This design comes from an exercise in tuning for small area, a short achievable clock period and few clock cycles on the open sky130 flow, not from production work.
RTL that was checked went through simulation tests only; none was proved equivalent to the original.
Some runs may be left out. An edit can pass the tests and still lose a function that they never use.
Only the layout flow was run in runs 2 to 9; the RTL was not checked for function there.

`design/flow/run.sh`:
```
#!/bin/bash
# synth_recipe.tcl (not shown) runs the flow's synth.tcl, then flattens the netlist and writes it again
# the make line also repeats each setting of config.mk as NAME=value (left out here)
make -C /OpenROAD-flow-scripts/flow DESIGN_CONFIG=/design/flow/config.mk WORK_HOME=/design/flow/orfs CLKGATE_MAP_FILE= SYNTH_SCRIPT=/design/flow/synth_recipe.tcl finish
```
`design/flow/config.mk`:
```
export PLATFORM = sky130hd
export DESIGN_NAME = RISC15
export DESIGN_NICKNAME = RISC15
export VERILOG_FILES = /design/flow/design.v
export SDC_FILE = /design/flow/constraint.sdc
export NUM_CORES = 4
export LEC_CHECK = 0
export CAP_MARGIN = 20
export CORE_MARGIN = 2
export CORE_UTILIZATION = 40
export SLEW_MARGIN = 20
```
`design/flow/constraint.sdc`:
```
create_clock -name core_clock -period 10.0 [get_ports {clk}]
set_input_delay 2.0000 -clock core_clock [delete_from_list [all_inputs] [get_ports {clk}]]
set_output_delay 2.0000 -clock core_clock [all_outputs]
set_load 0.01 [all_outputs]
```
`design/flow/design.v`:
```
module add16(in1, in2 , out);
	input  [15:0] in1, in2;
	output [15:0] out;
	assign out = in1 + in2;
endmodule
module nand16(in1, in2, out);
	input  [15:0] in1, in2;
	output [15:0] out;
	assign out = ~(in1 & in2);
endmodule
module carry_generate(clk,proc_rst,in1,in2,carry,op_code);
input  clk, proc_rst;
input  [15:0] in1, in2;
input  op_code;
output wire carry;
reg tmp_carry;
reg carry_q;
reg [15:0] tmp_add;
always @*
	begin
		tmp_add = {1'b0,in1[14:0]} + {1'b0,in2[14:0]};
		if(in1[15] & in2[15])
			tmp_carry = 1;
		else if(~in1[15] & ~in2[15])
			tmp_carry = 0;
		else
			tmp_carry = tmp_add[15];
	end
always @(posedge clk)
	begin
		if(proc_rst == 0)
			carry_q <= 1'b0;
		else if(op_code == 0)
			carry_q <= tmp_carry;
	end
assign carry = (op_code == 0) ? tmp_carry : carry_q;
endmodule
module alu(clk, proc_rst, in1, in2, ALU_op, compare, carry, out, zero); 
	input  [15:0] in1, in2;
	input  clk, proc_rst;
	input  ALU_op;
	output [15:0] out;
	output compare;
	output carry, zero;
	wire [15:0] outADD, outNAND;
	assign zero = ~(out[0] | out[1] | out[2] | out[3] | out[4] | out[5] | out[6] | out[7] | out[8] | out[9] | out[10] | out[11] | out[12] | out[13] | out[14] | out[15]);
	carry_generate __carry_gen(clk,proc_rst,in1,in2,carry,ALU_op);
	assign out = ALU_op ? outNAND : outADD;
	assign compare = in1 == in2 ? 1'b1 : 1'b0;
	add16 __add(in1, in2, outADD);
	nand16 __nand(in1, in2, outNAND);
endmodule
module mux_16_2(inp0, inp1, sel, out);
	output reg [15:0] out;
	input  [15:0] inp0, inp1;
	input  sel;
	always@(inp0 or inp1 or sel) begin
		case(sel)
			0: out = inp0;
			1: out = inp1;
		endcase
	end
endmodule
module mux_16_8(inp0, inp1, inp2, inp3, inp4, inp5, inp6, inp7, sel, out);   
	output reg [15:0] out;
	input  [15:0] inp0, inp1, inp2, inp3, inp4, inp5, inp6, inp7;
	input  [2:0] sel;
	always@(inp0 or inp1 or inp2 or inp3 or inp4 or inp5 or inp6 or inp7 or sel) begin
		case(sel)
			0: out = inp0;
			1: out = inp1;
			2: out = inp2;
			3: out = inp3;
			4: out = inp4;
			5: out = inp5;
			6: out = inp6;
			7: out = inp7;
		endcase
	end
endmodule
module mux_1_4(inp0, inp1, inp2, inp3, sel, out); 
	output reg out;
	input  inp0, inp1, inp2, inp3;
	input  [1:0] sel;
	always@(inp0 or inp1 or inp2 or inp3 or sel) begin
		case(sel)
			0: out = inp0;
			1: out = inp1;
			2: out = inp2;
			3: out = inp3;
		endcase
	end
endmodule
module mux_1_8(inp0, inp1, inp2, inp3, inp4, inp5, inp6, inp7, sel, out);
	output reg out;
	input  inp0, inp1, inp2, inp3, inp4, inp5, inp6, inp7;
	input  [2:0] sel;
	always@(inp0 or inp1 or inp2 or inp3 or inp4 or inp5 or inp6 or inp7 or sel) begin
		case(sel)
			0: out = inp0;
			1: out = inp1;
			2: out = inp2;
			3: out = inp3;
			4: out = inp4;
			5: out = inp5;
			6: out = inp6;
			7: out = inp7;
		endcase
	end
endmodule
module mux_3_4(inp0, inp1, inp2, inp3, sel, out);
	output reg [2:0] out;
	input  [2:0] inp0, inp1, inp2, inp3;
	input  [1:0] sel;
	always@(inp0 or inp1 or inp2 or inp3 or sel) begin
		case(sel)
			0: out = inp0;
			1: out = inp1;
			2: out = inp2;
			3: out = inp3;
		endcase
	end
endmodule
module mux_3_8(inp0, inp1, inp2, inp3, inp4, inp5, inp6, inp7, sel, out);
	output reg [2:0] out;
	input  [2:0] inp0, inp1, inp2, inp3, inp4, inp5, inp6, inp7;
	input  [2:0] sel;
	always@(inp0 or inp1 or inp2 or inp3 or inp4 or inp5 or inp6 or inp7 or sel) begin
		case(sel)
			0: out = inp0;
			1: out = inp1;
			2: out = inp2;
			3: out = inp3;
			4: out = inp4;
			5: out = inp5;
			6: out = inp6;
			7: out = inp7;
		endcase
	end
endmodule
module demux_8(sel, out);
	output reg [7:0] out;
	input  [2:0] sel;
	always@(sel) begin
		case(sel)
			0: out = 16'b00000001;
			1: out = 16'b00000010;
			2: out = 16'b00000100;
			3: out = 16'b00001000;
			4: out = 16'b00010000;
			5: out = 16'b00100000;
			6: out = 16'b01000000;
			7: out = 16'b10000000;
		endcase
	end
endmodule
module imm_6(in, out);
	input [5:0] in;
	output [15:0] out;
	assign out = {{10{in[5]}},in};
endmodule
module imm_9(in, out);
	input [8:0] in;
	output [15:0] out;
	assign out = {{7{in[8]}},in};
endmodule
module shift_7(in, out);
	input [8:0] in;
	output [15:0] out;
	assign out = in << 7;
endmodule
module priority_encoder(clk, proc_rst, capture, imm8, firstOnePosition);
	input clk, proc_rst, capture;
	input [7:0] imm8;
	output reg [2:0] firstOnePosition;
	always@(posedge clk)
		begin
			if(proc_rst == 0)
				firstOnePosition <= 0;
			else if(capture)
			begin
		   	if(imm8[0] == 1'b1) 
		   		begin
		    		firstOnePosition <= 0; 
		   		end 
			else if(imm8[1] == 1) 
		   		begin
		    		firstOnePosition <= 1; 
		   		end 
			else if(imm8[2] == 1) 
		   		begin
		    		firstOnePosition <= 2; 
		   		end
		   	else if(imm8[3] == 1) 
		   		begin
		    		firstOnePosition <= 3; 
		   		end	
		 	else if(imm8[4] == 1) 
		   		begin
		    		firstOnePosition <= 4; 
		   		end
		   	else if(imm8[5] == 1) 
		   		begin
		    		firstOnePosition <= 5; 
		   		end
		   	else if(imm8[6] == 1) 
		   		begin
		    		firstOnePosition <= 6; 
		   		end
		   	else if(imm8[7] == 1) 
		   		begin
		    		firstOnePosition <= 7; 
		   		end
			end
		end
endmodule
module setPositionZero(imm8, position, start, out );
	input  [7:0] imm8;
	input 	     start;
	input  [2:0] position;
	output reg [7:0] out;
	always@*
		begin
			if(start == 0)
				begin
					out <= imm8;
				end
			else 
				begin
					case(position)
						0:begin
							out <= imm8 & 8'b11111110;		
						end
						1:begin
							out <= imm8 & 8'b11111100;		
						end
						2:begin
							out <= imm8 & 8'b11111000;		
						end
						3:begin
							out <= imm8 & 8'b11110000;		
						end
						4:begin
							out <= imm8 & 8'b11100000;		
						end
						5:begin
							out <= imm8 & 8'b11000000;		
						end
						6:begin
							out <= imm8 & 8'b10000000;		
						end
						7:begin
							out <= imm8 & 8'd0;		
						end
						default:begin
							out <= imm8;
						end																				
					endcase
				end
		end
endmodule 
module CZ_reg(clk,proc_rst,IR_CZ,inC,inZ,en,out);
	input       clk, proc_rst;
	input       inC, inZ, en;
	input [1:0] IR_CZ;
	output      out;
	reg C_q,Z_q;
	wire C,Z;
	assign C = (en == 0) ? inC : C_q;
	assign Z = (en == 0) ? inZ : Z_q;
	assign out = ~((~IR_CZ[1]&~IR_CZ[0]) | (IR_CZ[0]&~IR_CZ[1]&Z) | (~IR_CZ[0]&IR_CZ[1]&C));
	always @(posedge clk)
		begin
			if(proc_rst == 0)
				begin
					Z_q <= 1'b0;
					C_q <= 1'b0;
				end
			else if(en == 0)
				begin
					Z_q <= inZ;
					C_q <= inC;
				end
		end
endmodule
module IRreg16(clk, out, in, write, reset);  
	output reg [15:0] out;
	input      [15:0] in;
	input      clk, write, reset;
	always@(posedge clk) begin
		if(reset==0) begin
			out <= 16'b0;
		end
		else if(write == 1'b0) begin
			out <= in;
		end
	end
endmodule
module T1reg16(clk, out, in, write, reset, proc_rst);  
	output reg [15:0] out;
	input      [15:0] in;
	input      clk, write, reset, proc_rst;
	always@(posedge clk) begin
		if(proc_rst==0) 
			begin
				out <= 16'd0;
			end
		if(reset==0) begin
			out <= 16'd0;
		end
		else if(write == 1'b0) begin
			out <= in;
		end
	end
endmodule
module reg16(clk, out, in, write, reset, proc_rst);  
	output reg [15:0] out;
	input      [15:0] in;
	input      proc_rst, clk, write, reset;
	always@(posedge clk) begin
		if(proc_rst==0)
			begin
				out <= 16'd0;
			end
		if(reset==0) begin
			out <= 16'b0;
		end
		else if(write == 1'b0) begin
			out <= in;
		end
	end
endmodule
module reg16_file(clk, proc_rst, out1, out2, readAdd1, readAdd2, write, write_select, in, reset);
	output [15:0] out1, out2;
	input  [15:0] in;
	input  [2:0]  readAdd1, readAdd2, write_select;
	input         write, clk, reset, proc_rst;
	wire [15:0] reg_data0,  reg_data1,  reg_data2,  reg_data3,  reg_data4,  reg_data5,  reg_data6,  reg_data7;
	wire [7:0]  write_line_enable, write_reg_enable;
	demux_8 __demux(write_select, write_line_enable);
	mux_16_8 __mux1(reg_data0, reg_data1, reg_data2, reg_data3, reg_data4, reg_data5, reg_data6, reg_data7, readAdd1, out1);
	mux_16_8 __mux2(reg_data0, reg_data1, reg_data2, reg_data3, reg_data4, reg_data5, reg_data6, reg_data7, readAdd2, out2);
	or a0(write_reg_enable[0], write, ~write_line_enable[0]);
	or a1(write_reg_enable[1], write, ~write_line_enable[1]);
	or a2(write_reg_enable[2], write, ~write_line_enable[2]);
	or a3(write_reg_enable[3], write, ~write_line_enable[3]);
	or a4(write_reg_enable[4], write, ~write_line_enable[4]);
	or a5(write_reg_enable[5], write, ~write_line_enable[5]);
	or a6(write_reg_enable[6], write, ~write_line_enable[6]);
	or a7(write_reg_enable[7], write, ~write_line_enable[7]);
	reg16 r0(clk, reg_data0, in, write_reg_enable[0], reset, proc_rst);
	reg16 r1(clk, reg_data1, in, write_reg_enable[1], reset, proc_rst);
	reg16 r2(clk, reg_data2, in, write_reg_enable[2], reset, proc_rst);
	reg16 r3(clk, reg_data3, in, write_reg_enable[3], reset, proc_rst);
	reg16 r4(clk, reg_data4, in, write_reg_enable[4], reset, proc_rst);
	reg16 r5(clk, reg_data5, in, write_reg_enable[5], reset, proc_rst);
	reg16 r6(clk, reg_data6, in, write_reg_enable[6], reset, proc_rst);
	reg16 r7(clk, reg_data7, in, write_reg_enable[7], reset, proc_rst);
endmodule
module datapath(clk, proc_rst, Mux1_alu_B, Mux2_alu_A, Mux3_RF_wen, Mux4_RF_wadd, Mux5_RF_read2,
				Mux6_RF_dataIn, Mux8_memwrite, Mux9_memDataIn, CZ_en, ALU_op, wIR, wAtmp, T1write, 
			   counter, compare, T1out, Mux9_memDataIn_out, memDataOut, Mux8_memwrite_out, IRout,Mux7_RF_write_out,lm_sm_wadd);
	input 		  clk, proc_rst, wIR, wAtmp;
	input [2:0]   Mux1_alu_B;
	input [2:0]   Mux2_alu_A;
	input [1:0]   Mux3_RF_wen;
	input [2:0]   Mux4_RF_wadd;
	input [1:0]   Mux5_RF_read2;
	input 		  Mux6_RF_dataIn;
	input [1:0]   Mux8_memwrite;
	input 		  Mux9_memDataIn;
	input         ALU_op,CZ_en, T1write;
	input [2:0]   counter, lm_sm_wadd;
	input [15:0]  memDataOut;	
	output 		  compare;
	output [15:0] T1out;
	output [15:0] Mux9_memDataIn_out, IRout;	
	output 		  Mux8_memwrite_out;
	output wire   Mux7_RF_write_out;
	wire [15:0] ALU_out, tmpAout;
	wire [15:0] RFout1, RFout2, Mux6_RF_dataIn_out, Mux1_alu_B_out, Mux2_alu_A_out, imm6Out, imm9Out, shift7Out;
	wire [2:0]  Mux4_RF_wadd_out, Mux5_RF_read2_out;
	wire        Mux3_RF_wen_out,   CZout, carry, zero;
	reg  [15:0] A,B;
	reg16_file 		__RF(clk, proc_rst, RFout1, RFout2, IRout[11:9], Mux5_RF_read2_out, Mux3_RF_wen_out, Mux4_RF_wadd_out, Mux6_RF_dataIn_out, 1'b1);
	alu 			__alu(clk, proc_rst, Mux1_alu_B_out, Mux2_alu_A_out, ALU_op, compare, carry, ALU_out, zero);
	CZ_reg			__CZ(clk, proc_rst, IRout[1:0],carry, zero, CZ_en, CZout);
	IRreg16 			__IR(clk, IRout, memDataOut, wIR, proc_rst);
	T1reg16			__T1(clk, T1out, ALU_out, T1write, 1'b1, proc_rst);
	reg16			__tmpA(clk, tmpAout, RFout1, wAtmp, 1'b1,proc_rst);
	imm_6			__imm6(IRout[5:0], imm6Out);
	imm_9			__imm9(IRout[8:0], imm9Out);
	shift_7			__shift7(IRout[8:0], shift7Out);
	mux_16_8 		__Mux1_alu_B(16'd0, 16'd1, B, imm6Out, {{13{1'b0}},counter}, 16'd0, 16'd0, 16'd0, Mux1_alu_B, Mux1_alu_B_out);
	mux_16_8 		__Mux2_alu_A(16'd0, 16'd1, shift7Out, imm6Out, imm9Out, A, tmpAout, 16'd0, Mux2_alu_A, Mux2_alu_A_out);
	mux_1_4			__Mux3_RF_wen(1'b0,1'b1,CZout,Mux7_RF_write_out, Mux3_RF_wen, Mux3_RF_wen_out);
	mux_3_8		    __Mux4_RF_wadd(IRout[11:9],IRout[5:3],lm_sm_wadd,3'b111,IRout[8:6],3'b000,3'b000,3'b000,Mux4_RF_wadd,Mux4_RF_wadd_out);
	mux_3_4			__Mux5_RF_read2(IRout[8:6],lm_sm_wadd,3'b111,3'b000,Mux5_RF_read2,Mux5_RF_read2_out);
	mux_16_2		__Mux6_RF_dataIn(memDataOut, T1out, Mux6_RF_dataIn, Mux6_RF_dataIn_out);
	mux_1_8			__Mux7_RF_write(~IRout[7],~IRout[6],~IRout[5],~IRout[4],~IRout[3],~IRout[2],~IRout[1],~IRout[0],counter,Mux7_RF_write_out);
	mux_1_4			__Mux8_memwrite(1'b0,1'b1,Mux7_RF_write_out,1'b0, Mux8_memwrite, Mux8_memwrite_out);
	mux_16_2		__Mux9_memDataIn(A,B, Mux9_memDataIn, Mux9_memDataIn_out);		
	always@*
		begin
			A <= RFout1;
			B <= RFout2;
		end
endmodule
module controller(clk, proc_rst, compare, IR, Mux1_alu_B, Mux2_alu_A, Mux3_RF_wen, Mux4_RF_wadd, Mux5_RF_read2,
				Mux6_RF_dataIn, counter, Mux8_memwrite, Mux9_memDataIn, CZ_en, ALU_op, memread, wIR, wAtmp, 
				StateID, T1write, Mux7_RF_write_out,lm_sm_wadd,halted);
	input             clk, proc_rst, compare, Mux7_RF_write_out;
	input      [15:0] IR;
	output reg [2:0]  Mux1_alu_B;
	output reg [2:0]  Mux2_alu_A;
	output reg [1:0]  Mux3_RF_wen;
	output reg [2:0]  Mux4_RF_wadd;
	output reg [1:0]  Mux5_RF_read2;
	output reg 		  Mux6_RF_dataIn;
	output reg [1:0]  Mux8_memwrite;
	output reg 		  Mux9_memDataIn;
	output reg        ALU_op,CZ_en, T1write;
	output reg        memread,wIR,wAtmp; 
	output reg [2:0]  counter;
	output reg [5:0]  StateID;
	output wire       halted;
	reg priEn_enable;
	reg start_setPos;
	wire [7:0] zeroPost_out; 
	output wire [2:0] lm_sm_wadd; 
	parameter halt0 = 6'd63;
	parameter halt = 6'd62;
	priority_encoder   __priEn(clk, proc_rst, proc_rst & priEn_enable & (StateID == 6'd31 || StateID == 6'd35), zeroPost_out, lm_sm_wadd);
	setPositionZero    __setPZ(IR[7:0], lm_sm_wadd, start_setPos, zeroPost_out);
	always@(posedge clk)
		begin
			if(proc_rst==0) begin
				Mux3_RF_wen <= 2'b00;
				Mux4_RF_wadd <= 3'b011;  
				Mux6_RF_dataIn <= 1'b1;
				wIR <= 0;
				memread <=0;
				T1write <= 1'b1;
				Mux1_alu_B <= 3'b000;
				Mux2_alu_A <= 3'b000;
				Mux5_RF_read2 <= 2'b00;
				Mux8_memwrite <= 2'b01;
				Mux9_memDataIn <= 1'b0;
				ALU_op <= 1'b0;
				CZ_en <= 1'b1;
				counter <= 3'b000;
				wAtmp <= 1'b1;
				priEn_enable <= 1'b1;
				start_setPos <= 1'b0;
			end
			else begin
				case(StateID)
					0:begin
						wIR <= 0;
						T1write <= 1'b1;
						memread <=0;
						Mux8_memwrite <=2'b01;
						Mux3_RF_wen <= 2'b01;
						CZ_en <= 1'b1;
						counter <= 3'b000;
						priEn_enable <= 1;
						start_setPos <= 0;
					end	
					1:begin
						wIR <= 1'b0;  
						Mux1_alu_B <= 3'b010;
						Mux2_alu_A <= 3'b101;
						Mux5_RF_read2 <= 2'b00;
						Mux6_RF_dataIn <= 1'b1;
						CZ_en <= 1'b1;
						ALU_op <= 0;
					end
					2:begin
						wIR <= 1'b1;
						T1write <= 1'b0;
						Mux3_RF_wen <= 2'b00;
						Mux4_RF_wadd <= 3'b001;
						Mux6_RF_dataIn <= 1'b1;
						ALU_op <= 0;
						CZ_en <= 0;
					end
					3:begin
						if(IR[15:12] == 4'b0100 &&  IR[11:9] == 3'b111)
							begin
								Mux3_RF_wen <= 2'b00;
							end
						Mux1_alu_B <= 3'b010;
						Mux2_alu_A <= 3'b001;
						Mux5_RF_read2 <= 2'b10;	 
						ALU_op <= 0;
						CZ_en <= 1'b1;
					end
					4:begin
						if(IR[15:12] == 4'b0100 &&  IR[11:9] == 3'b111)
							begin
								Mux3_RF_wen <= 2'b01;
							end
						else 
							begin
								Mux3_RF_wen <= 2'b00;	
							end
						wIR <= 0;
						memread <=0;
						Mux4_RF_wadd <= 3'b011;
						Mux8_memwrite <= 2'b01;
						Mux6_RF_dataIn <= 1'b1;					
						ALU_op <= 0;
						CZ_en <= 1'b1;
					end
					5:begin
						wIR <= 1'b1;
						T1write <= 1'b0;
						Mux3_RF_wen <= 2'b10;
						Mux4_RF_wadd <= 3'b001;
						Mux6_RF_dataIn <= 1'b1;
						ALU_op <= 0;
						CZ_en <= 1;
					end
					6:begin
						Mux3_RF_wen <= 2'b10;
						Mux4_RF_wadd <= 3'b001;
						CZ_en <= 1'b1;
					end
					7:begin
						wIR <= 1'b1;
						T1write <= 1'b0;
						Mux3_RF_wen <= 2'b10;
						Mux4_RF_wadd <= 3'b001;
						Mux6_RF_dataIn <= 1'b1;
						ALU_op <= 0;
						CZ_en <= 0;
					end
					8:begin
						wIR <= 1'b1;  
						Mux1_alu_B <= 3'b010;
						Mux2_alu_A <= 3'b101;
						Mux5_RF_read2 <= 2'b00;
						Mux6_RF_dataIn <= 1'b1;
						CZ_en <= 1'b1;
						ALU_op <= 1;
					end
					9:begin
						wIR <= 1'b1;
						T1write <= 1'b0;
						Mux3_RF_wen <= 2'b00;
						Mux4_RF_wadd <= 3'b001;
						Mux6_RF_dataIn <= 1'b1;
						ALU_op <= 1'b1;
						CZ_en <= 0;
					end
					10:begin
						Mux3_RF_wen <= 2'b10;
						Mux4_RF_wadd <= 3'b001;
						Mux6_RF_dataIn <= 1'b1;
						ALU_op <= 1'b1;
						CZ_en <= 1'b1;
					end
					11:begin
						wIR <= 1'b1;  
						Mux1_alu_B <= 3'b011;
						Mux2_alu_A <= 3'b101;
						Mux5_RF_read2 <= 2'b00;
						Mux6_RF_dataIn <= 1'b1;
						CZ_en <= 1'b1;
						ALU_op <= 0;
					end
					12:begin
						wIR <= 1'b1;
						T1write <= 1'b0;
						Mux3_RF_wen <= 2'b00;
						Mux4_RF_wadd <= 3'b100;
						Mux6_RF_dataIn <= 1'b1;
						ALU_op <= 0;
						CZ_en <= 0;
					end
					13:begin
						Mux1_alu_B <= 3'b000;
						Mux2_alu_A <= 3'b010;
						CZ_en <=1'b1;
						ALU_op <=0;
					end
					14:begin
						Mux3_RF_wen <= 2'b00;
						Mux4_RF_wadd <= 3'b000;
						Mux6_RF_dataIn <= 1'b1;
						ALU_op <= 0;
						CZ_en <= 0;
					end
					15:begin
						wIR <= 1'b0;  
						T1write <= 1'b0;
						Mux1_alu_B <= 3'b010;
						Mux2_alu_A <= 3'b011;
						Mux5_RF_read2 <= 2'b00;
						Mux9_memDataIn <= 1'b0;
						CZ_en <= 1'b1;
						ALU_op <= 0;
					end
					16:begin
						wIR <= 1'b1;
						T1write <= 1'b0;
						Mux9_memDataIn <= 1'b0;
						ALU_op <= 0;
						CZ_en <= 1;
					end
					17:begin
						Mux8_memwrite <= 2'b00;
						Mux9_memDataIn <= 1'b0;
						CZ_en <= 1;
						ALU_op <= 0;
					end
					18:begin
						memread <= 0;
						CZ_en <= 1;
						Mux6_RF_dataIn <= 1'b0;
						Mux3_RF_wen <= 2'b00;
						Mux4_RF_wadd <= 3'b000;
					end
					19:begin
					end
					20:begin
						wIR <= 1'b0;  
						Mux1_alu_B <= 3'b000;
						Mux2_alu_A <= 3'b010;
						Mux5_RF_read2 <= 2'b00;
						Mux6_RF_dataIn <= 1'b1;
						CZ_en <= 1'b1;
						ALU_op <= 0;
					end
					21:begin
						wIR <= 1'b1;
						T1write <= 1'b0;
						Mux3_RF_wen <= 2'b00;
						Mux4_RF_wadd <= 3'b000;
						Mux6_RF_dataIn <= 1'b1;
						ALU_op <= 0;
						CZ_en <= 1;
					end
					22:begin
						Mux2_alu_A <= 3'b101;
						Mux1_alu_B <= 3'b010;
						Mux5_RF_read2 <= 2'b00;
						CZ_en <= 1;
						ALU_op <= 0;					
					end
					23:begin
						Mux2_alu_A <= 3'b101;
						Mux1_alu_B <= 3'b010;
						T1write <= 1'b0;
						CZ_en <= 1;
						ALU_op <= 0;
					end
					24:begin
						Mux1_alu_B <= 3'b010;
						Mux2_alu_A <= 3'b011;
						Mux5_RF_read2 <= 2'b10;
						T1write <= 1'b0;
						CZ_en <= 1;
						ALU_op <= 0;
					end
					25:begin
						Mux3_RF_wen <= 2'b00;
						Mux4_RF_wadd <= 3'b000;
						T1write <= 1'b0;
						Mux6_RF_dataIn <= 1'b1;					
						ALU_op <= 0;
						CZ_en <= 1'b1;
					end
					26:begin
						Mux1_alu_B <= 3'b010;
						Mux2_alu_A <= 3'b100;
						Mux5_RF_read2 <= 2'b10;	 
						ALU_op <= 0;
						CZ_en <= 1'b1;
					end
					27:begin
						ALU_op <= 0;
						CZ_en <= 1'b1;
						Mux3_RF_wen <= 2'b00;
						Mux4_RF_wadd <= 3'b011;
						Mux6_RF_dataIn <= 1'b1;
					end
					28:begin
						ALU_op <= 0;
						CZ_en <= 1'b1;
						Mux1_alu_B <= 3'b010;
						Mux2_alu_A <= 3'b000;
						Mux5_RF_read2 <= 2'b00;
					end
					29:begin
						ALU_op <= 0;
						CZ_en <= 1'b1;
						Mux1_alu_B <= 3'b010;
						Mux2_alu_A <= 3'b000;
						Mux5_RF_read2 <= 2'b00;
						Mux3_RF_wen <= 2'b00;
						Mux4_RF_wadd <= 3'b011;
						Mux6_RF_dataIn <= 1'b1;						 
					end
					30:begin
						start_setPos <= 1;
						ALU_op <= 1'b0;
						Mux1_alu_B <= 3'b100;
						Mux2_alu_A <= 3'b110;
						wAtmp <= 0;
						T1write <= 1'b0;
						Mux6_RF_dataIn <= 0;
						Mux4_RF_wadd <= 3'b010;
						Mux3_RF_wen <= 2'b00;
					end
					31:begin
						priEn_enable <= 0;
						Mux4_RF_wadd <= 3'b010;
						Mux6_RF_dataIn <= 0;
					end
					32:begin
						wAtmp <= 1;
					end
					33:begin
						Mux3_RF_wen <= 2'b01;
					    T1write <= 1'b1;
						counter <= counter +3'b001;
						priEn_enable <= 1'b1;
					end
					34:begin
						ALU_op <= 1'b0;
						start_setPos <= 1'b1;
						Mux1_alu_B <= 3'b100;
						Mux2_alu_A <= 3'b110;
						wAtmp <= 0;
						T1write <= 1'b0;
						Mux5_RF_read2 <= 2'b01;
						Mux3_RF_wen <= 2'b01;
						Mux8_memwrite <= 2'b01;
						Mux9_memDataIn <= 1'b1;
					end
					35:begin
						priEn_enable <= 0;
						Mux8_memwrite <= 2'b00;
					end
					36:begin
					end
					37:begin
						Mux8_memwrite <= 2'b01;
						priEn_enable <= 1'b1;
						counter <= counter + 3'b001;
					end
					halt0:begin
					end
					halt:begin
						wIR <= 1'b1;
					end
			endcase
		end
	end
	assign halted = (StateID == halt0) && (IR[15:12] == 4'd10 || IR[15:12] == 4'd11 || IR[15:12] == 4'd13 || IR[15:12] == 4'd14 || IR[15:12] == 4'd15);
	always@(posedge clk)
		begin
			if(proc_rst==0) begin
				StateID <= 6'd0;
			end
			else begin
				case (StateID)
					0: StateID <= halt;
					halt: StateID <= halt0;
					halt0:begin
							case (IR[15:12])
							0: StateID <= 1;
							1: StateID <= 11;
							2: StateID <= 8;
							3: StateID <= 20;
							4: StateID <= 15;
							5: StateID <= 15;
							6: StateID <= 30;
							7: StateID <= 34;
							8: StateID <= 3;
							9: StateID <= 3;
							12: StateID <= 22;
							endcase
					  end
					1:begin
							case (IR[1:0])
							0: StateID <= 2;
							1: StateID <= 5;
							2: StateID <= 5;
							default: StateID <= 0;
							endcase
					  end 
					2: StateID <= 3;
					3:begin
							case (IR[15:12])
							8: StateID <= 25;
							9: StateID <= 25;
							default: StateID <= 4;
							endcase
					  end
					4: StateID <= 0;
					5: StateID <= 7;
					6: StateID <= 7;
					7: StateID <= 3;
					8:begin
							case (IR[1:0])
							0: StateID <= 9;
							1: StateID <= 10;
							2: StateID <= 10;
							default: StateID <= 0;
							endcase
					  end
					9: StateID <= 3;
					10: StateID <= 7;
					11: StateID <= 12;
					12: StateID <= 3;
					13: StateID <= 14;
					14: StateID <= 3;
					15:begin
							case (IR[15:12])
							4: StateID <= 18;
							5: StateID <= 16;
							default: StateID <= 0;
							endcase
					  end
					16: StateID <= 17;
					17: StateID <= 3;
					18: StateID <= 3;
					19: StateID <= 3;
					20: StateID <= 21;
					21: StateID <= 3;
					22: StateID <= 23;
					23:begin
							case (compare)
							0: StateID <= 3;
							1: StateID <= 24;
							endcase
					  end
					24: StateID <= 4;
					25:begin
							case (IR[15:12])
							8: StateID <= 26;
							9: StateID <= 28;
							default: StateID <= 0;
							endcase
					  end
					26: StateID <= 27;
					27: StateID <= 4;
					28: StateID <= 29;
					29: StateID <= 4;
					30: StateID <= 31;
					31: StateID <= 32;
					32: StateID <= 33;
					33: if(zeroPost_out==8'd0) StateID <= 3;
										  else StateID <= 30;
					34: StateID <= 35;
					35: StateID <= 36;
					36: StateID <= 37;
					37: if(zeroPost_out==8'd0) StateID <= 3;
										  else StateID <= 34;
					default: StateID <= 0;
				endcase
			end
		end
endmodule
module RISC15(clk, proc_rst, mem_addr, mem_wdata, mem_write_n, mem_rdata, halted);
	input wire  clk, proc_rst;
	output [15:0] mem_addr;
	output [15:0] mem_wdata;
	output        mem_write_n;
	input  [15:0] mem_rdata;
	output        halted;
	wire [15:0] memDataOut;
	wire [15:0] IRout, T1out, Mux9_memDataIn_out;
	wire [2:0]  Mux1_alu_B;
	wire [2:0]  Mux2_alu_A;
	wire [1:0]  Mux3_RF_wen;
	wire [2:0]  Mux4_RF_wadd;
	wire [1:0]  Mux5_RF_read2;
	wire 		Mux6_RF_dataIn;
	wire [1:0]  Mux8_memwrite;
	wire 		Mux9_memDataIn;
	wire 		Mux7_RF_write_out;
	wire        ALU_op,CZ_en;
	wire        memread,wIR,wAtmp,T1write; 
	wire [2:0]  counter,lm_sm_wadd;
	wire 		compare, Mux8_memwrite_out;
	wire [5:0]  StateID;
	controller   __controller(clk, proc_rst, compare, IRout, Mux1_alu_B, Mux2_alu_A, Mux3_RF_wen, Mux4_RF_wadd, Mux5_RF_read2,
							  Mux6_RF_dataIn, counter, Mux8_memwrite, Mux9_memDataIn, CZ_en, ALU_op, memread, wIR, wAtmp, 
				              StateID, T1write, Mux7_RF_write_out,lm_sm_wadd,halted);
	datapath 	 __datapath(clk, proc_rst, Mux1_alu_B, Mux2_alu_A, Mux3_RF_wen, Mux4_RF_wadd, Mux5_RF_read2,
				            Mux6_RF_dataIn, Mux8_memwrite, Mux9_memDataIn, CZ_en, ALU_op, wIR, wAtmp, T1write,
				            counter, compare, T1out, Mux9_memDataIn_out, memDataOut, Mux8_memwrite_out, IRout,Mux7_RF_write_out,lm_sm_wadd);
	assign mem_addr    = T1out;
	assign mem_wdata   = Mux9_memDataIn_out;
	assign mem_write_n = Mux8_memwrite_out;
	assign memDataOut  = mem_rdata;
endmodule
```
Run 1, close-up of the layout:
Scale bar: 20 um. Region (121, 24) to (171, 74) um. Cells in grey, sequential cells in the stronger grey; small squares are vias.
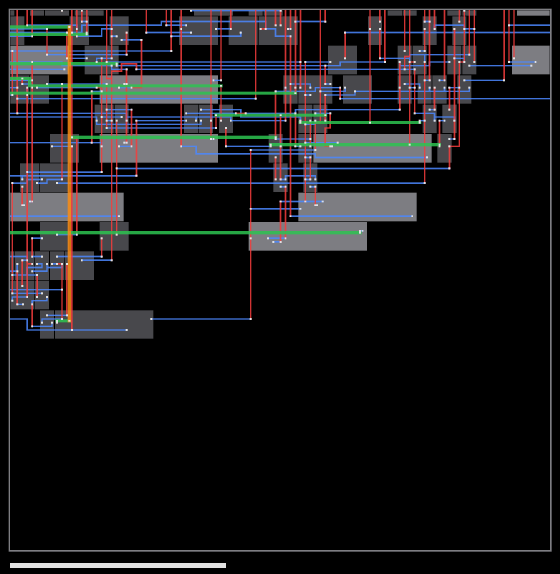
blue -> metal 1
red -> metal 2
green -> metal 3
orange -> metal 4
most frequent = nor2_1 (16), nand2_1 (13), buf_4 (7)
sequential cells in the window = 6
cells with their middle in the window = 56
netlist names of flops here include = __datapath.__RF.r1.out (3), __datapath.__RF.r7.out (3)

Run 1, I/O nets highlighted:
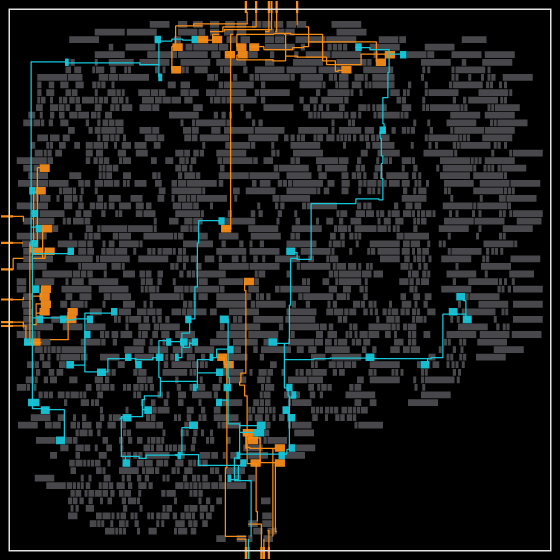
orange -> mem_rdata  # bits 16, direction input, edge 6 top, 6 left, 4 bottom, end cells 32, buffers 16, wire 888 um
cyan -> proc_rst  # bits 1, direction input, edge bottom, end cells 63, buffers 2, wire 1050 um
buffers added on ports: 51
io pins: 52

Run 1, signal wires by layer:
Only two layers are drawn.
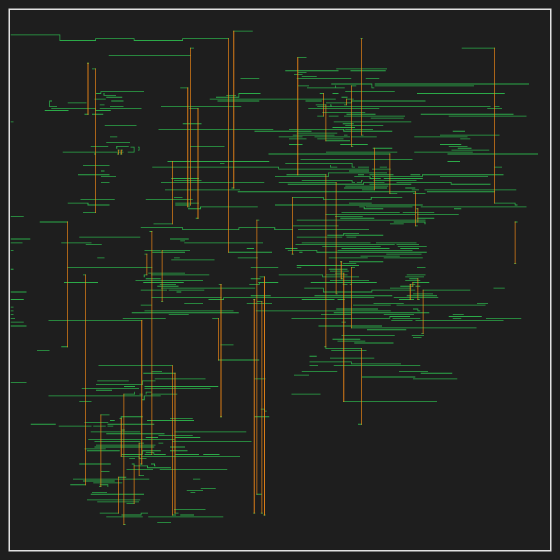
orange -> metal 4  # wire length 1770 um
green -> metal 3  # wire length 5700 um
final wirelength: 53.33 mm
vias: 13.75k
routed len/inst: 24.82 um
gr usage total: 27.52%

Run 1, ports around the boundary:
Scale bar: 50 um. Pins as bars across the die edge, other pins in grey.
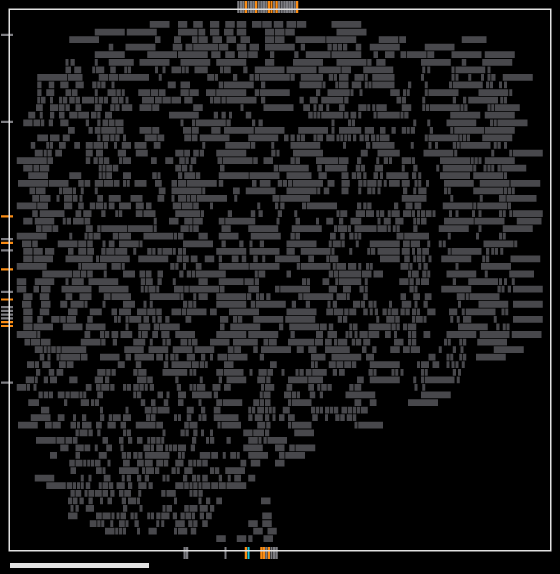
orange -> mem_rdata  # pins 16, direction input, edge 6 top, 6 left, 4 bottom
cyan -> proc_rst  # pins 1, direction input, edge bottom
all pins by edge = 24 top, 16 left, 12 bottom
Die Wd: 194.2 um
die height: 194.2 um

==> out/metrics.csv, run 1 <==
stage,metric,value,unit
status,outcome,timing/DRC/antenna clean,
worst_setup_path,critPathArrivalTime,8.85,ns
sta,setup_tns,0,ns
synthesis,synth-simple-area-share,22.57,%
route,vias_per_cell,6.398,
layout,fin_area,16210,um2
worst_setup_path,crit_type,register to register,
synthesis,synth_edf_count,160,
synthesis,synth_adder_area_share,2.524,%
sta,setup_ws,1.321,ns
layout,final_cells,2149,
clocking,holdBufCountCts,0,
route,drc,0,
worst_setup_path,endpoint,__datapath.__RF.r7.out[8]$_SDFFCE_PP0P_,
die,core,35570,um2
sta,rsz0062_at_grt,false,
layout,area_growth,11.99,%
synthesis,synthCells,1677,
route,wl_met1,22.84,mm
synthesis,synth_cell_type_count,82,
synthesis,synth-xor-area-share,0.4235,%
sta,finalMaxSlewViolations,0,
clocking,cts_tree,done,
route,drtAntennaViolNets,0,
global_routing,gr-total-overflow,0,
placed_design,finalWeightedCongestion,1.006,
worst_setup_path,crit_top_cell,a21o_1,
sta,worst_slew_margin_rel,28.29,%
worst_setup_path,cpPeakStageDelay,1.00,ns
worst_setup_path,r2r_setup_slack,1.32,ns
worst_setup_path,cp_top_family,compound AO/OA/AOI/OAI gates,
placed_design,place_ws,1.493,ns
synthesis,synth_warnings,16,
min_path,min-delay-path-class,register to register,
synthesis,synthArstFlopShare,0,%
clocking,cts_resized,0,
synthesis,yosys.area.top_type,edfxtp_1,
worst_setup_path,crit_chain,"nor2b_1, o2bb2ai_2, buf_4, nor2_1, nand2_1, nor2_1, nor3_1, a21o_1, ha_1, o21ai_1, a22oi_1, nand2_1, o21ai_1, a21o_1, a21o_1, a21o_1, a21o_1, fa_1, o41ai_1, nand4b_1, or3b_1, nor4_1, a41oi_4, o21ai_2",
run,drv_cap,0,
die,dieArea,37730,um2
die,rows,69,
worst_setup_path,worstSetupPathDepth,24,
placed_design,place_area,15420,um2
worst_setup_path,path_buf_inv,1,
worst_setup_path,startpoint_type,register,
placed_design,post-place-cells,2103,
worst_setup_path,worstSetupStartpoint,__controller.Mux5_RF_read2[0]$_SDFFE_PN0P_,
synthesis,synth_area_leaders,"edfxtp_1, dfxtp_1, nand2_1",
synthesis,muxShareOfSynthArea,9.178,%
synthesis,ys_ff_latch,214,
clocking,cts_sinks,214,
clocking,cts_max_level,1,
worst_setup_path,worst-path-max-fanout,27,
Testbench counts for the RTL of run 1, summed over its fixed seeds: cycles 103,933.
-- run 1: registers in the layout, indices dropped and copies added, names as in the netlist, 6 cells and up --
signal / cells
__datapath.__RF.r3.out: 16
__datapath.__RF.r5.out: 16
__datapath.__RF.r0.out: 16
__datapath.__RF.r6.out: 16
__datapath.__T1.out: 16
__controller.StateID: 6
__datapath.__RF.r7.out: 16
__datapath.__RF.r4.out: 16
__datapath.__tmpA.out: 16
__datapath.__IR.out: 16
__datapath.__RF.r2.out: 16
__datapath.__RF.r1.out: 16
-- run 1: cell usage in the layout, fill, tap and decap left out, types with 7 or more instances in the layout --
| cell type | instances |
|---|---|
| a22o_1 | 11 |
| nand4_1 | 7 |
| o221ai_1 | 10 |
| a21boi_0 | 8 |
| nand2_1 | 242 |
| a22oi_1 | 23 |
| a221oi_1 | 17 |
| nand2b_1 | 20 |
| mux4_2 | 20 |
| o2bb2ai_1 | 8 |
| o211ai_1 | 10 |
| clkdlybuf4s50_1 | 50 |
| mux2_2 | 14 |
| clkbuf_16 | 25 |
| ha_1 | 26 |
| buf_4 | 41 |
| o21a_1 | 9 |
| nor2_1 | 227 |
| mux2i_1 | 72 |
| nor4_1 | 8 |
| o31a_1 | 7 |
| a31oi_1 | 18 |
| o21ai_2 | 8 |
| and3_1 | 11 |
| nand3_1 | 27 |
| nor2b_1 | 47 |
| dfxtp_1 | 54 |
| nor3_1 | 102 |
| edfxtp_1 | 160 |
| o22ai_1 | 13 |
| inv_1 | 32 |
| o21ai_0 | 86 |
| and2_1 | 10 |
| a221o_1 | 7 |
| a21oi_1 | 97 |
| a21o_1 | 22 |
-- run 1: per-layer routing --
| metal | global-route usage (%) | vias to the layer above |
|---|---|---|
| met4 | 7.912 | 0 |
| li1 | - | 6158 |
| met1 | 39.48 | 6574 |
| met2 | 41.99 | 892 |
| met5 | 0 | - |
| met3 | 5.497 | 125 |
-- run 1: kinds of logic (layout without fill, tap and decap cells) --
kind of cell               after synthesis  count (layout)
AOI/OAI and AO/OA                      428             428
adders and majority gates               28              28
and+or+nand+nor                        731             731
muxes                                  106             106
xor gates and xnor gates                 7               7
DFF                                    214             214
buffers and inverters                  163             174
-- run 1: cell type report --
class                      instances  share of cell area, %
multi-input combinational       1300                  49.38
sequential                       214                  36.30
timing repair buffer              92                  5.016
clock buffer                      31                  4.121
tap                              461                  3.558
inverter                          36                 0.8335
clock inverter                    15                 0.7872
## Run 2: files that changed since run 1, shown whole
==> design/flow/design.v <==
module RISC15(clk, proc_rst, mem_addr, mem_wdata, mem_write_n, mem_rdata, halted);
	input  wire        clk, proc_rst;
	output reg  [15:0] mem_addr;
	output wire [15:0] mem_wdata;
	output reg         mem_write_n;
	input  wire [15:0] mem_rdata;
	output reg         halted;
	localparam S_START = 2'd0, S_EXEC = 2'd1, S_LWB = 2'd2, S_HALT = 2'd3;
	reg  [1:0]  state;
	reg         sw_gap;        
	reg  [15:0] pc;            
	reg  [2:0]  ld_reg;
	reg  [15:0] r [0:6];
	wire [15:0] ir = mem_rdata;
	wire [3:0]  op = ir[15:12];
	wire [2:0]  ra = ir[11:9], rb = ir[8:6], rc = ir[5:3];
	wire [15:0] simm = {{10{ir[5]}}, ir[5:0]};
	wire [15:0] va = (ra == 3'd7) ? pc : r[ra];
	wire [15:0] vb = (rb == 3'd7) ? pc : r[rb];
	wire is_add = op == 4'b0000;
	wire is_adi = op == 4'b0001;
	wire is_ndu = op == 4'b0010;
	wire is_lhi = op == 4'b0011;
	wire is_lw  = op == 4'b0100;
	wire is_sw  = op == 4'b0101;
	wire is_beq = op == 4'b1100;
	wire is_jlr = op == 4'b1001;
	wire is_hlt = op == 4'b1010 || op == 4'b1011 || op == 4'b1101 || op == 4'b1110 || op == 4'b1111;
	wire        exec = (state == S_EXEC) && !sw_gap;
	wire [15:0] pc1  = pc + 16'd1;
	wire [15:0] sum  = va + (is_adi ? simm : vb);
	wire [15:0] eaddr = vb + simm;
	wire [15:0] btgt = pc + simm;
	wire        eq   = va == vb;
	reg        we;
	reg [2:0]  wa;
	reg [15:0] wd;
	always @* begin
		we = 1'b0; wa = rc; wd = sum;
		if (state == S_LWB) begin
			we = 1'b1; wa = ld_reg; wd = mem_rdata;
		end else if (exec) begin
			case (1'b1)
				is_add: begin we = 1'b1; wa = rc; wd = sum; end
				is_ndu: begin we = 1'b1; wa = rc; wd = ~(va & vb); end
				is_adi: begin we = 1'b1; wa = rb; wd = sum; end
				is_lhi: begin we = 1'b1; wa = ra; wd = {ir[8:0], 7'd0}; end
				is_jlr: begin we = 1'b1; wa = ra; wd = pc1; end
				default: ;
			endcase
		end
	end
	always @* begin
		mem_addr = pc1;
		mem_write_n = 1'b1;
		halted = state == S_HALT;
		if (state == S_START) mem_addr = 16'd0;
		else if (state == S_HALT) mem_addr = pc;
		else if (exec) begin
			if (is_lw) mem_addr = eaddr;
			else if (is_sw) begin mem_addr = eaddr; mem_write_n = 1'b0; end
			else if (is_beq && eq) mem_addr = btgt;
			else if (is_jlr && ra != rb) mem_addr = vb;
			else if (is_hlt) begin mem_addr = pc; halted = 1'b1; end
		end
	end
	assign mem_wdata = va;
	integer i;
	always @(posedge clk) begin
		if (!proc_rst) begin
			state <= S_START;
			sw_gap <= 1'b0;
			pc <= 16'd0;
			for (i = 0; i < 7; i = i + 1) r[i] <= 16'd0;
		end else begin
			if (we && wa != 3'd7) r[wa] <= wd;
			sw_gap <= 1'b0;
			case (state)
				S_START: begin state <= S_EXEC; pc <= 16'd0; end
				S_LWB: begin state <= S_EXEC; pc <= pc1; end
				S_EXEC: begin
					if (sw_gap) pc <= pc1;
					else if (is_lw) begin state <= S_LWB; ld_reg <= ra; end
					else if (is_sw) sw_gap <= 1'b1;
					else if (is_hlt) state <= S_HALT;
					else pc <= mem_addr;
				end
				default: ;
			endcase
		end
	end
endmodule
==> out/metrics.csv, run 2 <==
stage,metric,value,unit,change
run,drv_cap,0,,unchanged
layout,final_cell_mix,"nor2_1, nand2_1, edfxtp_1",,"was nand2_1, nor2_1, edfxtp_1"
worst_setup_path,startpoint_type,primary input,,was register
worst_setup_path,worst-path-max-fanout,15,,was 27
synthesis,synth_adder_area_share,7.548,%,was 2.524%
sta,setup_ws,1.018,ns,was 1.321 ns
placed_design,finalWeightedCongestion,0.9060,,was 1.006
synthesis,synth-simple-area-share,16.83,%,was 22.57%
die,dieArea,31150,um2,was 37730 um2
sta,setup_tns,0,ns,unchanged
synthesis,synthCells,1296,,was 1677
synthesis,ys_ff_latch,134,,was 214
route,drc,0,,unchanged
synthesis,synth_edf_count,99,,was 160
global_routing,gr-total-overflow,0,,unchanged
sta,worst_slew_margin_rel,27.08,%,was 28.29%
synthesis,synth-xor-area-share,4.930,%,was 0.4235%
route,wl_per_cell,23.90,um,was 24.82 um
layout,layout_commonest_cell,nor2_1,,was nand2_1
layout,fin_area,13260,um2,was 16210 um2
status,outcome,timing/DRC/antenna clean,,unchanged
synthesis,synthArstFlopShare,0,%,unchanged
die,io_pins,52,,unchanged
placed_design,place_area,12670,um2,was 15420 um2
clocking,holdBufCountCts,0,,unchanged
sta,rsz0062_at_grt,false,,unchanged
clocking,cts_resized,0,,unchanged
## run 2: cell families (layout without fill, tap and decap cells)
| family | after synthesis | count (layout) |
|---|---|---|
| multiplexers | 110 | 110 |
| XOR/XNOR | 67 | 67 |
| flip-flops | 134 | 134 |
| buffers and inverters | 146 | 162 |
| adder cells (fa/ha/maj) | 70 | 70 |
| AO/OA/AOI/OAI | 342 | 342 |
| AND/OR/NAND/NOR | 427 | 427 |
## run 2: metal layers
| layer | vias up | wire [um] | global-route usage [%] |
|---|---|---|---|
| li1 | 4844 | - | - |
| met1 | 5244 | 17600 | 37.08 |
| met2 | 558 | 18590 | 42.04 |
| met3 | 72 | 3472 | 3.811 |
| met4 | 0 | 1018 | 8.574 |
| met5 | - | 0 | 0 |
## run 2: critical path: stages
cell             delay, ns
clkdlybuf4s50_1       1.11
mux2i_1               0.38
inv_1                 0.14
ha_1                  0.30
or4_1                 0.63
or4_1                 0.86
mux2i_1               0.22
o311ai_0              0.55
o211a_1               0.26
clkdlybuf4s50_1       0.53
## run 2: area by class of cell
type / count / area share (%)
Multi-Input combinational cell: 1016 / 57.39
Clock buffer: 18 / 3.237
Sequential cell: 134 / 27.71
Tap cell: 390 / 3.681
Clock inverter: 14 / 1.208
Timing Repair Buffer: 74 / 5.191
Inverter: 56 / 1.586
## run 2: worst max path at each step
stage | from | end | slack (ns) | cells past startpoint
2_1_floorplan | mem_rdata[9] | mem_addr[1] | 2.12 | 12
3_3_place_gp | mem_rdata[9] | mem_addr[1] | 1.14 | 12
3_5_place_dp | mem_rdata[11] | mem_addr[1] | 1.12 | 10
4_1_cts | mem_rdata[9] | mem_addr[1] | 1.09 | 12
5_1_grt | mem_rdata[9] | mem_addr[1] | 0.73 | 12
6_report | mem_rdata[11] | mem_addr[1] | 1.02 | 10
Run 2, ports around the boundary:
Scale bar: 50 um. Pins as bars across the die edge, other pins in grey.
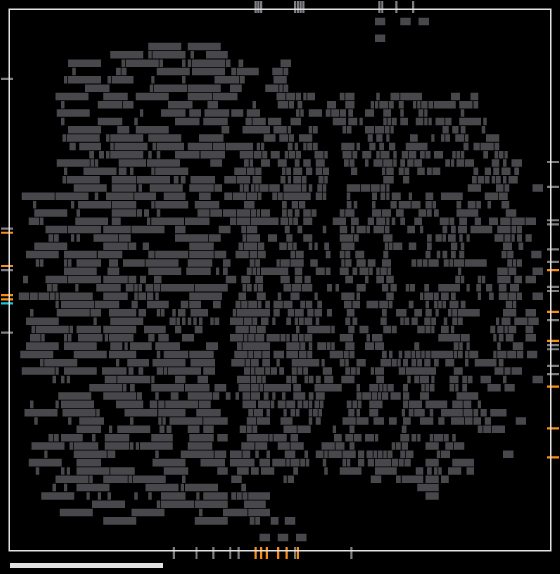
orange -> mem_rdata  # pins 16, direction input, edge 6 bottom, 6 right, 4 left
cyan -> proc_rst  # pins 1, direction input, edge left
all pins by edge = 19 right, 13 bottom, 11 top, 9 left
die height: 176.5 um
Die Wd: 176.5 um

Run 2, I/O nets highlighted:
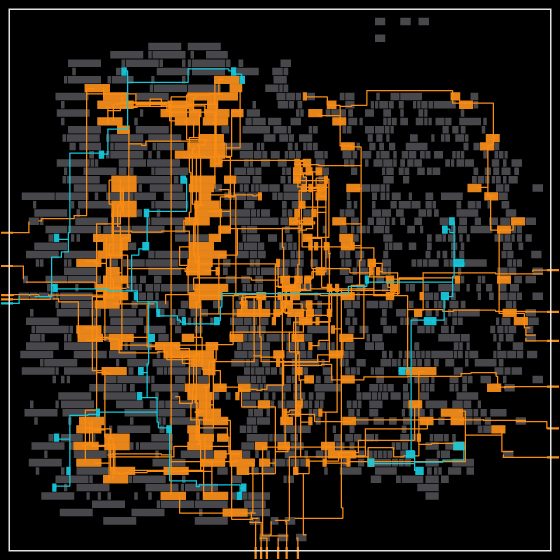
orange -> mem_rdata  # bits 16, direction input, edge 6 bottom, 6 right, 4 left, end cells 219, buffers 26, wire 5020 um
cyan -> proc_rst  # bits 1, direction input, edge left, end cells 35, buffers 2, wire 690 um

Run 2, sequential cells grouped by signal name:
Scale bar: 50 um. Other sequential cells in the stronger grey, the rest of the logic in the fainter grey.
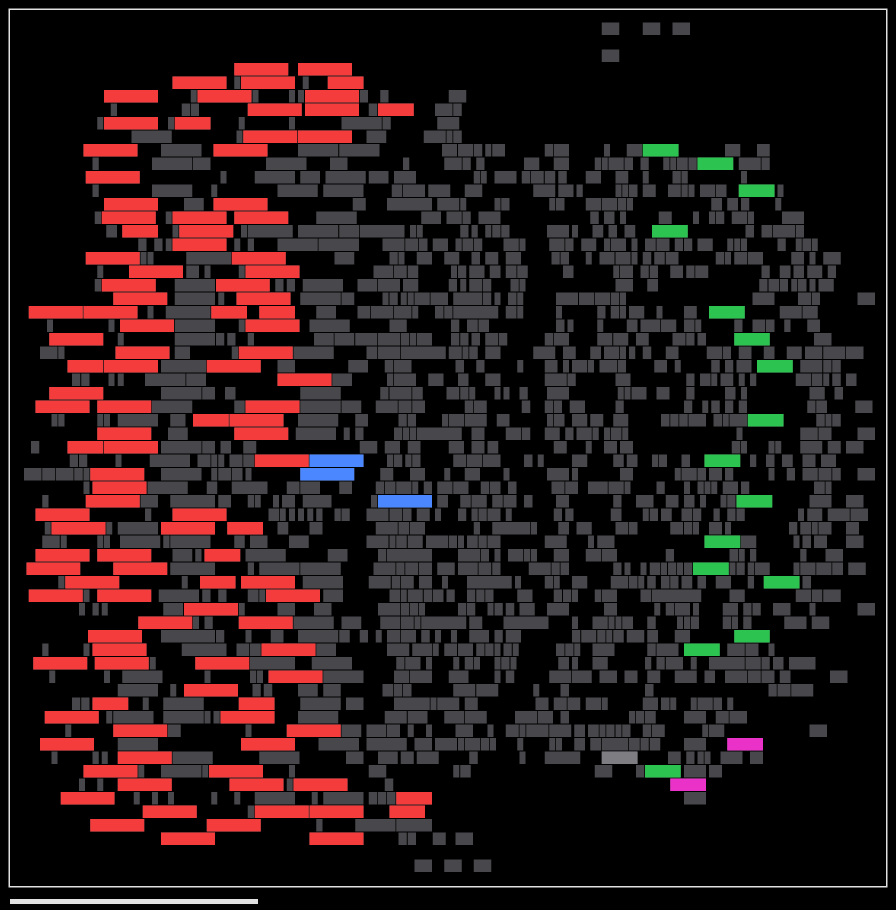
green -> pc  # sequential cells 16
blue -> ld_reg  # sequential cells 3
red -> r  # sequential cells 112
magenta -> state  # sequential cells 2
not coloured = 1
Seq/total area: 27.71%
fin util: 44.97%
Reg area: 3674 um2

==> run 3: changes to the inputs <==
==> design/flow/design.v (replaced) <==
module RISC15(clk, proc_rst, mem_addr, mem_wdata, mem_write_n, mem_rdata, halted);
	input  wire        clk, proc_rst;
	output wire [15:0] mem_addr;
	output wire [15:0] mem_wdata;
	output wire        mem_write_n;
	input  wire [15:0] mem_rdata;
	output reg         halted;
	reg  [15:0] MA;         
	reg  [15:0] fa;         
	reg         fetching;   
	reg         rv;         
	reg  [15:0] IR;
	reg         iv;         
	reg  [15:0] pcX;        
	reg         nj;         
	reg         lport;      
	reg  [2:0]  ldr_p;
	reg         ldp;        
	reg  [2:0]  ldr_w;
	reg         wn;
	reg  [15:0] wd;
	reg  [15:0] R0, R1, R2, R3, R4, R5, R6;
	assign mem_addr    = MA;
	assign mem_wdata   = wd;
	assign mem_write_n = wn;
	wire [3:0]  op = IR[15:12];
	wire [2:0]  ra = IR[11:9], rb = IR[8:6], rc = IR[5:3];
	wire [15:0] simm = {{10{IR[5]}}, IR[5:0]};
	reg [15:0] va, vb;
	always @* begin
		case (ra)
			3'd0: va = R0; 3'd1: va = R1; 3'd2: va = R2; 3'd3: va = R3;
			3'd4: va = R4; 3'd5: va = R5; 3'd6: va = R6; default: va = pcX;
		endcase
		case (rb)
			3'd0: vb = R0; 3'd1: vb = R1; 3'd2: vb = R2; 3'd3: vb = R3;
			3'd4: vb = R4; 3'd5: vb = R5; 3'd6: vb = R6; default: vb = pcX;
		endcase
	end
	wire is_add = op == 4'b0000;
	wire is_adi = op == 4'b0001;
	wire is_ndu = op == 4'b0010;
	wire is_lhi = op == 4'b0011;
	wire is_lw  = op == 4'b0100;
	wire is_sw  = op == 4'b0101;
	wire is_jlr = op == 4'b1001;
	wire is_beq = op == 4'b1100;
	wire is_hlt = op == 4'b1010 || op == 4'b1011 || op == 4'b1101 || op == 4'b1110 || op == 4'b1111;
	wire ra_chk = is_add | is_ndu | is_adi | is_sw | is_beq | is_lhi | is_jlr;
	wire rb_chk = is_add | is_ndu | is_adi | is_sw | is_beq | is_lw | is_jlr;
	wire rc_chk = is_add | is_ndu;
	wire dep = lport & iv & ((ra_chk & ra == ldr_p) | (rb_chk & rb == ldr_p) | (rc_chk & rc == ldr_p));
	wire run = iv & ~ldp & ~dep & ~is_hlt;
	wire [15:0] sum   = va + (is_adi ? simm : vb);
	wire [15:0] eaddr = vb + simm;
	wire [15:0] btgt  = pcX + simm;
	wire [15:0] pc1   = pcX + 16'd1;
	wire        eq    = va == vb;
	wire jump   = run & ((is_beq & eq) | (is_jlr & (ra != rb)));
	wire [15:0] target = is_beq ? btgt : vb;
	wire memop  = run & (is_lw | is_sw);
	wire rewind = dep & rv;
	wire ld_ir  = rv & (~iv | run);
	wire [15:0] nf = fetching ? MA + 16'd1 : fa;
	wire        wr_x = run & (is_add | is_ndu | is_adi | is_lhi | is_jlr);
	wire [2:0]  dest = (is_add | is_ndu) ? rc : is_adi ? rb : ra;
	reg  [15:0] res;
	always @* begin
		if (is_ndu)      res = ~(va & vb);
		else if (is_lhi) res = {IR[8:0], 7'd0};
		else if (is_jlr) res = pc1;
		else             res = sum;
	end
	wire        we   = wr_x | ldp | ~proc_rst;
	wire [2:0]  wa   = ldp ? ldr_w : dest;
	wire [15:0] wdat = ~proc_rst ? 16'd0 : ldp ? mem_rdata : res;
	wire        rst  = ~proc_rst;
	always @(posedge clk) begin
		if (we && (rst || wa == 3'd0)) R0 <= wdat;
		if (we && (rst || wa == 3'd1)) R1 <= wdat;
		if (we && (rst || wa == 3'd2)) R2 <= wdat;
		if (we && (rst || wa == 3'd3)) R3 <= wdat;
		if (we && (rst || wa == 3'd4)) R4 <= wdat;
		if (we && (rst || wa == 3'd5)) R5 <= wdat;
		if (we && (rst || wa == 3'd6)) R6 <= wdat;
	end
	always @(posedge clk) begin
		wd <= va;
		fa <= nf;
		ldr_p <= ra;
		ldr_w <= ldr_p;
		if (ld_ir) IR <= mem_rdata;
		if (rst) begin
			MA <= 16'd0;
			fetching <= 1'b1;
			rv <= 1'b0;
			iv <= 1'b0;
			pcX <= 16'd0;
			nj <= 1'b1;
			lport <= 1'b0;
			ldp <= 1'b0;
			wn <= 1'b1;
			halted <= 1'b0;
		end else begin
			MA <= jump ? target : memop ? eaddr : rewind ? pc1 : nf;
			fetching <= ~memop;
			rv <= fetching & ~jump;
			iv <= jump ? 1'b0 : ld_ir ? 1'b1 : run ? 1'b0 : iv;
			if (jump) begin pcX <= target; nj <= 1'b1; end
			else if (ld_ir) begin pcX <= nj ? pcX : pc1; nj <= 1'b0; end
			lport <= run & is_lw;
			ldp <= lport;
			wn <= ~(run & is_sw);
			halted <= halted | (iv & is_hlt);
		end
	end
endmodule
==> out/metrics.csv, run 3 <==
stage,metric,value,unit,change
synthesis,ys_ff_latch,206,,was 134
placed_design,io_buffer_count,51,,unchanged
status,outcome,timing/DRC/antenna clean,,unchanged
synthesis,synth_warnings,1,,unchanged
synthesis,yosys.area.top_type,edfxtp_1,,unchanged
die,core,31640,um2,was 29480 um2
global_routing,gr-total-overflow,0,,unchanged
synthesis,synthArstFlopShare,0,%,unchanged
route,via_count,10720,,about the same
worst_setup_path,worst-path-max-fanout,43,,was 15
global_routing,gr-usage-all-layers,24.72,%,was 26.43%
route,drtAntennaViolNets,0,,unchanged
worst_setup_path,cpPeakStageDelay,0.81,ns,was 1.11 ns
worst_setup_path,startpoint_type,register,,was primary input
sta,setup_tns,0,ns,unchanged
clocking,cts_sinks,206,,was 134
synthesis,synth_area_leaders,"edfxtp_1, dfxtp_1, ha_1",,"was edfxtp_1, mux4_2, ha_1"
sta,rsz0062_at_grt,false,,unchanged
route,drc,0,,unchanged
worst_setup_path,cp_slowest_cell,a311oi_1,,was clkdlybuf4s50_1
die,rows,65,,was 63
die,io_pins,52,,unchanged
sta,worst_slew_margin_rel,16.62,%,was 27.08%
min_path,min-delay-path-class,register to register,,unchanged
clocking,cts_tree,done,,unchanged
synthesis,synth_edf_count,128,,was 99
clocking,holdBufCountCts,0,,unchanged
sta,setup_ws,4.340,ns,was 1.018 ns
route,routed_wl,41.92,mm,was 40.69 mm
layout,layout_commonest_cell,a21oi_1,,was nor2_1
layout,final_cell_mix,"a21oi_1, nor2_1, edfxtp_1",,"was nor2_1, nand2_1, edfxtp_1"
layout,register_area,5405,um2,was 3674 um2
worst_setup_path,r2r_setup_slack,4.34,ns,was 5.56 ns
layout,utilization,46.22,%,was 44.97%
clocking,cts_resized,0,,unchanged
placed_design,place_ws,4.507,ns,was 1.118 ns
worst_setup_path,crit_chain,"buf_4, nor2b_1, a221o_2, o21ai_0, a21oi_1, nand2_1, nand2_1, ha_1, inv_1, fa_1, nor2_1, a2111oi_4, o31ai_4, o31ai_1, xnor2_1, a21oi_1, a311oi_1",,"was clkdlybuf4s50_1, mux2i_1, inv_1, ha_1, or4_1, or4_1, mux2i_1, o311ai_0, o211a_1, clkdlybuf4s50_1"
worst_setup_path,crit_type,register to register,,was primary input to output pin
synthesis,synth_cell_type_count,89,,was 82
die,dieArea,33670,um2,was 31150 um2
placed_design,finalWeightedCongestion,0.9773,,was 0.9060
route,vias_per_cell,6.022,,was 6.297
==> run 3: cell type report <==
cell class | count | area share, %
timing repair buffer | 70 | 4.467
tap | 402 | 3.440
multi-input combinational | 1024 | 48.28
clock buffer | 30 | 4.612
sequential | 206 | 36.97
inverter | 35 | 0.8985
clock inverter | 13 | 1.335
==> run 3: metrics by stage <==
step	hold slack, ns	cell area, um2
after detailed placement	0.4170	13710
after global routing	0.4341	14620
after CTS	0.4311	14580
final	0.4327	14620
after floorplan	0.3427	12890
after global placement	0.4127	13700
==> run 3: kinds of logic after synthesis <==
logic type               Yosys count  share of synthesized area (%)
multiplexers                      75                          7.223
buffers and inverters            118                          3.913
XOR/XNOR                          93                          6.320
adder cells (fa/ha/maj)           65                          6.476
AND/OR/NAND/NOR                  385                          13.88
AO/OA/AOI/OAI                    406                          20.24
flip-flops                       206                          41.94
==> run 3: worst max path at each step <==
stage,startpoint,endpoint,cells past startpoint
floorplan,IR[8]$_DFFE_PP_,R0[15]$_DFFE_PP_,18
global placement,IR[6]$_DFFE_PP_,R2[7]$_DFFE_PP_,16
detailed placement,IR[6]$_DFFE_PP_,R5[12]$_DFFE_PP_,17
CTS,IR[6]$_DFFE_PP_,R1[12]$_DFFE_PP_,17
global route,IR[6]$_DFFE_PP_,R1[12]$_DFFE_PP_,17
finish,IR[6]$_DFFE_PP_,R1[12]$_DFFE_PP_,17
==> run 3: critical path, delay by kind of cell (launching register included) <==
kind                       cells  cell delay, ns
AOI/OAI and AO/OA              8            2.39
and+or+nand+nor                4            1.21
adders and majority gates      2            0.61
buffers and inverters          2            0.53
DFF                            1            0.39
xor gates and xnor gates       1            0.15
==> run 3: per-layer routing <==
layer | global-route usage (%) | routed length (um) | vias to the layer above
met5 | 0 | 0 | -
met4 | 8.192 | 1422 | 0
met3 | 2.872 | 3026 | 82
met2 | 39.53 | 18850 | 447
met1 | 34.90 | 18620 | 5191
li1 | - | - | 4999
Run 3, ports around the boundary:
Scale bar: 50 um. Pins as bars across the die edge, other pins in grey.
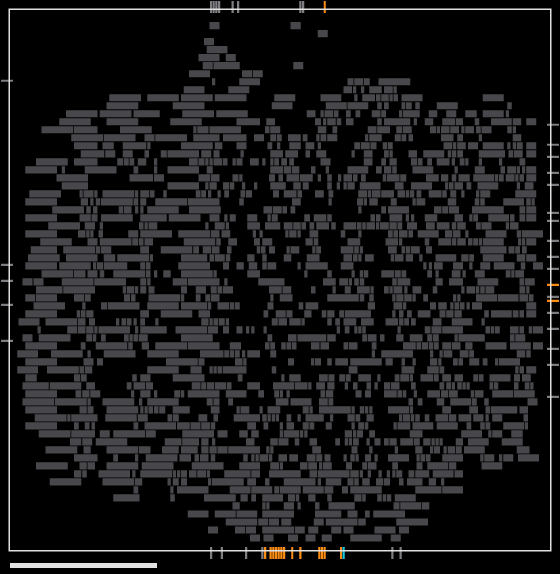
cyan -> proc_rst  # pins 1, direction input, edge bottom
orange -> mem_rdata  # pins 16, direction input, edge 13 bottom, 2 right, 1 top
Die Wd: 183.5 um
die height: 183.5 um

Run 3, close-up of the layout:
Scale bar: 20 um. Region (113, 21) to (163, 71) um. Cells in grey, sequential cells in the stronger grey; small squares are vias.
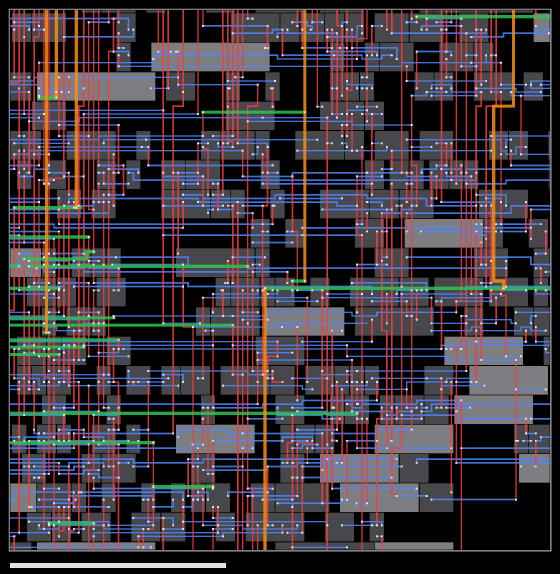
orange -> metal 4
blue -> metal 1
green -> metal 3
red -> metal 2
netlist names of flops here include = pcX (4), IR (2)
most frequent = a21oi_1 (21), nor2_1 (19), nand2_1 (17)
cells with their middle in the window = 176
sequential cells in the window = 11

Run 3, I/O nets highlighted:
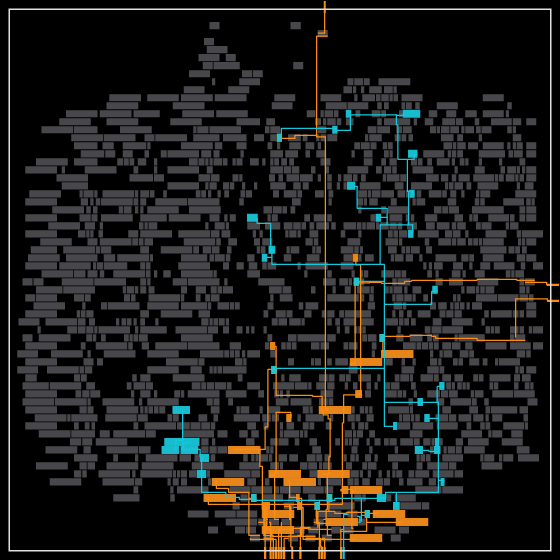
cyan -> proc_rst  # bits 1, direction input, edge bottom, end cells 38, buffers 2, wire 580 um
orange -> mem_rdata  # bits 16, direction input, edge 13 bottom, 2 right, 1 top, end cells 33, buffers 16, wire 1050 um

Run 3, signal wires by layer:
Only two layers are drawn.
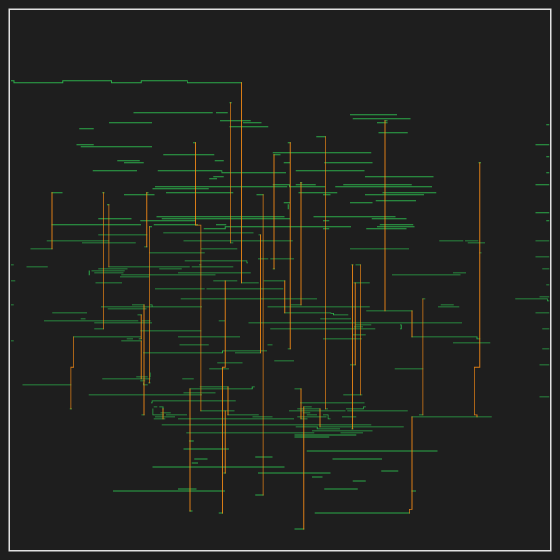

==> run 4: changes to the inputs <==
--- a/design/flow/config.mk
+++ b/design/flow/config.mk
@@ -5,7 +5,9 @@
 export SDC_FILE = /design/flow/constraint.sdc
 export NUM_CORES = 4
 export LEC_CHECK = 0
+export ABC_CLOCK_PERIOD_IN_PS = 3000
 export CAP_MARGIN = 20
 export CORE_MARGIN = 2
 export CORE_UTILIZATION = 40
+export SETUP_SLACK_MARGIN = 5
 export SLEW_MARGIN = 20
Run 4, signal wires by layer:
Only two layers are drawn.
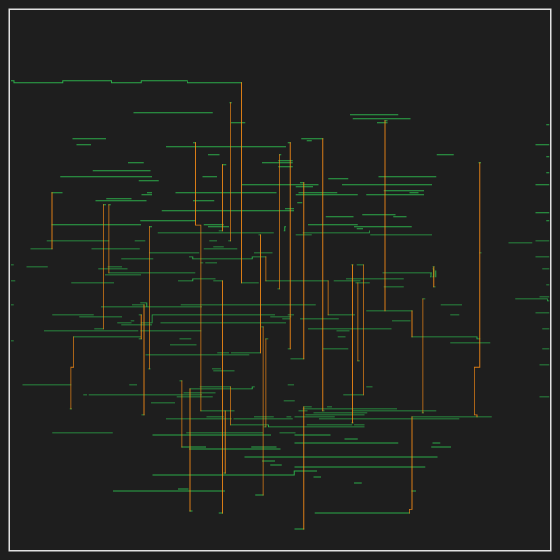
orange -> metal 4  # wire length 1430 um
green -> metal 3  # wire length 2640 um
gr usage total: 24.73%
routed len/inst: 23.61 um
final wirelength: 42.03 mm
vias: 10.69k

Run 4, ports around the boundary:
Scale bar: 50 um. Pins as bars across the die edge, other pins in grey.
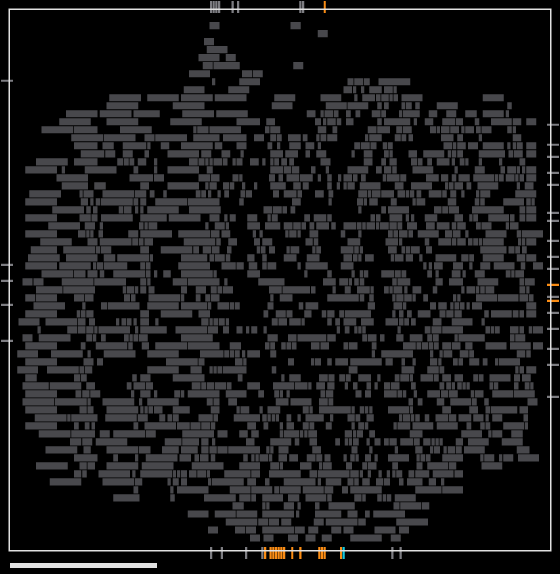
orange -> mem_rdata  # pins 16, direction input, edge 13 bottom, 2 right, 1 top
cyan -> proc_rst  # pins 1, direction input, edge bottom
all pins by edge = 20 bottom, 18 right, 9 top, 5 left

==> out/metrics.csv, run 4 <==
stage,metric,value,unit,change
synthesis,synth_area_leaders,"edfxtp_1, dfxtp_1, ha_1",,unchanged
die,core,31640,um2,unchanged
worst_setup_path,endpoint,R5[15]$_DFFE_PP_,,was R1[12]$_DFFE_PP_
clocking,cts_max_level,1,,unchanged
clocking,cts_tree,done,,unchanged
synthesis,synthCells,1348,,unchanged
placed_design,place_area,13710,um2,unchanged
die,rows,65,,unchanged
synthesis,ys_ff_latch,206,,unchanged
clocking,cts_sinks,206,,unchanged
layout,utilization,46.58,%,was 46.22%
layout,layout_commonest_cell,a21oi_1,,unchanged
status,outcome,timing/DRC/antenna clean,,unchanged
worst_setup_path,worst-path-max-fanout,41,,was 43
layout,final_cell_mix,"a21oi_1, nor2_1, edfxtp_1",,unchanged
synthesis,synthArstFlopShare,0,%,unchanged
worst_setup_path,crit_type,register to register,,unchanged
die,dieArea,33670,um2,unchanged
synthesis,synth_cell_type_count,89,,unchanged
route,vias_per_cell,6.005,,was 6.022
die,die_x,183.5,um,unchanged
placed_design,finalWeightedCongestion,0.9773,,unchanged
worst_setup_path,critPathArrivalTime,5.10,ns,was 5.86 ns
Run 4, I/O nets highlighted:
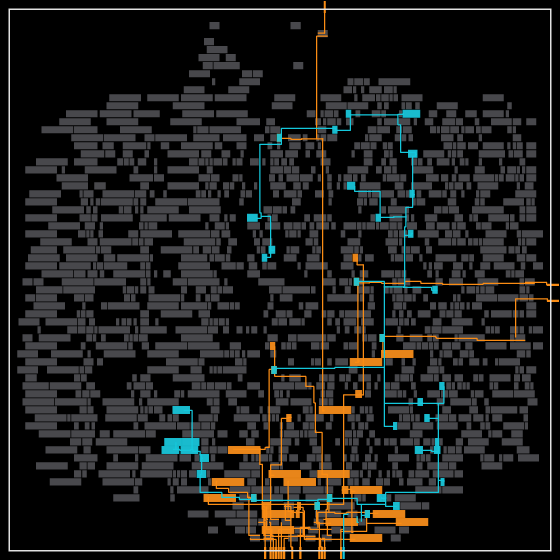
cyan -> proc_rst  # bits 1, direction input, edge bottom, end cells 38, buffers 2, wire 565 um
orange -> mem_rdata  # bits 16, direction input, edge 13 bottom, 2 right, 1 top, end cells 33, buffers 16, wire 1050 um

[run 4: cell counts after synthesis]
Identical to the previous run, type by type.
[run 4: how the worst min path moves through the flow]
stage,from,slack [ns],depth (start not counted),endpoint
after floorplan,IR[10]$_DFFE_PP_,0.34,0,ldr_p[1]$_DFF_P_
after global placement,ldr_p[2]$_DFF_P_,0.41,0,ldr_w[2]$_DFF_P_
after detailed placement,ldr_p[2]$_DFF_P_,0.42,0,ldr_w[2]$_DFF_P_
after CTS,ldr_p[0]$_DFF_P_,0.43,0,ldr_w[0]$_DFF_P_
after global routing,ldr_p[0]$_DFF_P_,0.43,0,ldr_w[0]$_DFF_P_
final,ldr_p[0]$_DFF_P_,0.43,0,ldr_w[0]$_DFF_P_
[run 4: metal layers]
layer | wire length [um] | vias to the layer above | global-route usage, %
li1 | - | 5007 | -
met1 | 18930 | 5186 | 34.86
met2 | 19030 | 415 | 39.65
met3 | 2636 | 81 | 2.872
met4 | 1433 | 0 | 8.064
met5 | 0 | - | 0
[run 4: critical path, cell delays in order, from the launching register on]
cell	delay, ns
edfxtp_1	0.39
buf_6	0.39
and2_1	0.32
a22oi_1	0.10
nor2_1	0.15
o22ai_1	0.12
a21oi_2	0.44
nand2_1	0.09
o21ai_0	0.18
ha_1	0.31
a21oi_1	0.24
and3b_1	0.23
nor2b_1	0.12
a221o_1	0.28
nor3b_2	0.26
a21oi_2	0.13
a311oi_2	0.31
mux2i_1	0.21
o21ai_1	0.24
[run 4: what timing repair did]
action,in CTS,in global routing
endpoints found under the setup margin,71,78
cloned,0,0
resized for setup,5,26
[run 4: cell type report]
| class | instances | area, um2 | area share, % |
|---|---|---|---|
| Multi-Input combinational cell | 1024 | 7136 | 48.42 |
| Sequential cell | 206 | 5405 | 36.68 |
| Timing Repair Buffer | 70 | 693.2 | 4.703 |
| Clock buffer | 30 | 674.4 | 4.576 |
| Tap cell | 402 | 503.0 | 3.413 |
| Clock inverter | 13 | 195.2 | 1.324 |
| Inverter | 35 | 131.4 | 0.8914 |
[run 4: logic make-up (layout without fill, tap and decap cells)]
family | after synthesis | in the layout | share of synthesized area (%)
AOI/OAI and AO/OA | 406 | 406 | 20.24
xor gates and xnor gates | 93 | 93 | 6.320
adders and majority gates | 65 | 65 | 6.476
buffers and inverters | 118 | 148 | 3.913
DFF | 206 | 206 | 41.94
muxes | 75 | 75 | 7.223
and+or+nand+nor | 385 | 385 | 13.88
==> run 5: changes to the inputs <==
--- a/design/flow/design.v
+++ b/design/flow/design.v
@@ -47,12 +47,12 @@
 	wire is_beq = op == 4'b1100;
 	wire is_hlt = op == 4'b1010 || op == 4'b1011 || op == 4'b1101 || op == 4'b1110 || op == 4'b1111;
 	wire ra_chk = is_add | is_ndu | is_adi | is_sw | is_beq | is_lhi | is_jlr;
-	wire rb_chk = is_add | is_ndu | is_adi | is_sw | is_beq | is_lw | is_jlr;
+	wire rb_chk = is_add | is_ndu | is_adi | is_sw | is_beq | is_lw | is_jlr;   
 	wire rc_chk = is_add | is_ndu;
 	wire dep = lport & iv & ((ra_chk & ra == ldr_p) | (rb_chk & rb == ldr_p) | (rc_chk & rc == ldr_p));
 	wire run = iv & ~ldp & ~dep & ~is_hlt;
-	wire [15:0] sum   = va + (is_adi ? simm : vb);
-	wire [15:0] eaddr = vb + simm;
+	wire [15:0] sum   = vb + (is_add ? va : simm);
+	wire [15:0] eaddr = sum;
 	wire [15:0] btgt  = pcX + simm;
 	wire [15:0] pc1   = pcX + 16'd1;
 	wire        eq    = va == vb;
@@ -63,7 +63,7 @@
 	wire ld_ir  = rv & (~iv | run);
 	wire [15:0] nf = fetching ? MA + 16'd1 : fa;
 	wire        wr_x = run & (is_add | is_ndu | is_adi | is_lhi | is_jlr);
-	wire [2:0]  dest = (is_add | is_ndu) ? rc : is_adi ? rb : ra;
+	wire [2:0]  dest = (is_add | is_ndu) ? rc : ra;
 	reg  [15:0] res;
 	always @* begin
 		if (is_ndu)      res = ~(va & vb);
@@ -89,7 +89,7 @@
 		fa <= nf;
 		ldr_p <= ra;
 		ldr_w <= ldr_p;
-		if (ld_ir) IR <= mem_rdata;
+		if (ld_ir) IR <= (mem_rdata[15:12] == 4'b0001) ? {mem_rdata[15:12], mem_rdata[8:6], mem_rdata[11:9], mem_rdata[5:0]} : mem_rdata;
 		if (rst) begin
 			MA <= 16'd0;
 			fetching <= 1'b1;
--- a/design/flow/config.mk
+++ b/design/flow/config.mk
@@ -5,7 +5,7 @@
 export SDC_FILE = /design/flow/constraint.sdc
 export NUM_CORES = 4
 export LEC_CHECK = 0
-export ABC_CLOCK_PERIOD_IN_PS = 3000
+export ABC_AREA = 1
 export CAP_MARGIN = 20
 export CORE_MARGIN = 2
 export CORE_UTILIZATION = 40
Run 5, I/O nets highlighted:
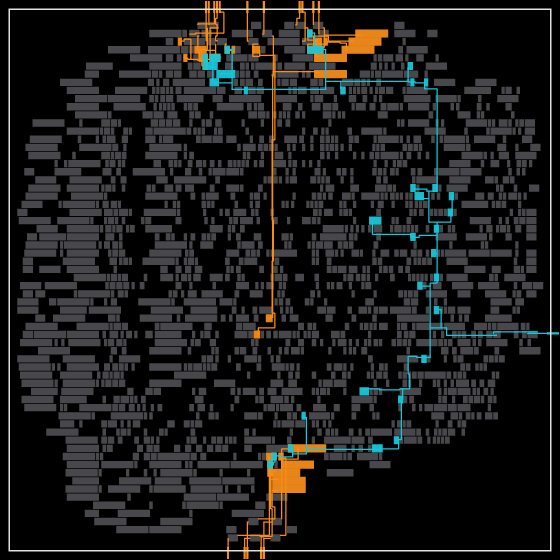
orange -> mem_rdata  # bits 16, direction input, edge 11 top, 5 bottom, end cells 37, buffers 16, wire 688 um
cyan -> proc_rst  # bits 1, direction input, edge right, end cells 40, buffers 2, wire 477 um

Run 5, signal wires by layer:
Only two layers are drawn.
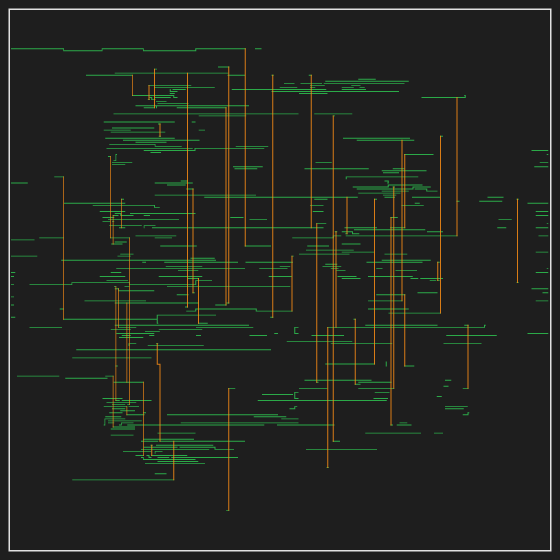
orange -> metal 4  # wire length 1610 um
green -> metal 3  # wire length 3610 um
vias: 11.69k
gr usage total: 25.97%
final wirelength: 43.65 mm

Run 5, ports around the boundary:
Scale bar: 50 um. Pins as bars across the die edge, other pins in grey.
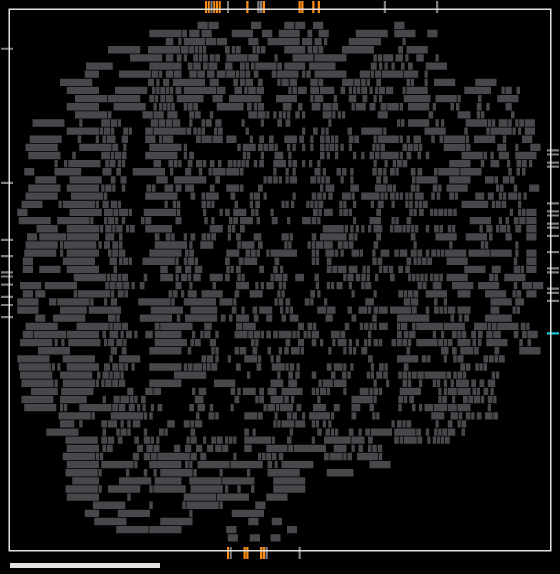
orange -> mem_rdata  # pins 16, direction input, edge 11 top, 5 bottom
cyan -> proc_rst  # pins 1, direction input, edge right
die height: 180.6 um
Die Wd: 180.6 um

==> out/metrics.csv, run 5 <==
stage,metric,value,unit,change
status,outcome,timing/DRC/antenna clean,,unchanged
worst_setup_path,cpPeakStageDelay,0.54,ns,was 0.44 ns
clocking,holdBufCountCts,0,,unchanged
worst_setup_path,path_buf_inv,3,,was 1
worst_setup_path,r2r_setup_slack,5.26,ns,was 5.11 ns
sta,setup_tns,0,ns,unchanged
route,drc,0,,unchanged
die,core,30670,um2,was 31640 um2
synthesis,ys_ff_latch,206,,unchanged
placed_design,io_buffer_count,51,,unchanged
clocking,cts_tree,done,,unchanged
sta,rsz0062_at_grt,false,,unchanged
min_path,min-delay-path-class,register to register,,unchanged
route,vias_per_cell,5.746,,was 6.005
clocking,cts_sinks,206,,unchanged
die,rows,64,,was 65
clocking,cts_max_level,1,,unchanged
route,drtAntennaViolNets,0,,unchanged
min_path,hold_end,ldp$_SDFF_PN0_,,was ldr_w[0]$_DFF_P_
sta,finalMaxSlewViolations,0,,unchanged
layout,area_growth,13.98,%,was 14.36%
worst_setup_path,endpoint,R0[10]$_DFFE_PP_,,was R5[15]$_DFFE_PP_
route,wl_per_cell,21.46,um,was 23.61 um
worst_setup_path,worstSetupPathDepth,19,,was 18
worst_setup_path,critPathArrivalTime,4.96,ns,was 5.10 ns
worst_setup_path,startpoint_type,register,,unchanged
worst_setup_path,cp_top_family,compound AO/OA/AOI/OAI gates,,unchanged
placed_design,finalWeightedCongestion,0.9663,,was 0.9773
global_routing,gr-total-overflow,0,,unchanged
die,io_pins,52,,unchanged
min_path,hp-start,lport$_SDFF_PN0_,,was ldr_p[0]$_DFF_P_
worst_setup_path,worst-path-max-fanout,8,,was 41
synthesis,synth_area_leaders,"edfxtp_1, dfxtp_1, nand2_1",,"was edfxtp_1, dfxtp_1, ha_1"
worst_setup_path,crit_type,register to register,,unchanged
synthesis,synthCells,1581,,was 1348
run,drv_cap,0,,unchanged
layout,layout_commonest_cell,nand2_1,,was a21oi_1
min_path,min_path_cells,2,,was 0
sta,worst_slew_margin_rel,27.89,%,was 16.97%
worst_setup_path,worstSetupStartpoint,IR[9]$_DFFE_PP_,,was IR[8]$_DFFE_PP_
run 5: changes by cell type in the layout (fill, tap and decap cells not counted), moves of 14 or more:
cell / previous run / this run
nand3_1: 24 / 63
xor2_1: 43 / 28
nor2_1: 133 / 161
nand2_1: 102 / 277
mux2i_1: 48 / 1
o21ai_0: 65 / 163
inv_1: 35 / 226
nor2b_1: 14 / 0
xnor2_1: 50 / 12
o22ai_1: 15 / 83
a21oi_1: 141 / 69
and3_1: 19 / 1
run 5: layout make-up:
type	instances	area (um2)	share of cell area [%]
Multi-Input combinational cell	1080	5913	41.59
Clock buffer	31	676.9	4.761
Sequential cell	206	5405	38.02
Tap cell	396	495.5	3.485
Inverter	239	904.6	6.363
Clock inverter	11	161.4	1.135
Timing Repair Buffer	71	660.6	4.647
run 5: layer usage:
layer  global-route usage, %  part of all wire (%)  wire length (um)  vias up
li1                        -                     -                 -     5478
met1                   35.09                    42             18520     5484
met2                   42.38                    46             19920      623
met3                   3.779                   8.3              3606      102
met4                   9.452                   3.7              1608        0
met5                       0                     0                 0        -
run 5: kinds of logic after synthesis:
kind of cell | Yosys count | share of synthesized area [%]
simple gates | 587 | 20.51
compound gates | 402 | 18.53
buf+inv | 295 | 9.600
flops | 206 | 43.33
fa+ha+maj | 50 | 5.136
xor+xnor | 40 | 2.809
mux | 1 | 0.08025
run 5: tightest hold or removal path, stage by stage, from the launching register on:
cell	delay [ns]
dfxtp_1	0.31
nand2_1	0.05
inv_1	0.03
run 5: metrics by stage:
stage	instances	setup WS (ns)	cell area, um2	hold WS [ns]
final	2034	5.260	14220	0.4293
after global routing	2034	5.053	14220	0.4594
after CTS	2027	5.041	14140	0.4342
after detailed placement	1985	5.064	13300	0.4244
after global placement	1985	5.133	13300	0.4273
after floorplan	1581	6.383	12470	0.3493
run 5: what timing repair did:
item                       in CTS  in global routing
setup endpoints to repair       0                 77
buffers inserted                0                  7
resized for setup               0                  9
==> run 6: changes to the inputs <==
==> design/flow/flow/run.sh (new file) <==
#!/bin/bash
# Standard layout (standard.sh), with repair aiming for a larger setup margin.
bash standard.sh SETUP_SLACK_MARGIN=7 finish > standard.log 2>&1
==> design/flow/standard.sh (new file) <==
#!/bin/bash
# synth_recipe.tcl (not shown) runs the flow's synth.tcl, then flattens the netlist and writes it again
# the make line also repeats each setting of config.mk as NAME=value (left out here)
make -C /OpenROAD-flow-scripts/flow DESIGN_CONFIG=/design/flow/config.mk WORK_HOME=/design/flow/orfs CLKGATE_MAP_FILE= SYNTH_SCRIPT=/design/flow/synth_recipe.tcl "${@:-finish}"
removed: design/flow/run.sh
Run 6, close-up of the layout:
Scale bar: 20 um. Region (110, 20) to (160, 70) um. Cells in grey, sequential cells in the stronger grey; small squares are vias.
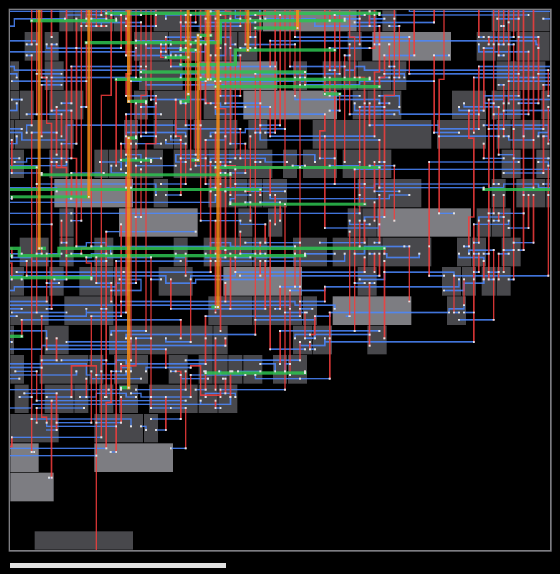
orange -> metal 4
blue -> metal 1
green -> metal 3
red -> metal 2
cells with their middle in the window = 153
netlist names of flops here include = pcX (7), MA (3)
sequential cells in the window = 10
most frequent = nand2_1 (25), nor2_1 (22), inv_1 (15)

Run 6, ports around the boundary:
Scale bar: 50 um. Pins as bars across the die edge, other pins in grey.
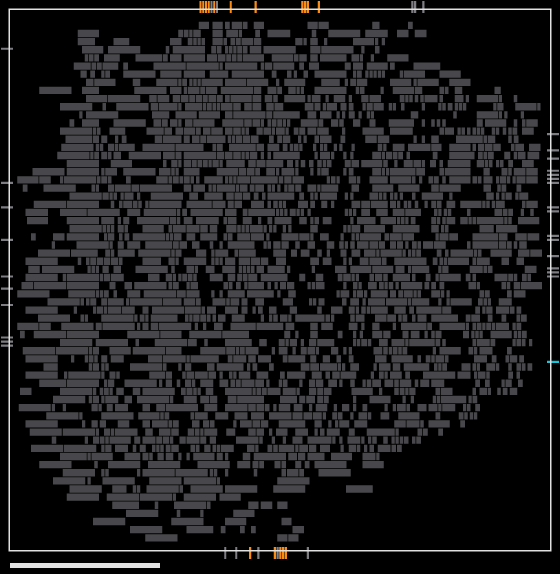
orange -> mem_rdata  # pins 16, direction input, edge 11 top, 5 bottom
cyan -> proc_rst  # pins 1, direction input, edge right
all pins by edge = 16 top, 16 right, 10 left, 10 bottom

==> out/metrics.csv, run 6 <==
stage,metric,value,unit,change
status,outcome,timing/DRC/antenna clean,,unchanged
route,drc,0,,unchanged
route,drtAntennaViolNets,0,,unchanged
global_routing,gr-total-overflow,0,,unchanged
sta,setup_tns,0,ns,unchanged
synthesis,synth_warnings,1,,unchanged
worst_setup_path,worst-path-max-fanout,7,,was 8
synthesis,synth_cell_type_count,52,,unchanged
sta,worst_slew_margin_rel,24.75,%,was 27.89%
die,dieArea,32610,um2,unchanged
worst_setup_path,crit_top_cell,buf_6,,
synthesis,synth_top_family_by_area,simple AND/OR/NAND/NOR gates,,unchanged
worst_setup_path,cpPeakStageDelay,0.48,ns,was 0.54 ns
synthesis,synth_top_cell_area_share,30.82,%,unchanged
die,core,30670,um2,unchanged
sta,min_period,3.751,ns,was 4.740 ns
clocking,cts_max_level,1,,unchanged
sta,rsz0062_at_grt,true,,was false
run,drv_cap,0,,unchanged
layout,utilization,57.06,%,was 46.36%
clocking,cts_tree,done,,unchanged
synthesis,synth_adder_area_share,5.136,%,unchanged
layout,layout_commonest_cell,nand2_1,,unchanged
worst_setup_path,r2r_setup_slack,6.25,ns,was 5.26 ns
min_path,hp-start,lport$_SDFF_PN0_,,unchanged
synthesis,synth_area_leaders,"edfxtp_1, dfxtp_1, nand2_1",,unchanged
worst_setup_path,cp_slowest_cell,edfxtp_1,,unchanged
synthesis,ys_ff_latch,206,,unchanged
sta,setup_ws,6.249,ns,was 5.260 ns
synthesis,synthArstFlopShare,0,%,unchanged
placed_design,place_ws,5.235,ns,was 5.064 ns
synthesis,muxShareOfSynthArea,0.08025,%,unchanged
placed_design,io_buffer_count,51,,unchanged
clocking,cts_sinks,206,,unchanged
sta,finalMaxSlewViolations,0,,unchanged
worst_setup_path,critPathArrivalTime,4.03,ns,was 4.96 ns
layout,area_growth,40.30,%,was 13.98%
die,dieHeight,180.6,um,unchanged
layout,final_cell_mix,"nand2_1, inv_1, nor2_1",,"was nand2_1, inv_1, o21ai_0"
placed_design,finalWeightedCongestion,0.9459,,was 0.9663
die,io_pins,52,,unchanged
synthesis,synth_compound_area_share,18.53,%,unchanged
die,rows,64,,unchanged
synthesis,synthCells,1581,,unchanged
worst_setup_path,startpoint_type,register,,unchanged
die,die_x,180.6,um,unchanged
worst_setup_path,crit_chain,"clkinvlp_4, buf_6, nor3_4, buf_12, buf_6, a221oi_2, o2111ai_1, o21ai_2, a21oi_2, ha_4, nand2_2, nor3_4, nand2_1, nand3b_1, buf_4, xnor2_4, nor2_1, o221ai_2, a21oi_2, buf_6",,"was buf_4, nor3_2, buf_4, clkinvlp_4, o22ai_1, a221oi_1, a22oi_1, nand2_1, o21ai_0, ha_1, nand3_1, nand3_1, nand2_1, nand3b_1, a21o_1, xnor2_1, nor2_1, o21ai_0, a21oi_1"
global_routing,grt_pass1_wl,74.62,mm,was 65.49 mm
synthesis,synth_edf_count,128,,unchanged
route,vias_per_cell,5.849,,was 5.746
worst_setup_path,worstSetupStartpoint,IR[10]$_DFFE_PP_,,was IR[9]$_DFFE_PP_
min_path,min-delay-path-class,register to register,,unchanged
worst_setup_path,crit_type,register to register,,unchanged
synthesis,synth-xor-area-share,2.809,%,unchanged
synthesis,synth-simple-area-share,20.51,%,unchanged
Run 6, signal wires by layer:
Only two layers are drawn.
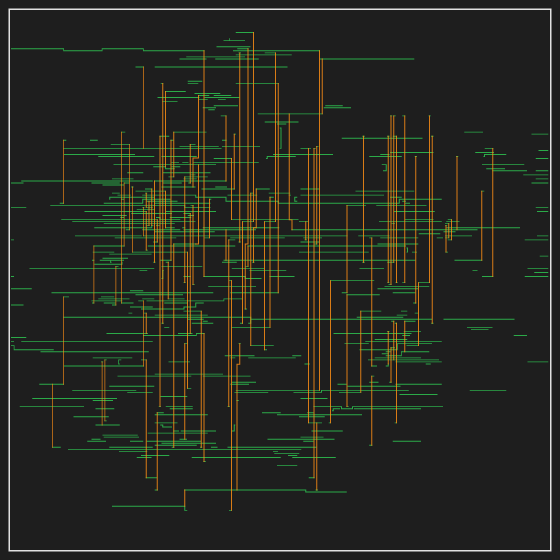
green -> metal 3  # wire length 4460 um
orange -> metal 4  # wire length 3370 um
final wirelength: 50.19 mm
routed len/inst: 22.71 um
vias: 12.93k
gr usage total: 29.90%

run 6: cell counts after synthesis:
No cell type changed its count.
run 6: kinds of logic after synthesis:
group,after synthesis
AOI/OAI and AO/OA,402
xor gates and xnor gates,40
adders and majority gates,50
buffers and inverters,295
DFF,206
muxes,1
and+or+nand+nor,587
run 6: metrics by stage:
| step | hold slack (ns) | area (um2) | cells |
|---|---|---|---|
| global placement | 0.4278 | 13390 | 1977 |
| detailed placement | 0.4286 | 13390 | 1977 |
| finish | 0.4318 | 17500 | 2210 |
| CTS | 0.4378 | 16840 | 2179 |
| floorplan | 0.3706 | 12720 | 1581 |
| global route | 0.4543 | 17500 | 2210 |
run 6: per-layer routing:
layer	track usage, %	up-vias	wire length (um)
met3	4.628	212	4464
met1	37.36	6121	19250
li1	-	5846	-
met4	18.29	0	3373
met5	0	-	0
met2	48.70	747	23100
run 6: layout make-up:
cell class	instances	area, um2
fillers	2655	13170
multi-input cells	1085	7387
flip-flops and latches	206	5477
repair buffers	237	2271
inverters	239	994.7
clock buffers	37	735.7
well taps	396	495.5
clock inverters	7	90.09
repair inverters	3	48.80
run 6: critical path, delay by kind of cell (launching register included):
kind                       cells  cell delay [ns]
and+or+nand+nor                6             0.57
xor gates and xnor gates       1             0.12
adders and majority gates      1             0.33
DFF                            1             0.48
buffers and inverters          6             0.90
AOI/OAI and AO/OA              6             1.06
run 6: timing repair:
| item | 4_1_cts | 5_1_grt |
|---|---|---|
| setup buffers | 150 | 31 |
| resized for setup | 506 | 91 |
| hold buffers | 0 | 0 |
| gates cloned | 8 | 0 |
| setup endpoints to repair | 293 | 229 |
| pin swaps | 115 | 51 |
run 6: path summary, 6_finish.rpt:
check             depth (start not counted)              end
setup / recovery                         20  R0[8]$_DFFE_PP_
setup reg to reg                         20  R0[8]$_DFFE_PP_
hold / removal                            2   ldp$_SDFF_PN0_
hold reg to reg                           2   ldp$_SDFF_PN0_
==> run 7: changes to the inputs <==
==> design/flow/flow/run.sh (replaced) <==
#!/bin/bash
# Standard layout (standard.sh), with repair aiming for a larger setup margin.
bash standard.sh SETUP_SLACK_MARGIN=6 finish > standard.log 2>&1
Run 7, close-up of the layout:
Scale bar: 20 um. Region (110, 20) to (160, 70) um. Cells in grey, sequential cells in the stronger grey; small squares are vias.
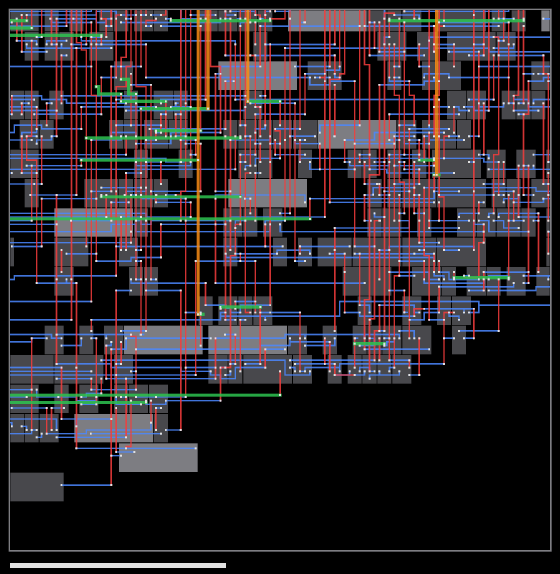
green -> metal 3
blue -> metal 1
red -> metal 2
orange -> metal 4
most frequent = nand2_1 (38), nor2_1 (28), o21ai_0 (20)
sequential cells in the window = 9
netlist names of flops here include = pcX (7), MA (2)
cells with their middle in the window = 161

Run 7, ports around the boundary:
Scale bar: 50 um. Pins as bars across the die edge, other pins in grey.
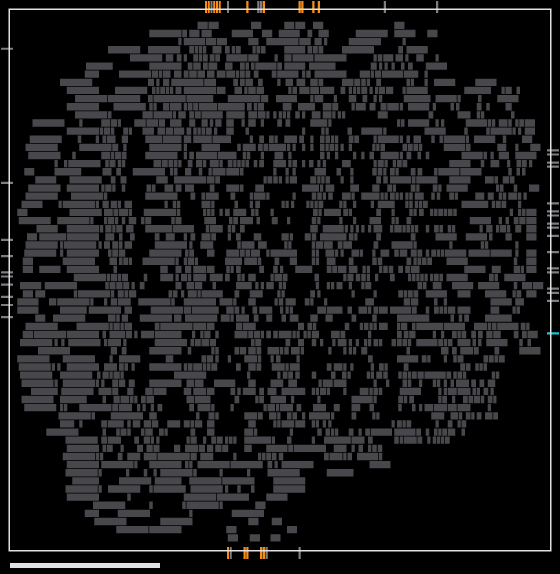
cyan -> proc_rst  # pins 1, direction input, edge right
orange -> mem_rdata  # pins 16, direction input, edge 11 top, 5 bottom

==> out/metrics.csv, run 7 <==
stage,metric,value,unit,change
synthesis,synth_top_cell_area_share,30.82,%,unchanged
global_routing,met2_usage,42.66,%,was 48.70%
die,io_pins,52,,unchanged
synthesis,ys_ff_latch,206,,unchanged
die,dieArea,32610,um2,unchanged
status,outcome,timing/DRC/antenna clean,,unchanged
die,core,30670,um2,unchanged
layout,multi_input_area_share,41.85,%,was 42.21%
global_routing,busiest_layer,met2,,unchanged
route,drtAntennaViolNets,0,,unchanged
sta,worst_slew_margin_rel,27.34,%,was 24.75%
layout,nClkBuffers,31,,was 37
layout,seq_cell_count,206,,unchanged
synthesis,synth_cell_type_count,52,,unchanged
die,tap_cells,396,,unchanged
global_routing,grt_use_met1,35.47,%,was 37.36%
layout,multi_input_cells,1080,,was 1085
route,drc,0,,unchanged
layout,area_share_nonclk_buffers,7.133,%,was 12.98%
run,drv_cap,0,,unchanged
synthesis,muxShareOfSynthArea,0.08025,%,unchanged
sta,min_period,3.873,ns,was 3.751 ns
synthesis,synth_adder_area_share,5.136,%,unchanged
global_routing,gr-total-overflow,0,,unchanged
sta,setup_tns,0,ns,unchanged
sta,finalMaxSlewViolations,0,,unchanged
global_routing,met3_usage,3.537,%,was 4.628%
layout,area_growth,20.79,%,was 40.30%
synthesis,synth_warnings,1,,unchanged
worst_setup_path,startpoint_type,register,,unchanged
layout,seq-cell-share,35.87,%,was 31.30%
placed_design,finalWeightedCongestion,0.9663,,was 0.9459
global_routing,grt_pass1_wl,66.12,mm,was 74.62 mm
layout,register_area,5405,um2,was 5477 um2
layout,largest_class,multi-input combinational cells,,unchanged
layout,nNonClkInverters,240,,was 242
worst_setup_path,critPathArrivalTime,4.13,ns,was 4.03 ns
synthesis,yosys.area.top_type,edfxtp_1,,unchanged
synthesis,synth-simple-area-share,20.51,%,unchanged
worst_setup_path,worst-path-max-fanout,8,,was 7
clocking,cts_tree,done,,unchanged
synthesis,synth_compound_area_share,18.53,%,unchanged
layout,layout_commonest_cell,nand2_1,,unchanged
Run 7, signal wires by layer:
Only two layers are drawn.
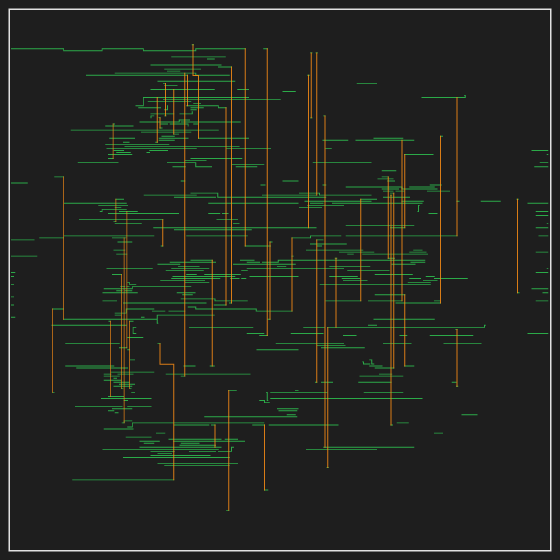
green -> metal 3  # wire length 3630 um
orange -> metal 4  # wire length 1800 um
routed len/inst: 21.38 um
final wirelength: 44.50 mm

==> run 7: cell families (layout without fill, tap and decap cells) <==
logic type                 after synthesis  in the layout
adders and majority gates               50             50
muxes                                    1              1
buffers and inverters                  295            399
DFF                                    206            206
xor gates and xnor gates                40             40
AOI/OAI and AO/OA                      402            402
and+or+nand+nor                        587            587
==> run 7: critical path: stages, from the launching register on <==
cell and delay, ns:
edfxtp_1 0.48, inv_4 0.19, nor3_4 0.05, buf_6 0.15, clkinvlp_4 0.19, o22ai_1 0.13
nor4_2 0.38, a21oi_2 0.12, nand2_1 0.07, o21ai_0 0.10, ha_1 0.37, a21oi_1 0.17
nand2_1 0.12, nand2_1 0.09, nand3_1 0.10, nand3_1 0.12, nand2_1 0.09, xor2_2 0.16
nand2_1 0.07, nand2_1 0.12, a21oi_2 0.20, nor2_4 0.10
==> run 7: what timing repair did <==
item,4_1_cts,5_1_grt
cloned,0,1
endpoints found under the setup margin,140,131
pin swaps,1,19
buffers inserted,14,39
resized for setup,50,63
==> run 7: worst paths after layout <==
| path | from | end | slack (ns) | depth (start not counted) |
|---|---|---|---|---|
| max | IR[11]$_DFFE_PP_ | R5[13]$_DFFE_PP_ | 6.13 | 21 |
| min | lport$_SDFF_PN0_ | ldp$_SDFF_PN0_ | 0.43 | 2 |
| max reg2reg | IR[11]$_DFFE_PP_ | R5[13]$_DFFE_PP_ | 6.13 | 21 |
| min reg2reg | lport$_SDFF_PN0_ | ldp$_SDFF_PN0_ | 0.43 | 2 |
==> run 7: through the flow <==
stage               cells  hold WS (ns)  area [um2]  setup WS, ns  util (%)
finish               2081        0.4289       15070         6.127     49.13
CTS                  2041        0.4342       14480         5.886     47.21
global placement     1985        0.4273       13300         5.133     43.36
global route         2081        0.4610       15070         5.954     49.13
floorplan            1581        0.3493       12470         6.383         -
detailed placement   1985        0.4244       13300         5.064     43.36
==> run 7: per-layer routing <==
metal,vias to the layer above,part of all wire [%]
li1,5576,-
met1,5603,42
met2,645,46
met3,106,8.1
met4,0,4.0
met5,-,0
==> run 8: changes to the inputs <==
==> design/flow/design.v (replaced) <==
module RISC15(clk, proc_rst, mem_addr, mem_wdata, mem_write_n, mem_rdata, halted);
	input  wire        clk, proc_rst;
	output wire [15:0] mem_addr;
	output wire [15:0] mem_wdata;
	output wire        mem_write_n;
	input  wire [15:0] mem_rdata;
	output reg         halted;
	reg  [15:0] MA;         
	reg  [15:0] fa;         
	reg         fetching;   
	reg         rv;         
	reg  [15:0] IR;         
	reg  [7:0]  sa, sb;     
	reg         iv;         
	reg  [15:0] pcX;        
	reg         nj;         
	reg         lport;      
	reg  [2:0]  ldr_p;
	reg         ldp;        
	reg  [2:0]  ldr_w;
	reg         wn;
	reg  [15:0] wd;
	reg         rst_q;      
	reg  [15:0] R [0:6];
	assign mem_addr    = MA;
	assign mem_wdata   = wd;
	assign mem_write_n = wn;
	wire [3:0]  op = IR[15:12];
	wire [2:0]  ra = IR[11:9], rb = IR[8:6], rc = IR[5:3];
	wire [15:0] simm = {{10{IR[5]}}, IR[5:0]};
	wire is_add = op == 4'b0000;
	wire is_adi = op == 4'b0001;
	wire is_ndu = op == 4'b0010;
	wire is_lhi = op == 4'b0011;
	wire is_lw  = op == 4'b0100;
	wire is_sw  = op == 4'b0101;
	wire is_jlr = op == 4'b1001;
	wire is_beq = op == 4'b1100;
	wire is_hlt = op == 4'b1010 || op == 4'b1011 || op == 4'b1101 || op == 4'b1110 || op == 4'b1111;
	reg [15:0] va, vb;
	integer k;
	always @* begin
		va = sa[7] ? pcX : 16'd0;
		vb = sb[7] ? pcX : 16'd0;
		for (k = 0; k < 7; k = k + 1) begin
			va = va | (sa[k] ? R[k] : 16'd0);
			vb = vb | (sb[k] ? R[k] : 16'd0);
		end
	end
	wire ra_chk = is_add | is_ndu | is_adi | is_sw | is_beq | is_lhi | is_jlr;
	wire rb_chk = is_add | is_ndu | is_adi | is_sw | is_beq | is_lw | is_jlr;
	wire rc_chk = is_add | is_ndu;
	wire dep = lport & iv & ((ra_chk & ra == ldr_p) | (rb_chk & rb == ldr_p) | (rc_chk & rc == ldr_p));
	wire run = iv & ~ldp & ~dep & ~is_hlt;
	wire [15:0] sum   = vb + (is_add ? va : simm);
	wire [15:0] btgt  = pcX + simm;
	wire [15:0] pc1   = pcX + 16'd1;
	wire        eq    = va == vb;
	wire jump   = run & ((is_beq & eq) | (is_jlr & (ra != rb)));
	wire [15:0] target = is_beq ? btgt : vb;
	wire memop  = run & (is_lw | is_sw);
	wire rewind = dep & rv;
	wire ld_ir  = rv & (~iv | run);
	wire [15:0] nf = fetching ? MA + 16'd1 : fa;
	wire        wr_x = run & (is_add | is_ndu | is_adi | is_lhi | is_jlr);
	wire [2:0]  wa   = ldp ? ldr_w : (is_add | is_ndu) ? rc : ra;
	wire        s_sum = ~rst_q & ~ldp & (is_add | is_adi);
	wire        s_ndu = ~rst_q & ~ldp & is_ndu;
	wire        s_lhi = ~rst_q & ~ldp & is_lhi;
	wire        s_jlr = ~rst_q & ~ldp & is_jlr;
	wire        s_ld  = ~rst_q & ldp;
	wire [15:0] wdat = ({16{s_sum}} & sum) | ({16{s_ndu}} & ~(va & vb)) |
	                   ({16{s_lhi}} & {IR[8:0], 7'd0}) | ({16{s_jlr}} & pc1) |
	                   ({16{s_ld}} & mem_rdata);
	wire        we   = wr_x | ldp;
	integer i;
	always @(posedge clk)
		for (i = 0; i < 7; i = i + 1)
			if (rst_q || (we && wa == i)) R[i] <= wdat;
	wire [15:0] ir_in = (mem_rdata[15:12] == 4'b0001) ?
	                    {mem_rdata[15:12], mem_rdata[8:6], mem_rdata[11:9], mem_rdata[5:0]} : mem_rdata;
	always @(posedge clk) begin
		wd <= va;
		fa <= nf;
		ldr_p <= ra;
		ldr_w <= ldr_p;
		rst_q <= ~proc_rst;
		if (ld_ir) begin
			IR <= ir_in;
			sa <= 8'd1 << ir_in[11:9];
			sb <= 8'd1 << ir_in[8:6];
		end
		if (~proc_rst) begin
			MA <= 16'd0;
			fetching <= 1'b1;
			rv <= 1'b0;
			iv <= 1'b0;
			pcX <= 16'd0;
			nj <= 1'b1;
			lport <= 1'b0;
			ldp <= 1'b0;
			wn <= 1'b1;
			halted <= 1'b0;
		end else begin
			MA <= jump ? target : memop ? sum : rewind ? pc1 : nf;
			fetching <= ~memop;
			rv <= fetching & ~jump;
			iv <= jump ? 1'b0 : ld_ir ? 1'b1 : run ? 1'b0 : iv;
			if (jump) begin pcX <= target; nj <= 1'b1; end
			else if (ld_ir) begin pcX <= nj ? pcX : pc1; nj <= 1'b0; end
			lport <= run & is_lw;
			ldp <= lport;
			wn <= ~(run & is_sw);
			halted <= halted | (iv & is_hlt);
		end
	end
endmodule
Run 8, sequential cells grouped by signal name:
Scale bar: 50 um. Other sequential cells in the stronger grey, the rest of the logic in the fainter grey.
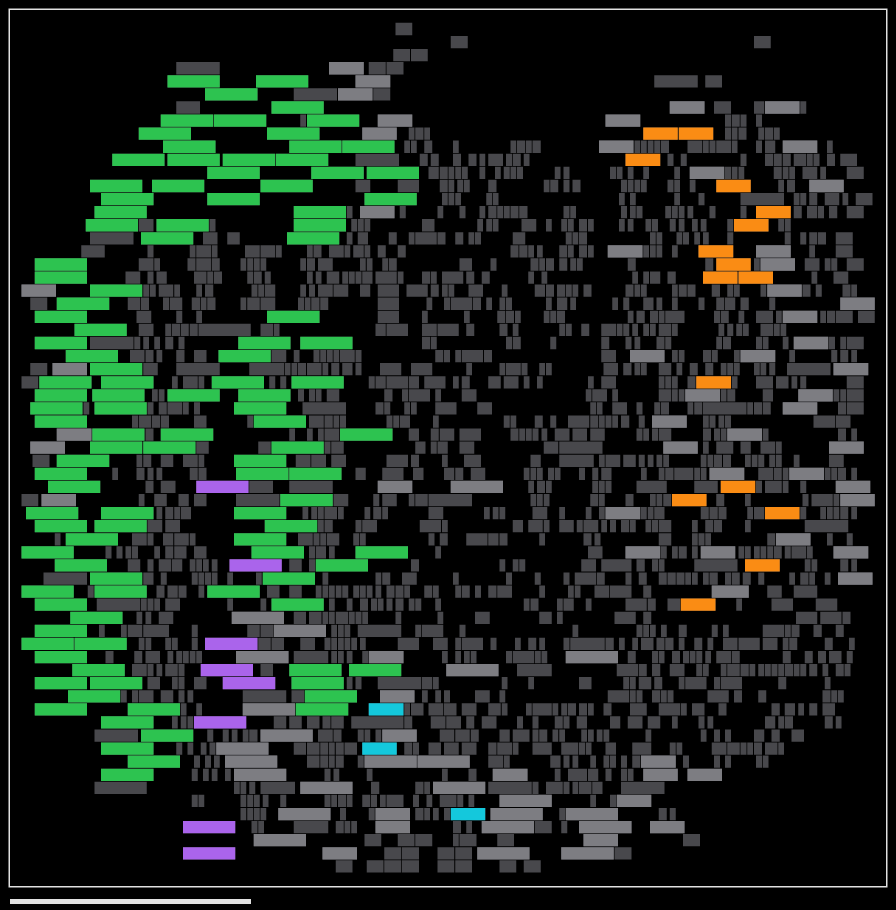
green -> R  # sequential cells 112
orange -> MA  # sequential cells 16
cyan -> ldr_p  # sequential cells 3
purple -> sb  # sequential cells 8
not coloured = 84
Seq/total area: 39.80%
Reg area: 5907 um2
fin util: 47.27%

Run 8, ports around the boundary:
Scale bar: 50 um. Pins as bars across the die edge, other pins in grey.
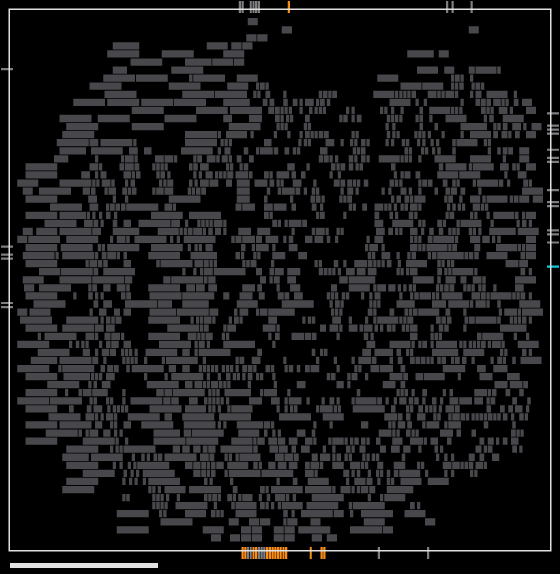
cyan -> proc_rst  # pins 1, direction input, edge right
orange -> mem_rdata  # pins 16, direction input, edge 15 bottom, 1 top
all pins by edge = 22 bottom, 14 right, 10 top, 6 left
die height: 182.1 um
Die Wd: 182.1 um

Run 8, signal wires by layer:
Only two layers are drawn.
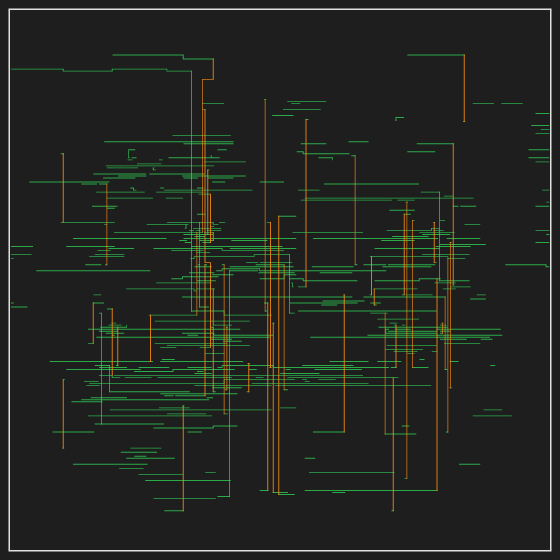
green -> metal 3  # wire length 4130 um
orange -> metal 4  # wire length 1920 um
vias: 11.83k
gr usage total: 27.68%
routed len/inst: 22.33 um
final wirelength: 46.64 mm

==> out/metrics.csv, run 8 <==
stage,metric,value,unit,change
worst_setup_path,cp_top_family,simple AND/OR/NAND/NOR gates,,unchanged
sta,worst_slew_margin_rel,34.13,%,was 27.34%
route,vias_per_cell,5.665,,was 5.733
layout,final_cell_mix,"nand2_1, edfxtp_1, inv_1",,"was nand2_1, inv_1, nor2_1, o21ai_0, edfxtp_1"
placed_design,place_area,13540,um2,was 13300 um2
global_routing,met2_usage,45.31,%,was 42.66%
synthesis,synth_top_cell_area_share,34.08,%,was 30.82%
worst_setup_path,worst-path-max-fanout,16,,was 8
layout,layout_commonest_cell,nand2_1,,unchanged
synthesis,ys_ff_latch,223,,was 206
placed_design,finalWeightedCongestion,0.9894,,was 0.9663
status,outcome,timing/DRC/antenna clean,,unchanged
placed_design,io_buffer_count,51,,unchanged
sta,min_period,3.878,ns,was 3.873 ns
route,drc,0,,unchanged
die,rows,65,,was 64
clocking,cts_max_level,1,,unchanged
worst_setup_path,path_buf_inv,1,,was 3
worst_setup_path,crit_chain,"nand2_1, o21ai_0, a221oi_1, nand2_1, ha_1, nor2_1, nand2_1, nor2_1, nand3_1, nand2_1, nand3_4, nand2_4, inv_2, and2_1, nand2_1, nand2_1",,"was inv_4, nor3_4, buf_6, clkinvlp_4, o22ai_1, nor4_2, a21oi_2, nand2_1, o21ai_0, ha_1, a21oi_1, nand2_1, nand2_1, nand3_1, nand3_1, nand2_1, xor2_2, nand2_1, nand2_1, a21oi_2, nor2_4"
worst_setup_path,cpPeakStageDelay,0.74,ns,was 0.48 ns
synthesis,synth_area_leaders,"edfxtp_1, nand2_1, dfxtp_1",,"was edfxtp_1, dfxtp_1, nand2_1"
layout,area_growth,16.95,%,was 20.79%
layout,largest_reg_flops,112,,
worst_setup_path,crit_type,register to register,,unchanged
global_routing,busiest_layer,met2,,unchanged
clocking,holdBufCountCts,0,,unchanged
worst_setup_path,cp_slowest_cell,edfxtp_1,,unchanged
die,io_pins,52,,unchanged
synthesis,synth_cell_type_count,48,,was 52
## run 8: worst reg2reg max path, delay by kind of cell (launching register included)
family,cells,cell delay (ns)
buf+inv,1,0.14
compound gates,2,0.58
fa+ha+maj,1,0.33
simple gates,12,1.97
flops,1,0.74
## run 8: timing repair
item	4_1_cts	5_1_grt
cloned	1	0
pin swaps	1	1
buffers inserted	6	38
gates resized for setup	4	13
setup endpoints to repair	49	124
## run 8: stage by stage
step                      hold slack (ns)  cells  utilization (%)  setup WS, ns
after detailed placement           0.4187   1997            43.14         5.588
after global placement             0.4131   1997            43.13         5.592
after floorplan                    0.3961   1588                -         6.865
after global routing               0.4354   2088            47.27         6.025
after CTS                          0.4270   2050            46.11         6.006
final                              0.4280   2088            47.27         6.122
## run 8: kinds of logic (layout without fill, tap and decap cells)
group	Yosys count	count (layout)	synth area share (%)
AND/OR/NAND/NOR	829	830	27.34
AO/OA/AOI/OAI	237	237	11.81
flip-flops	223	223	46.54
buffers and inverters	205	302	6.340
XOR/XNOR	48	48	3.313
adder cells (fa/ha/maj)	46	46	4.654
## run 8: final timing paths
kind | start | endpoint | slack (ns) | cells after the start
hold / removal | lport$_SDFF_PN0_ | ldp$_SDFF_PN0_ | 0.43 | 2
setup reg to reg | sb[4]$_SDFFCE_PN0P_ | MA[15]$_SDFF_PN0_ | 6.12 | 16
hold reg to reg | lport$_SDFF_PN0_ | ldp$_SDFF_PN0_ | 0.43 | 2
setup / recovery | sb[4]$_SDFFCE_PN0P_ | MA[15]$_SDFF_PN0_ | 6.12 | 16
## run 8: area by class of cell
type / count / area, um2 / area share, %
inverter: 152 / 581.8 / 3.920
clock inverter: 11 / 150.1 / 1.012
tap: 402 / 503.0 / 3.389
multi-input combinational: 1161 / 6025 / 40.60
timing repair buffer: 104 / 960.9 / 6.475
sequential: 223 / 5907 / 39.80
clock buffer: 35 / 713.2 / 4.806
## run 8: metal layers
metal | vias up | share of wire, % | routed length [um]
li1 | 5538 | - | -
met1 | 5546 | 41 | 19030
met2 | 626 | 46 | 21560
met3 | 119 | 8.9 | 4129
met4 | 0 | 4.1 | 1921
met5 | - | 0 | 0
Run 8, I/O nets highlighted:
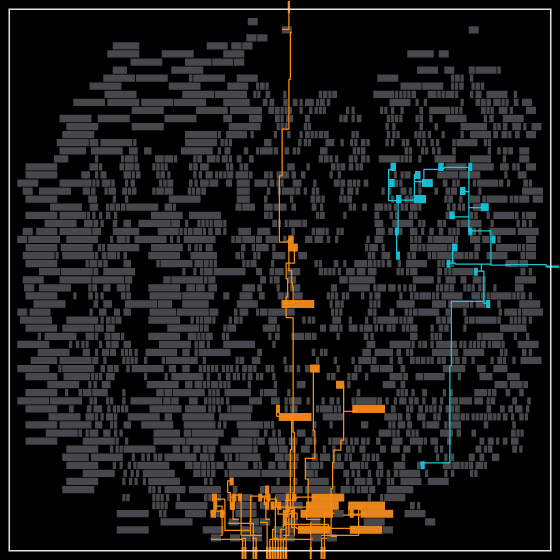

==> run 9: changes to the inputs <==
==> design/flow/run.sh (new file) <==
#!/bin/bash
# synth_recipe.tcl (not shown) runs the flow's synth.tcl, then flattens the netlist and writes it again
# the make line also repeats each setting of config.mk as NAME=value (left out here)
make -C /OpenROAD-flow-scripts/flow DESIGN_CONFIG=/design/flow/config.mk WORK_HOME=/design/flow/orfs CLKGATE_MAP_FILE= SYNTH_SCRIPT=/design/flow/synth_recipe.tcl finish
removed: design/flow/flow/run.sh
removed: design/flow/standard.sh
Run 9, I/O nets highlighted:
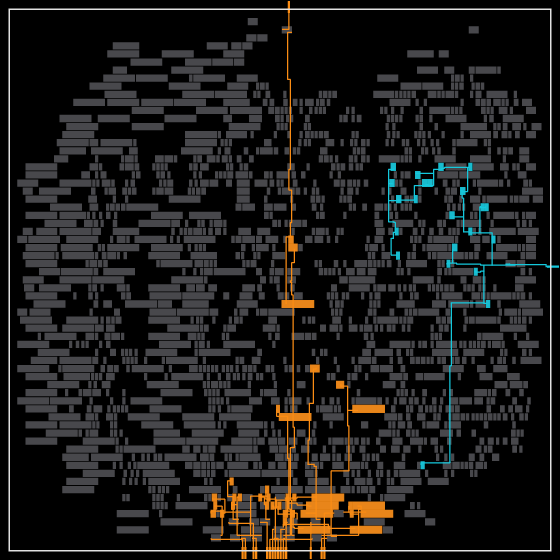
orange -> mem_rdata  # bits 16, direction input, edge 15 bottom, 1 top, end cells 36, buffers 16, wire 779 um
cyan -> proc_rst  # bits 1, direction input, edge right, end cells 22, buffers 1, wire 283 um

Run 9, signal wires by layer:
Only two layers are drawn.
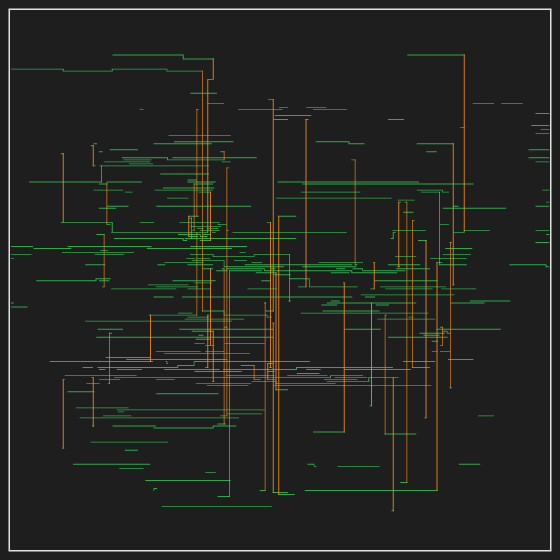
orange -> metal 4  # wire length 1820 um
green -> metal 3  # wire length 3660 um
routed len/inst: 22.54 um
gr usage total: 27.42%
final wirelength: 46.04 mm

==> out/metrics.csv, run 9 <==
stage,metric,value,unit,change
synthesis,ys_ff_latch,223,,unchanged
global_routing,gr-total-overflow,0,,unchanged
synthesis,yosys.area.top_type,edfxtp_1,,unchanged
worst_setup_path,cp_top_family,simple AND/OR/NAND/NOR gates,,unchanged
sta,worst_slew_margin_rel,21.80,%,was 34.13%
route,drtAntennaViolNets,0,,unchanged
die,io_pins,52,,unchanged
worst_setup_path,cpPeakStageDelay,0.53,ns,was 0.74 ns
sta,fin_hold_ws,0.4278,ns,was 0.4280 ns
min_path,min_path_cells,2,,unchanged
min_path,hold_end,ldp$_SDFF_PN0_,,unchanged
worst_setup_path,startpoint_type,register,,unchanged
worst_setup_path,worst-path-max-fanout,35,,was 16
placed_design,io_buffer_count,51,,unchanged
synthesis,synth_warnings,2,,unchanged
layout,largest_reg_flops,112,,unchanged
synthesis,synthCells,1588,,unchanged
sta,setup_tns,0,ns,unchanged
sta,min_period,4.574,ns,was 3.878 ns
route,via_count,11510,,was 11.83k
clocking,cts_resized,0,,was 4
status,outcome,timing/DRC/antenna clean,,unchanged
clocking,holdBufCountCts,0,,unchanged
worst_setup_path,path_buf_inv,2,,was 1
worst_setup_path,rr_worst_depth,18,,was 16
die,dieArea,33160,um2,unchanged
layout,fillers,3150,,was 3116
route,vias_per_cell,5.633,,was 5.665
worst_setup_path,rr_endpoint,MA[15]$_SDFF_PN0_,,unchanged
synthesis,synthArstFlopShare,0,%,unchanged
worst_setup_path,cp_slowest_cell,edfxtp_1,,unchanged
worst_setup_path,critPathArrivalTime,5.00,ns,was 4.31 ns
clocking,cts_max_level,1,,unchanged
die,rows,65,,unchanged
clocking,post-cts-setup-buffers,0,,was 6
layout,layout_commonest_cell,nand2_1,,unchanged
sta,finalMaxSlewViolations,0,,unchanged
placed_design,finalWeightedCongestion,0.9894,,unchanged
layout,final_cell_mix,"nand2_1, edfxtp_1, inv_1",,unchanged
synthesis,synth_top_cell_area_share,34.08,%,unchanged
layout,top_register,R,,unchanged
die,die_x,182.1,um,unchanged
worst_setup_path,crit_type,register to register,,unchanged
clocking,cts_tree,done,,unchanged
clocking,cts_sinks,223,,unchanged
die,dieHeight,182.1,um,unchanged
global_routing,grt_pass1_wl,68.05,mm,was 68.58 mm
min_path,min-delay-path-class,register to register,,unchanged
worst_setup_path,r2r_start,sa[7]$_SDFFCE_PN0P_,,was sb[4]$_SDFFCE_PN0P_
route,drc,0,,unchanged
Run 9, ports around the boundary:
Scale bar: 50 um. Pins as bars across the die edge, other pins in grey.
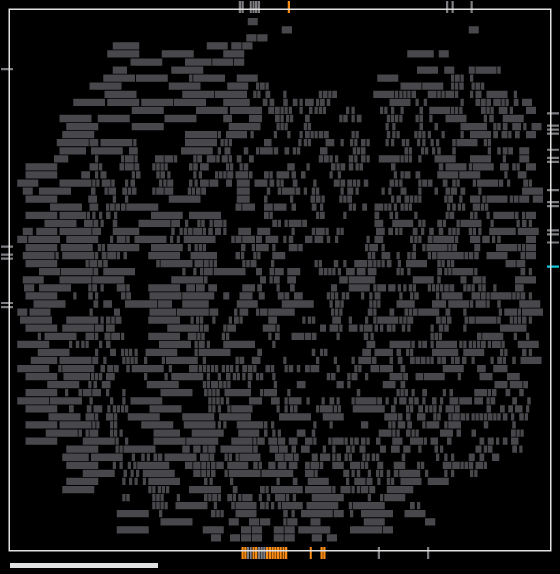
cyan -> proc_rst  # pins 1, direction input, edge right
orange -> mem_rdata  # pins 16, direction input, edge 15 bottom, 1 top

## run 9: cell count changes in the layout (fill, tap and decap cells not counted), sizes merged
| cell | before | now |
|---|---|---|
| buf | 53 | 9 |
| clkdlybuf4s50 | 50 | 51 |
| clkinvlp | 2 | 1 |
| dlymetal6s2s | 1 | 0 |
| inv | 151 | 152 |
| nand3 | 111 | 110 |
## run 9: layer usage
layer | up-vias | track usage, % | part of all wire (%)
met1 | 5415 | 37.10 | 42
met2 | 542 | 45.07 | 46
li1 | 5440 | - | -
met4 | 0 | 10.03 | 4.0
met3 | 112 | 3.712 | 7.9
met5 | - | 0 | 0
## run 9: cell families (layout without fill, tap and decap cells)
logic type                 count (synthesis)  after routing  share of synthesized area (%)
and+or+nand+nor                          829            829                          27.34
DFF                                      223            223                          46.54
xor gates and xnor gates                  48             48                          3.313
AOI/OAI and AO/OA                        237            237                          11.81
buffers and inverters                    205            258                          6.340
adders and majority gates                 46             46                          4.654
## run 9: cell type report
class / instances / area [um2] / area share, %
clock buffer: 35 / 713.2 / 4.951
clock inverter: 11 / 150.1 / 1.042
inverter: 152 / 570.5 / 3.960
multi-input combinational: 1160 / 5986 / 41.55
sequential: 223 / 5906 / 40.99
tap: 402 / 503.0 / 3.491
timing repair buffer: 60 / 578.1 / 4.013
## run 9: worst max-delay path by stage
stage / from / slack, ns / depth (start not counted) / end
final: sa[7]$_SDFFCE_PN0P_ / 5.43 / 18 / MA[15]$_SDFF_PN0_
after global routing: sa[7]$_SDFFCE_PN0P_ / 5.20 / 18 / MA[15]$_SDFF_PN0_
after CTS: sa[7]$_SDFFCE_PN0P_ / 5.53 / 18 / MA[15]$_SDFF_PN0_
after detailed placement: sa[7]$_SDFFCE_PN0P_ / 5.59 / 18 / MA[15]$_SDFF_PN0_
after global placement: proc_rst / 5.59 / 5 / pcX[0]$_SDFFE_PN0P_
after floorplan: mem_rdata[15] / 6.87 / 5 / IR[11]$_DFFE_PP_
## run 9: per-stage QoR
step / util [%] / worst slack (ns) / instance area, um2 / std cells
4_1_cts: 45.89 / 5.532 / 14410 / 2043
3_5_place_dp: 43.14 / 5.588 / 13540 / 1997
3_3_place_gp: 43.13 / 5.592 / 13540 / 1997
2_1_floorplan: - / 6.865 / 12690 / 1588
6_report: 45.89 / 5.426 / 14410 / 2043
5_1_grt: 45.89 / 5.199 / 14410 / 2043

[what the ideal ports hide]
Ports are ideal in the flow. The routed layouts listed here were re-timed in OpenROAD.
Step 1, drivers: a clkbuf_16 drives clk and a buf_2 each remaining input, both assumed.
Step 2 adds t to the input delays and takes it off the output delays; t is the mean of the earliest and latest rising clock arrival at the registers after step 1. Input paths then give back, and output paths get back, about the clock's delay inside the block.
a / b / c = ideal / step 1 / step 2; a / b = the first two.
run	shift t [ns]	setup slack, ns	worst data-port slew with drivers (ns)
run 1	0.599	1.321 / 1.321 / 1.321	0.04
run 2	0.482	1.018 / 0.992 / 0.992	0.03
run 3	0.592	4.340 / 4.340 / 4.340	0.04
run 4	0.593	5.113 / 5.113 / 4.869	0.04
run 5	0.592	5.260 / 5.260 / 5.260	0.03
run 6	0.581	6.249 / 6.249 / 6.150	0.04
run 7	0.593	6.127 / 6.127 / 5.722	0.04
run 8	0.602	6.122 / 6.122 / 5.861	0.03
run 9	0.602	5.426 / 5.426 / 5.426	0.03
After both steps every run listed still meets setup and hold. The setup slack of run 7, which loses most, moves by 0.000 ns with the drivers and by -0.405 ns with both steps.
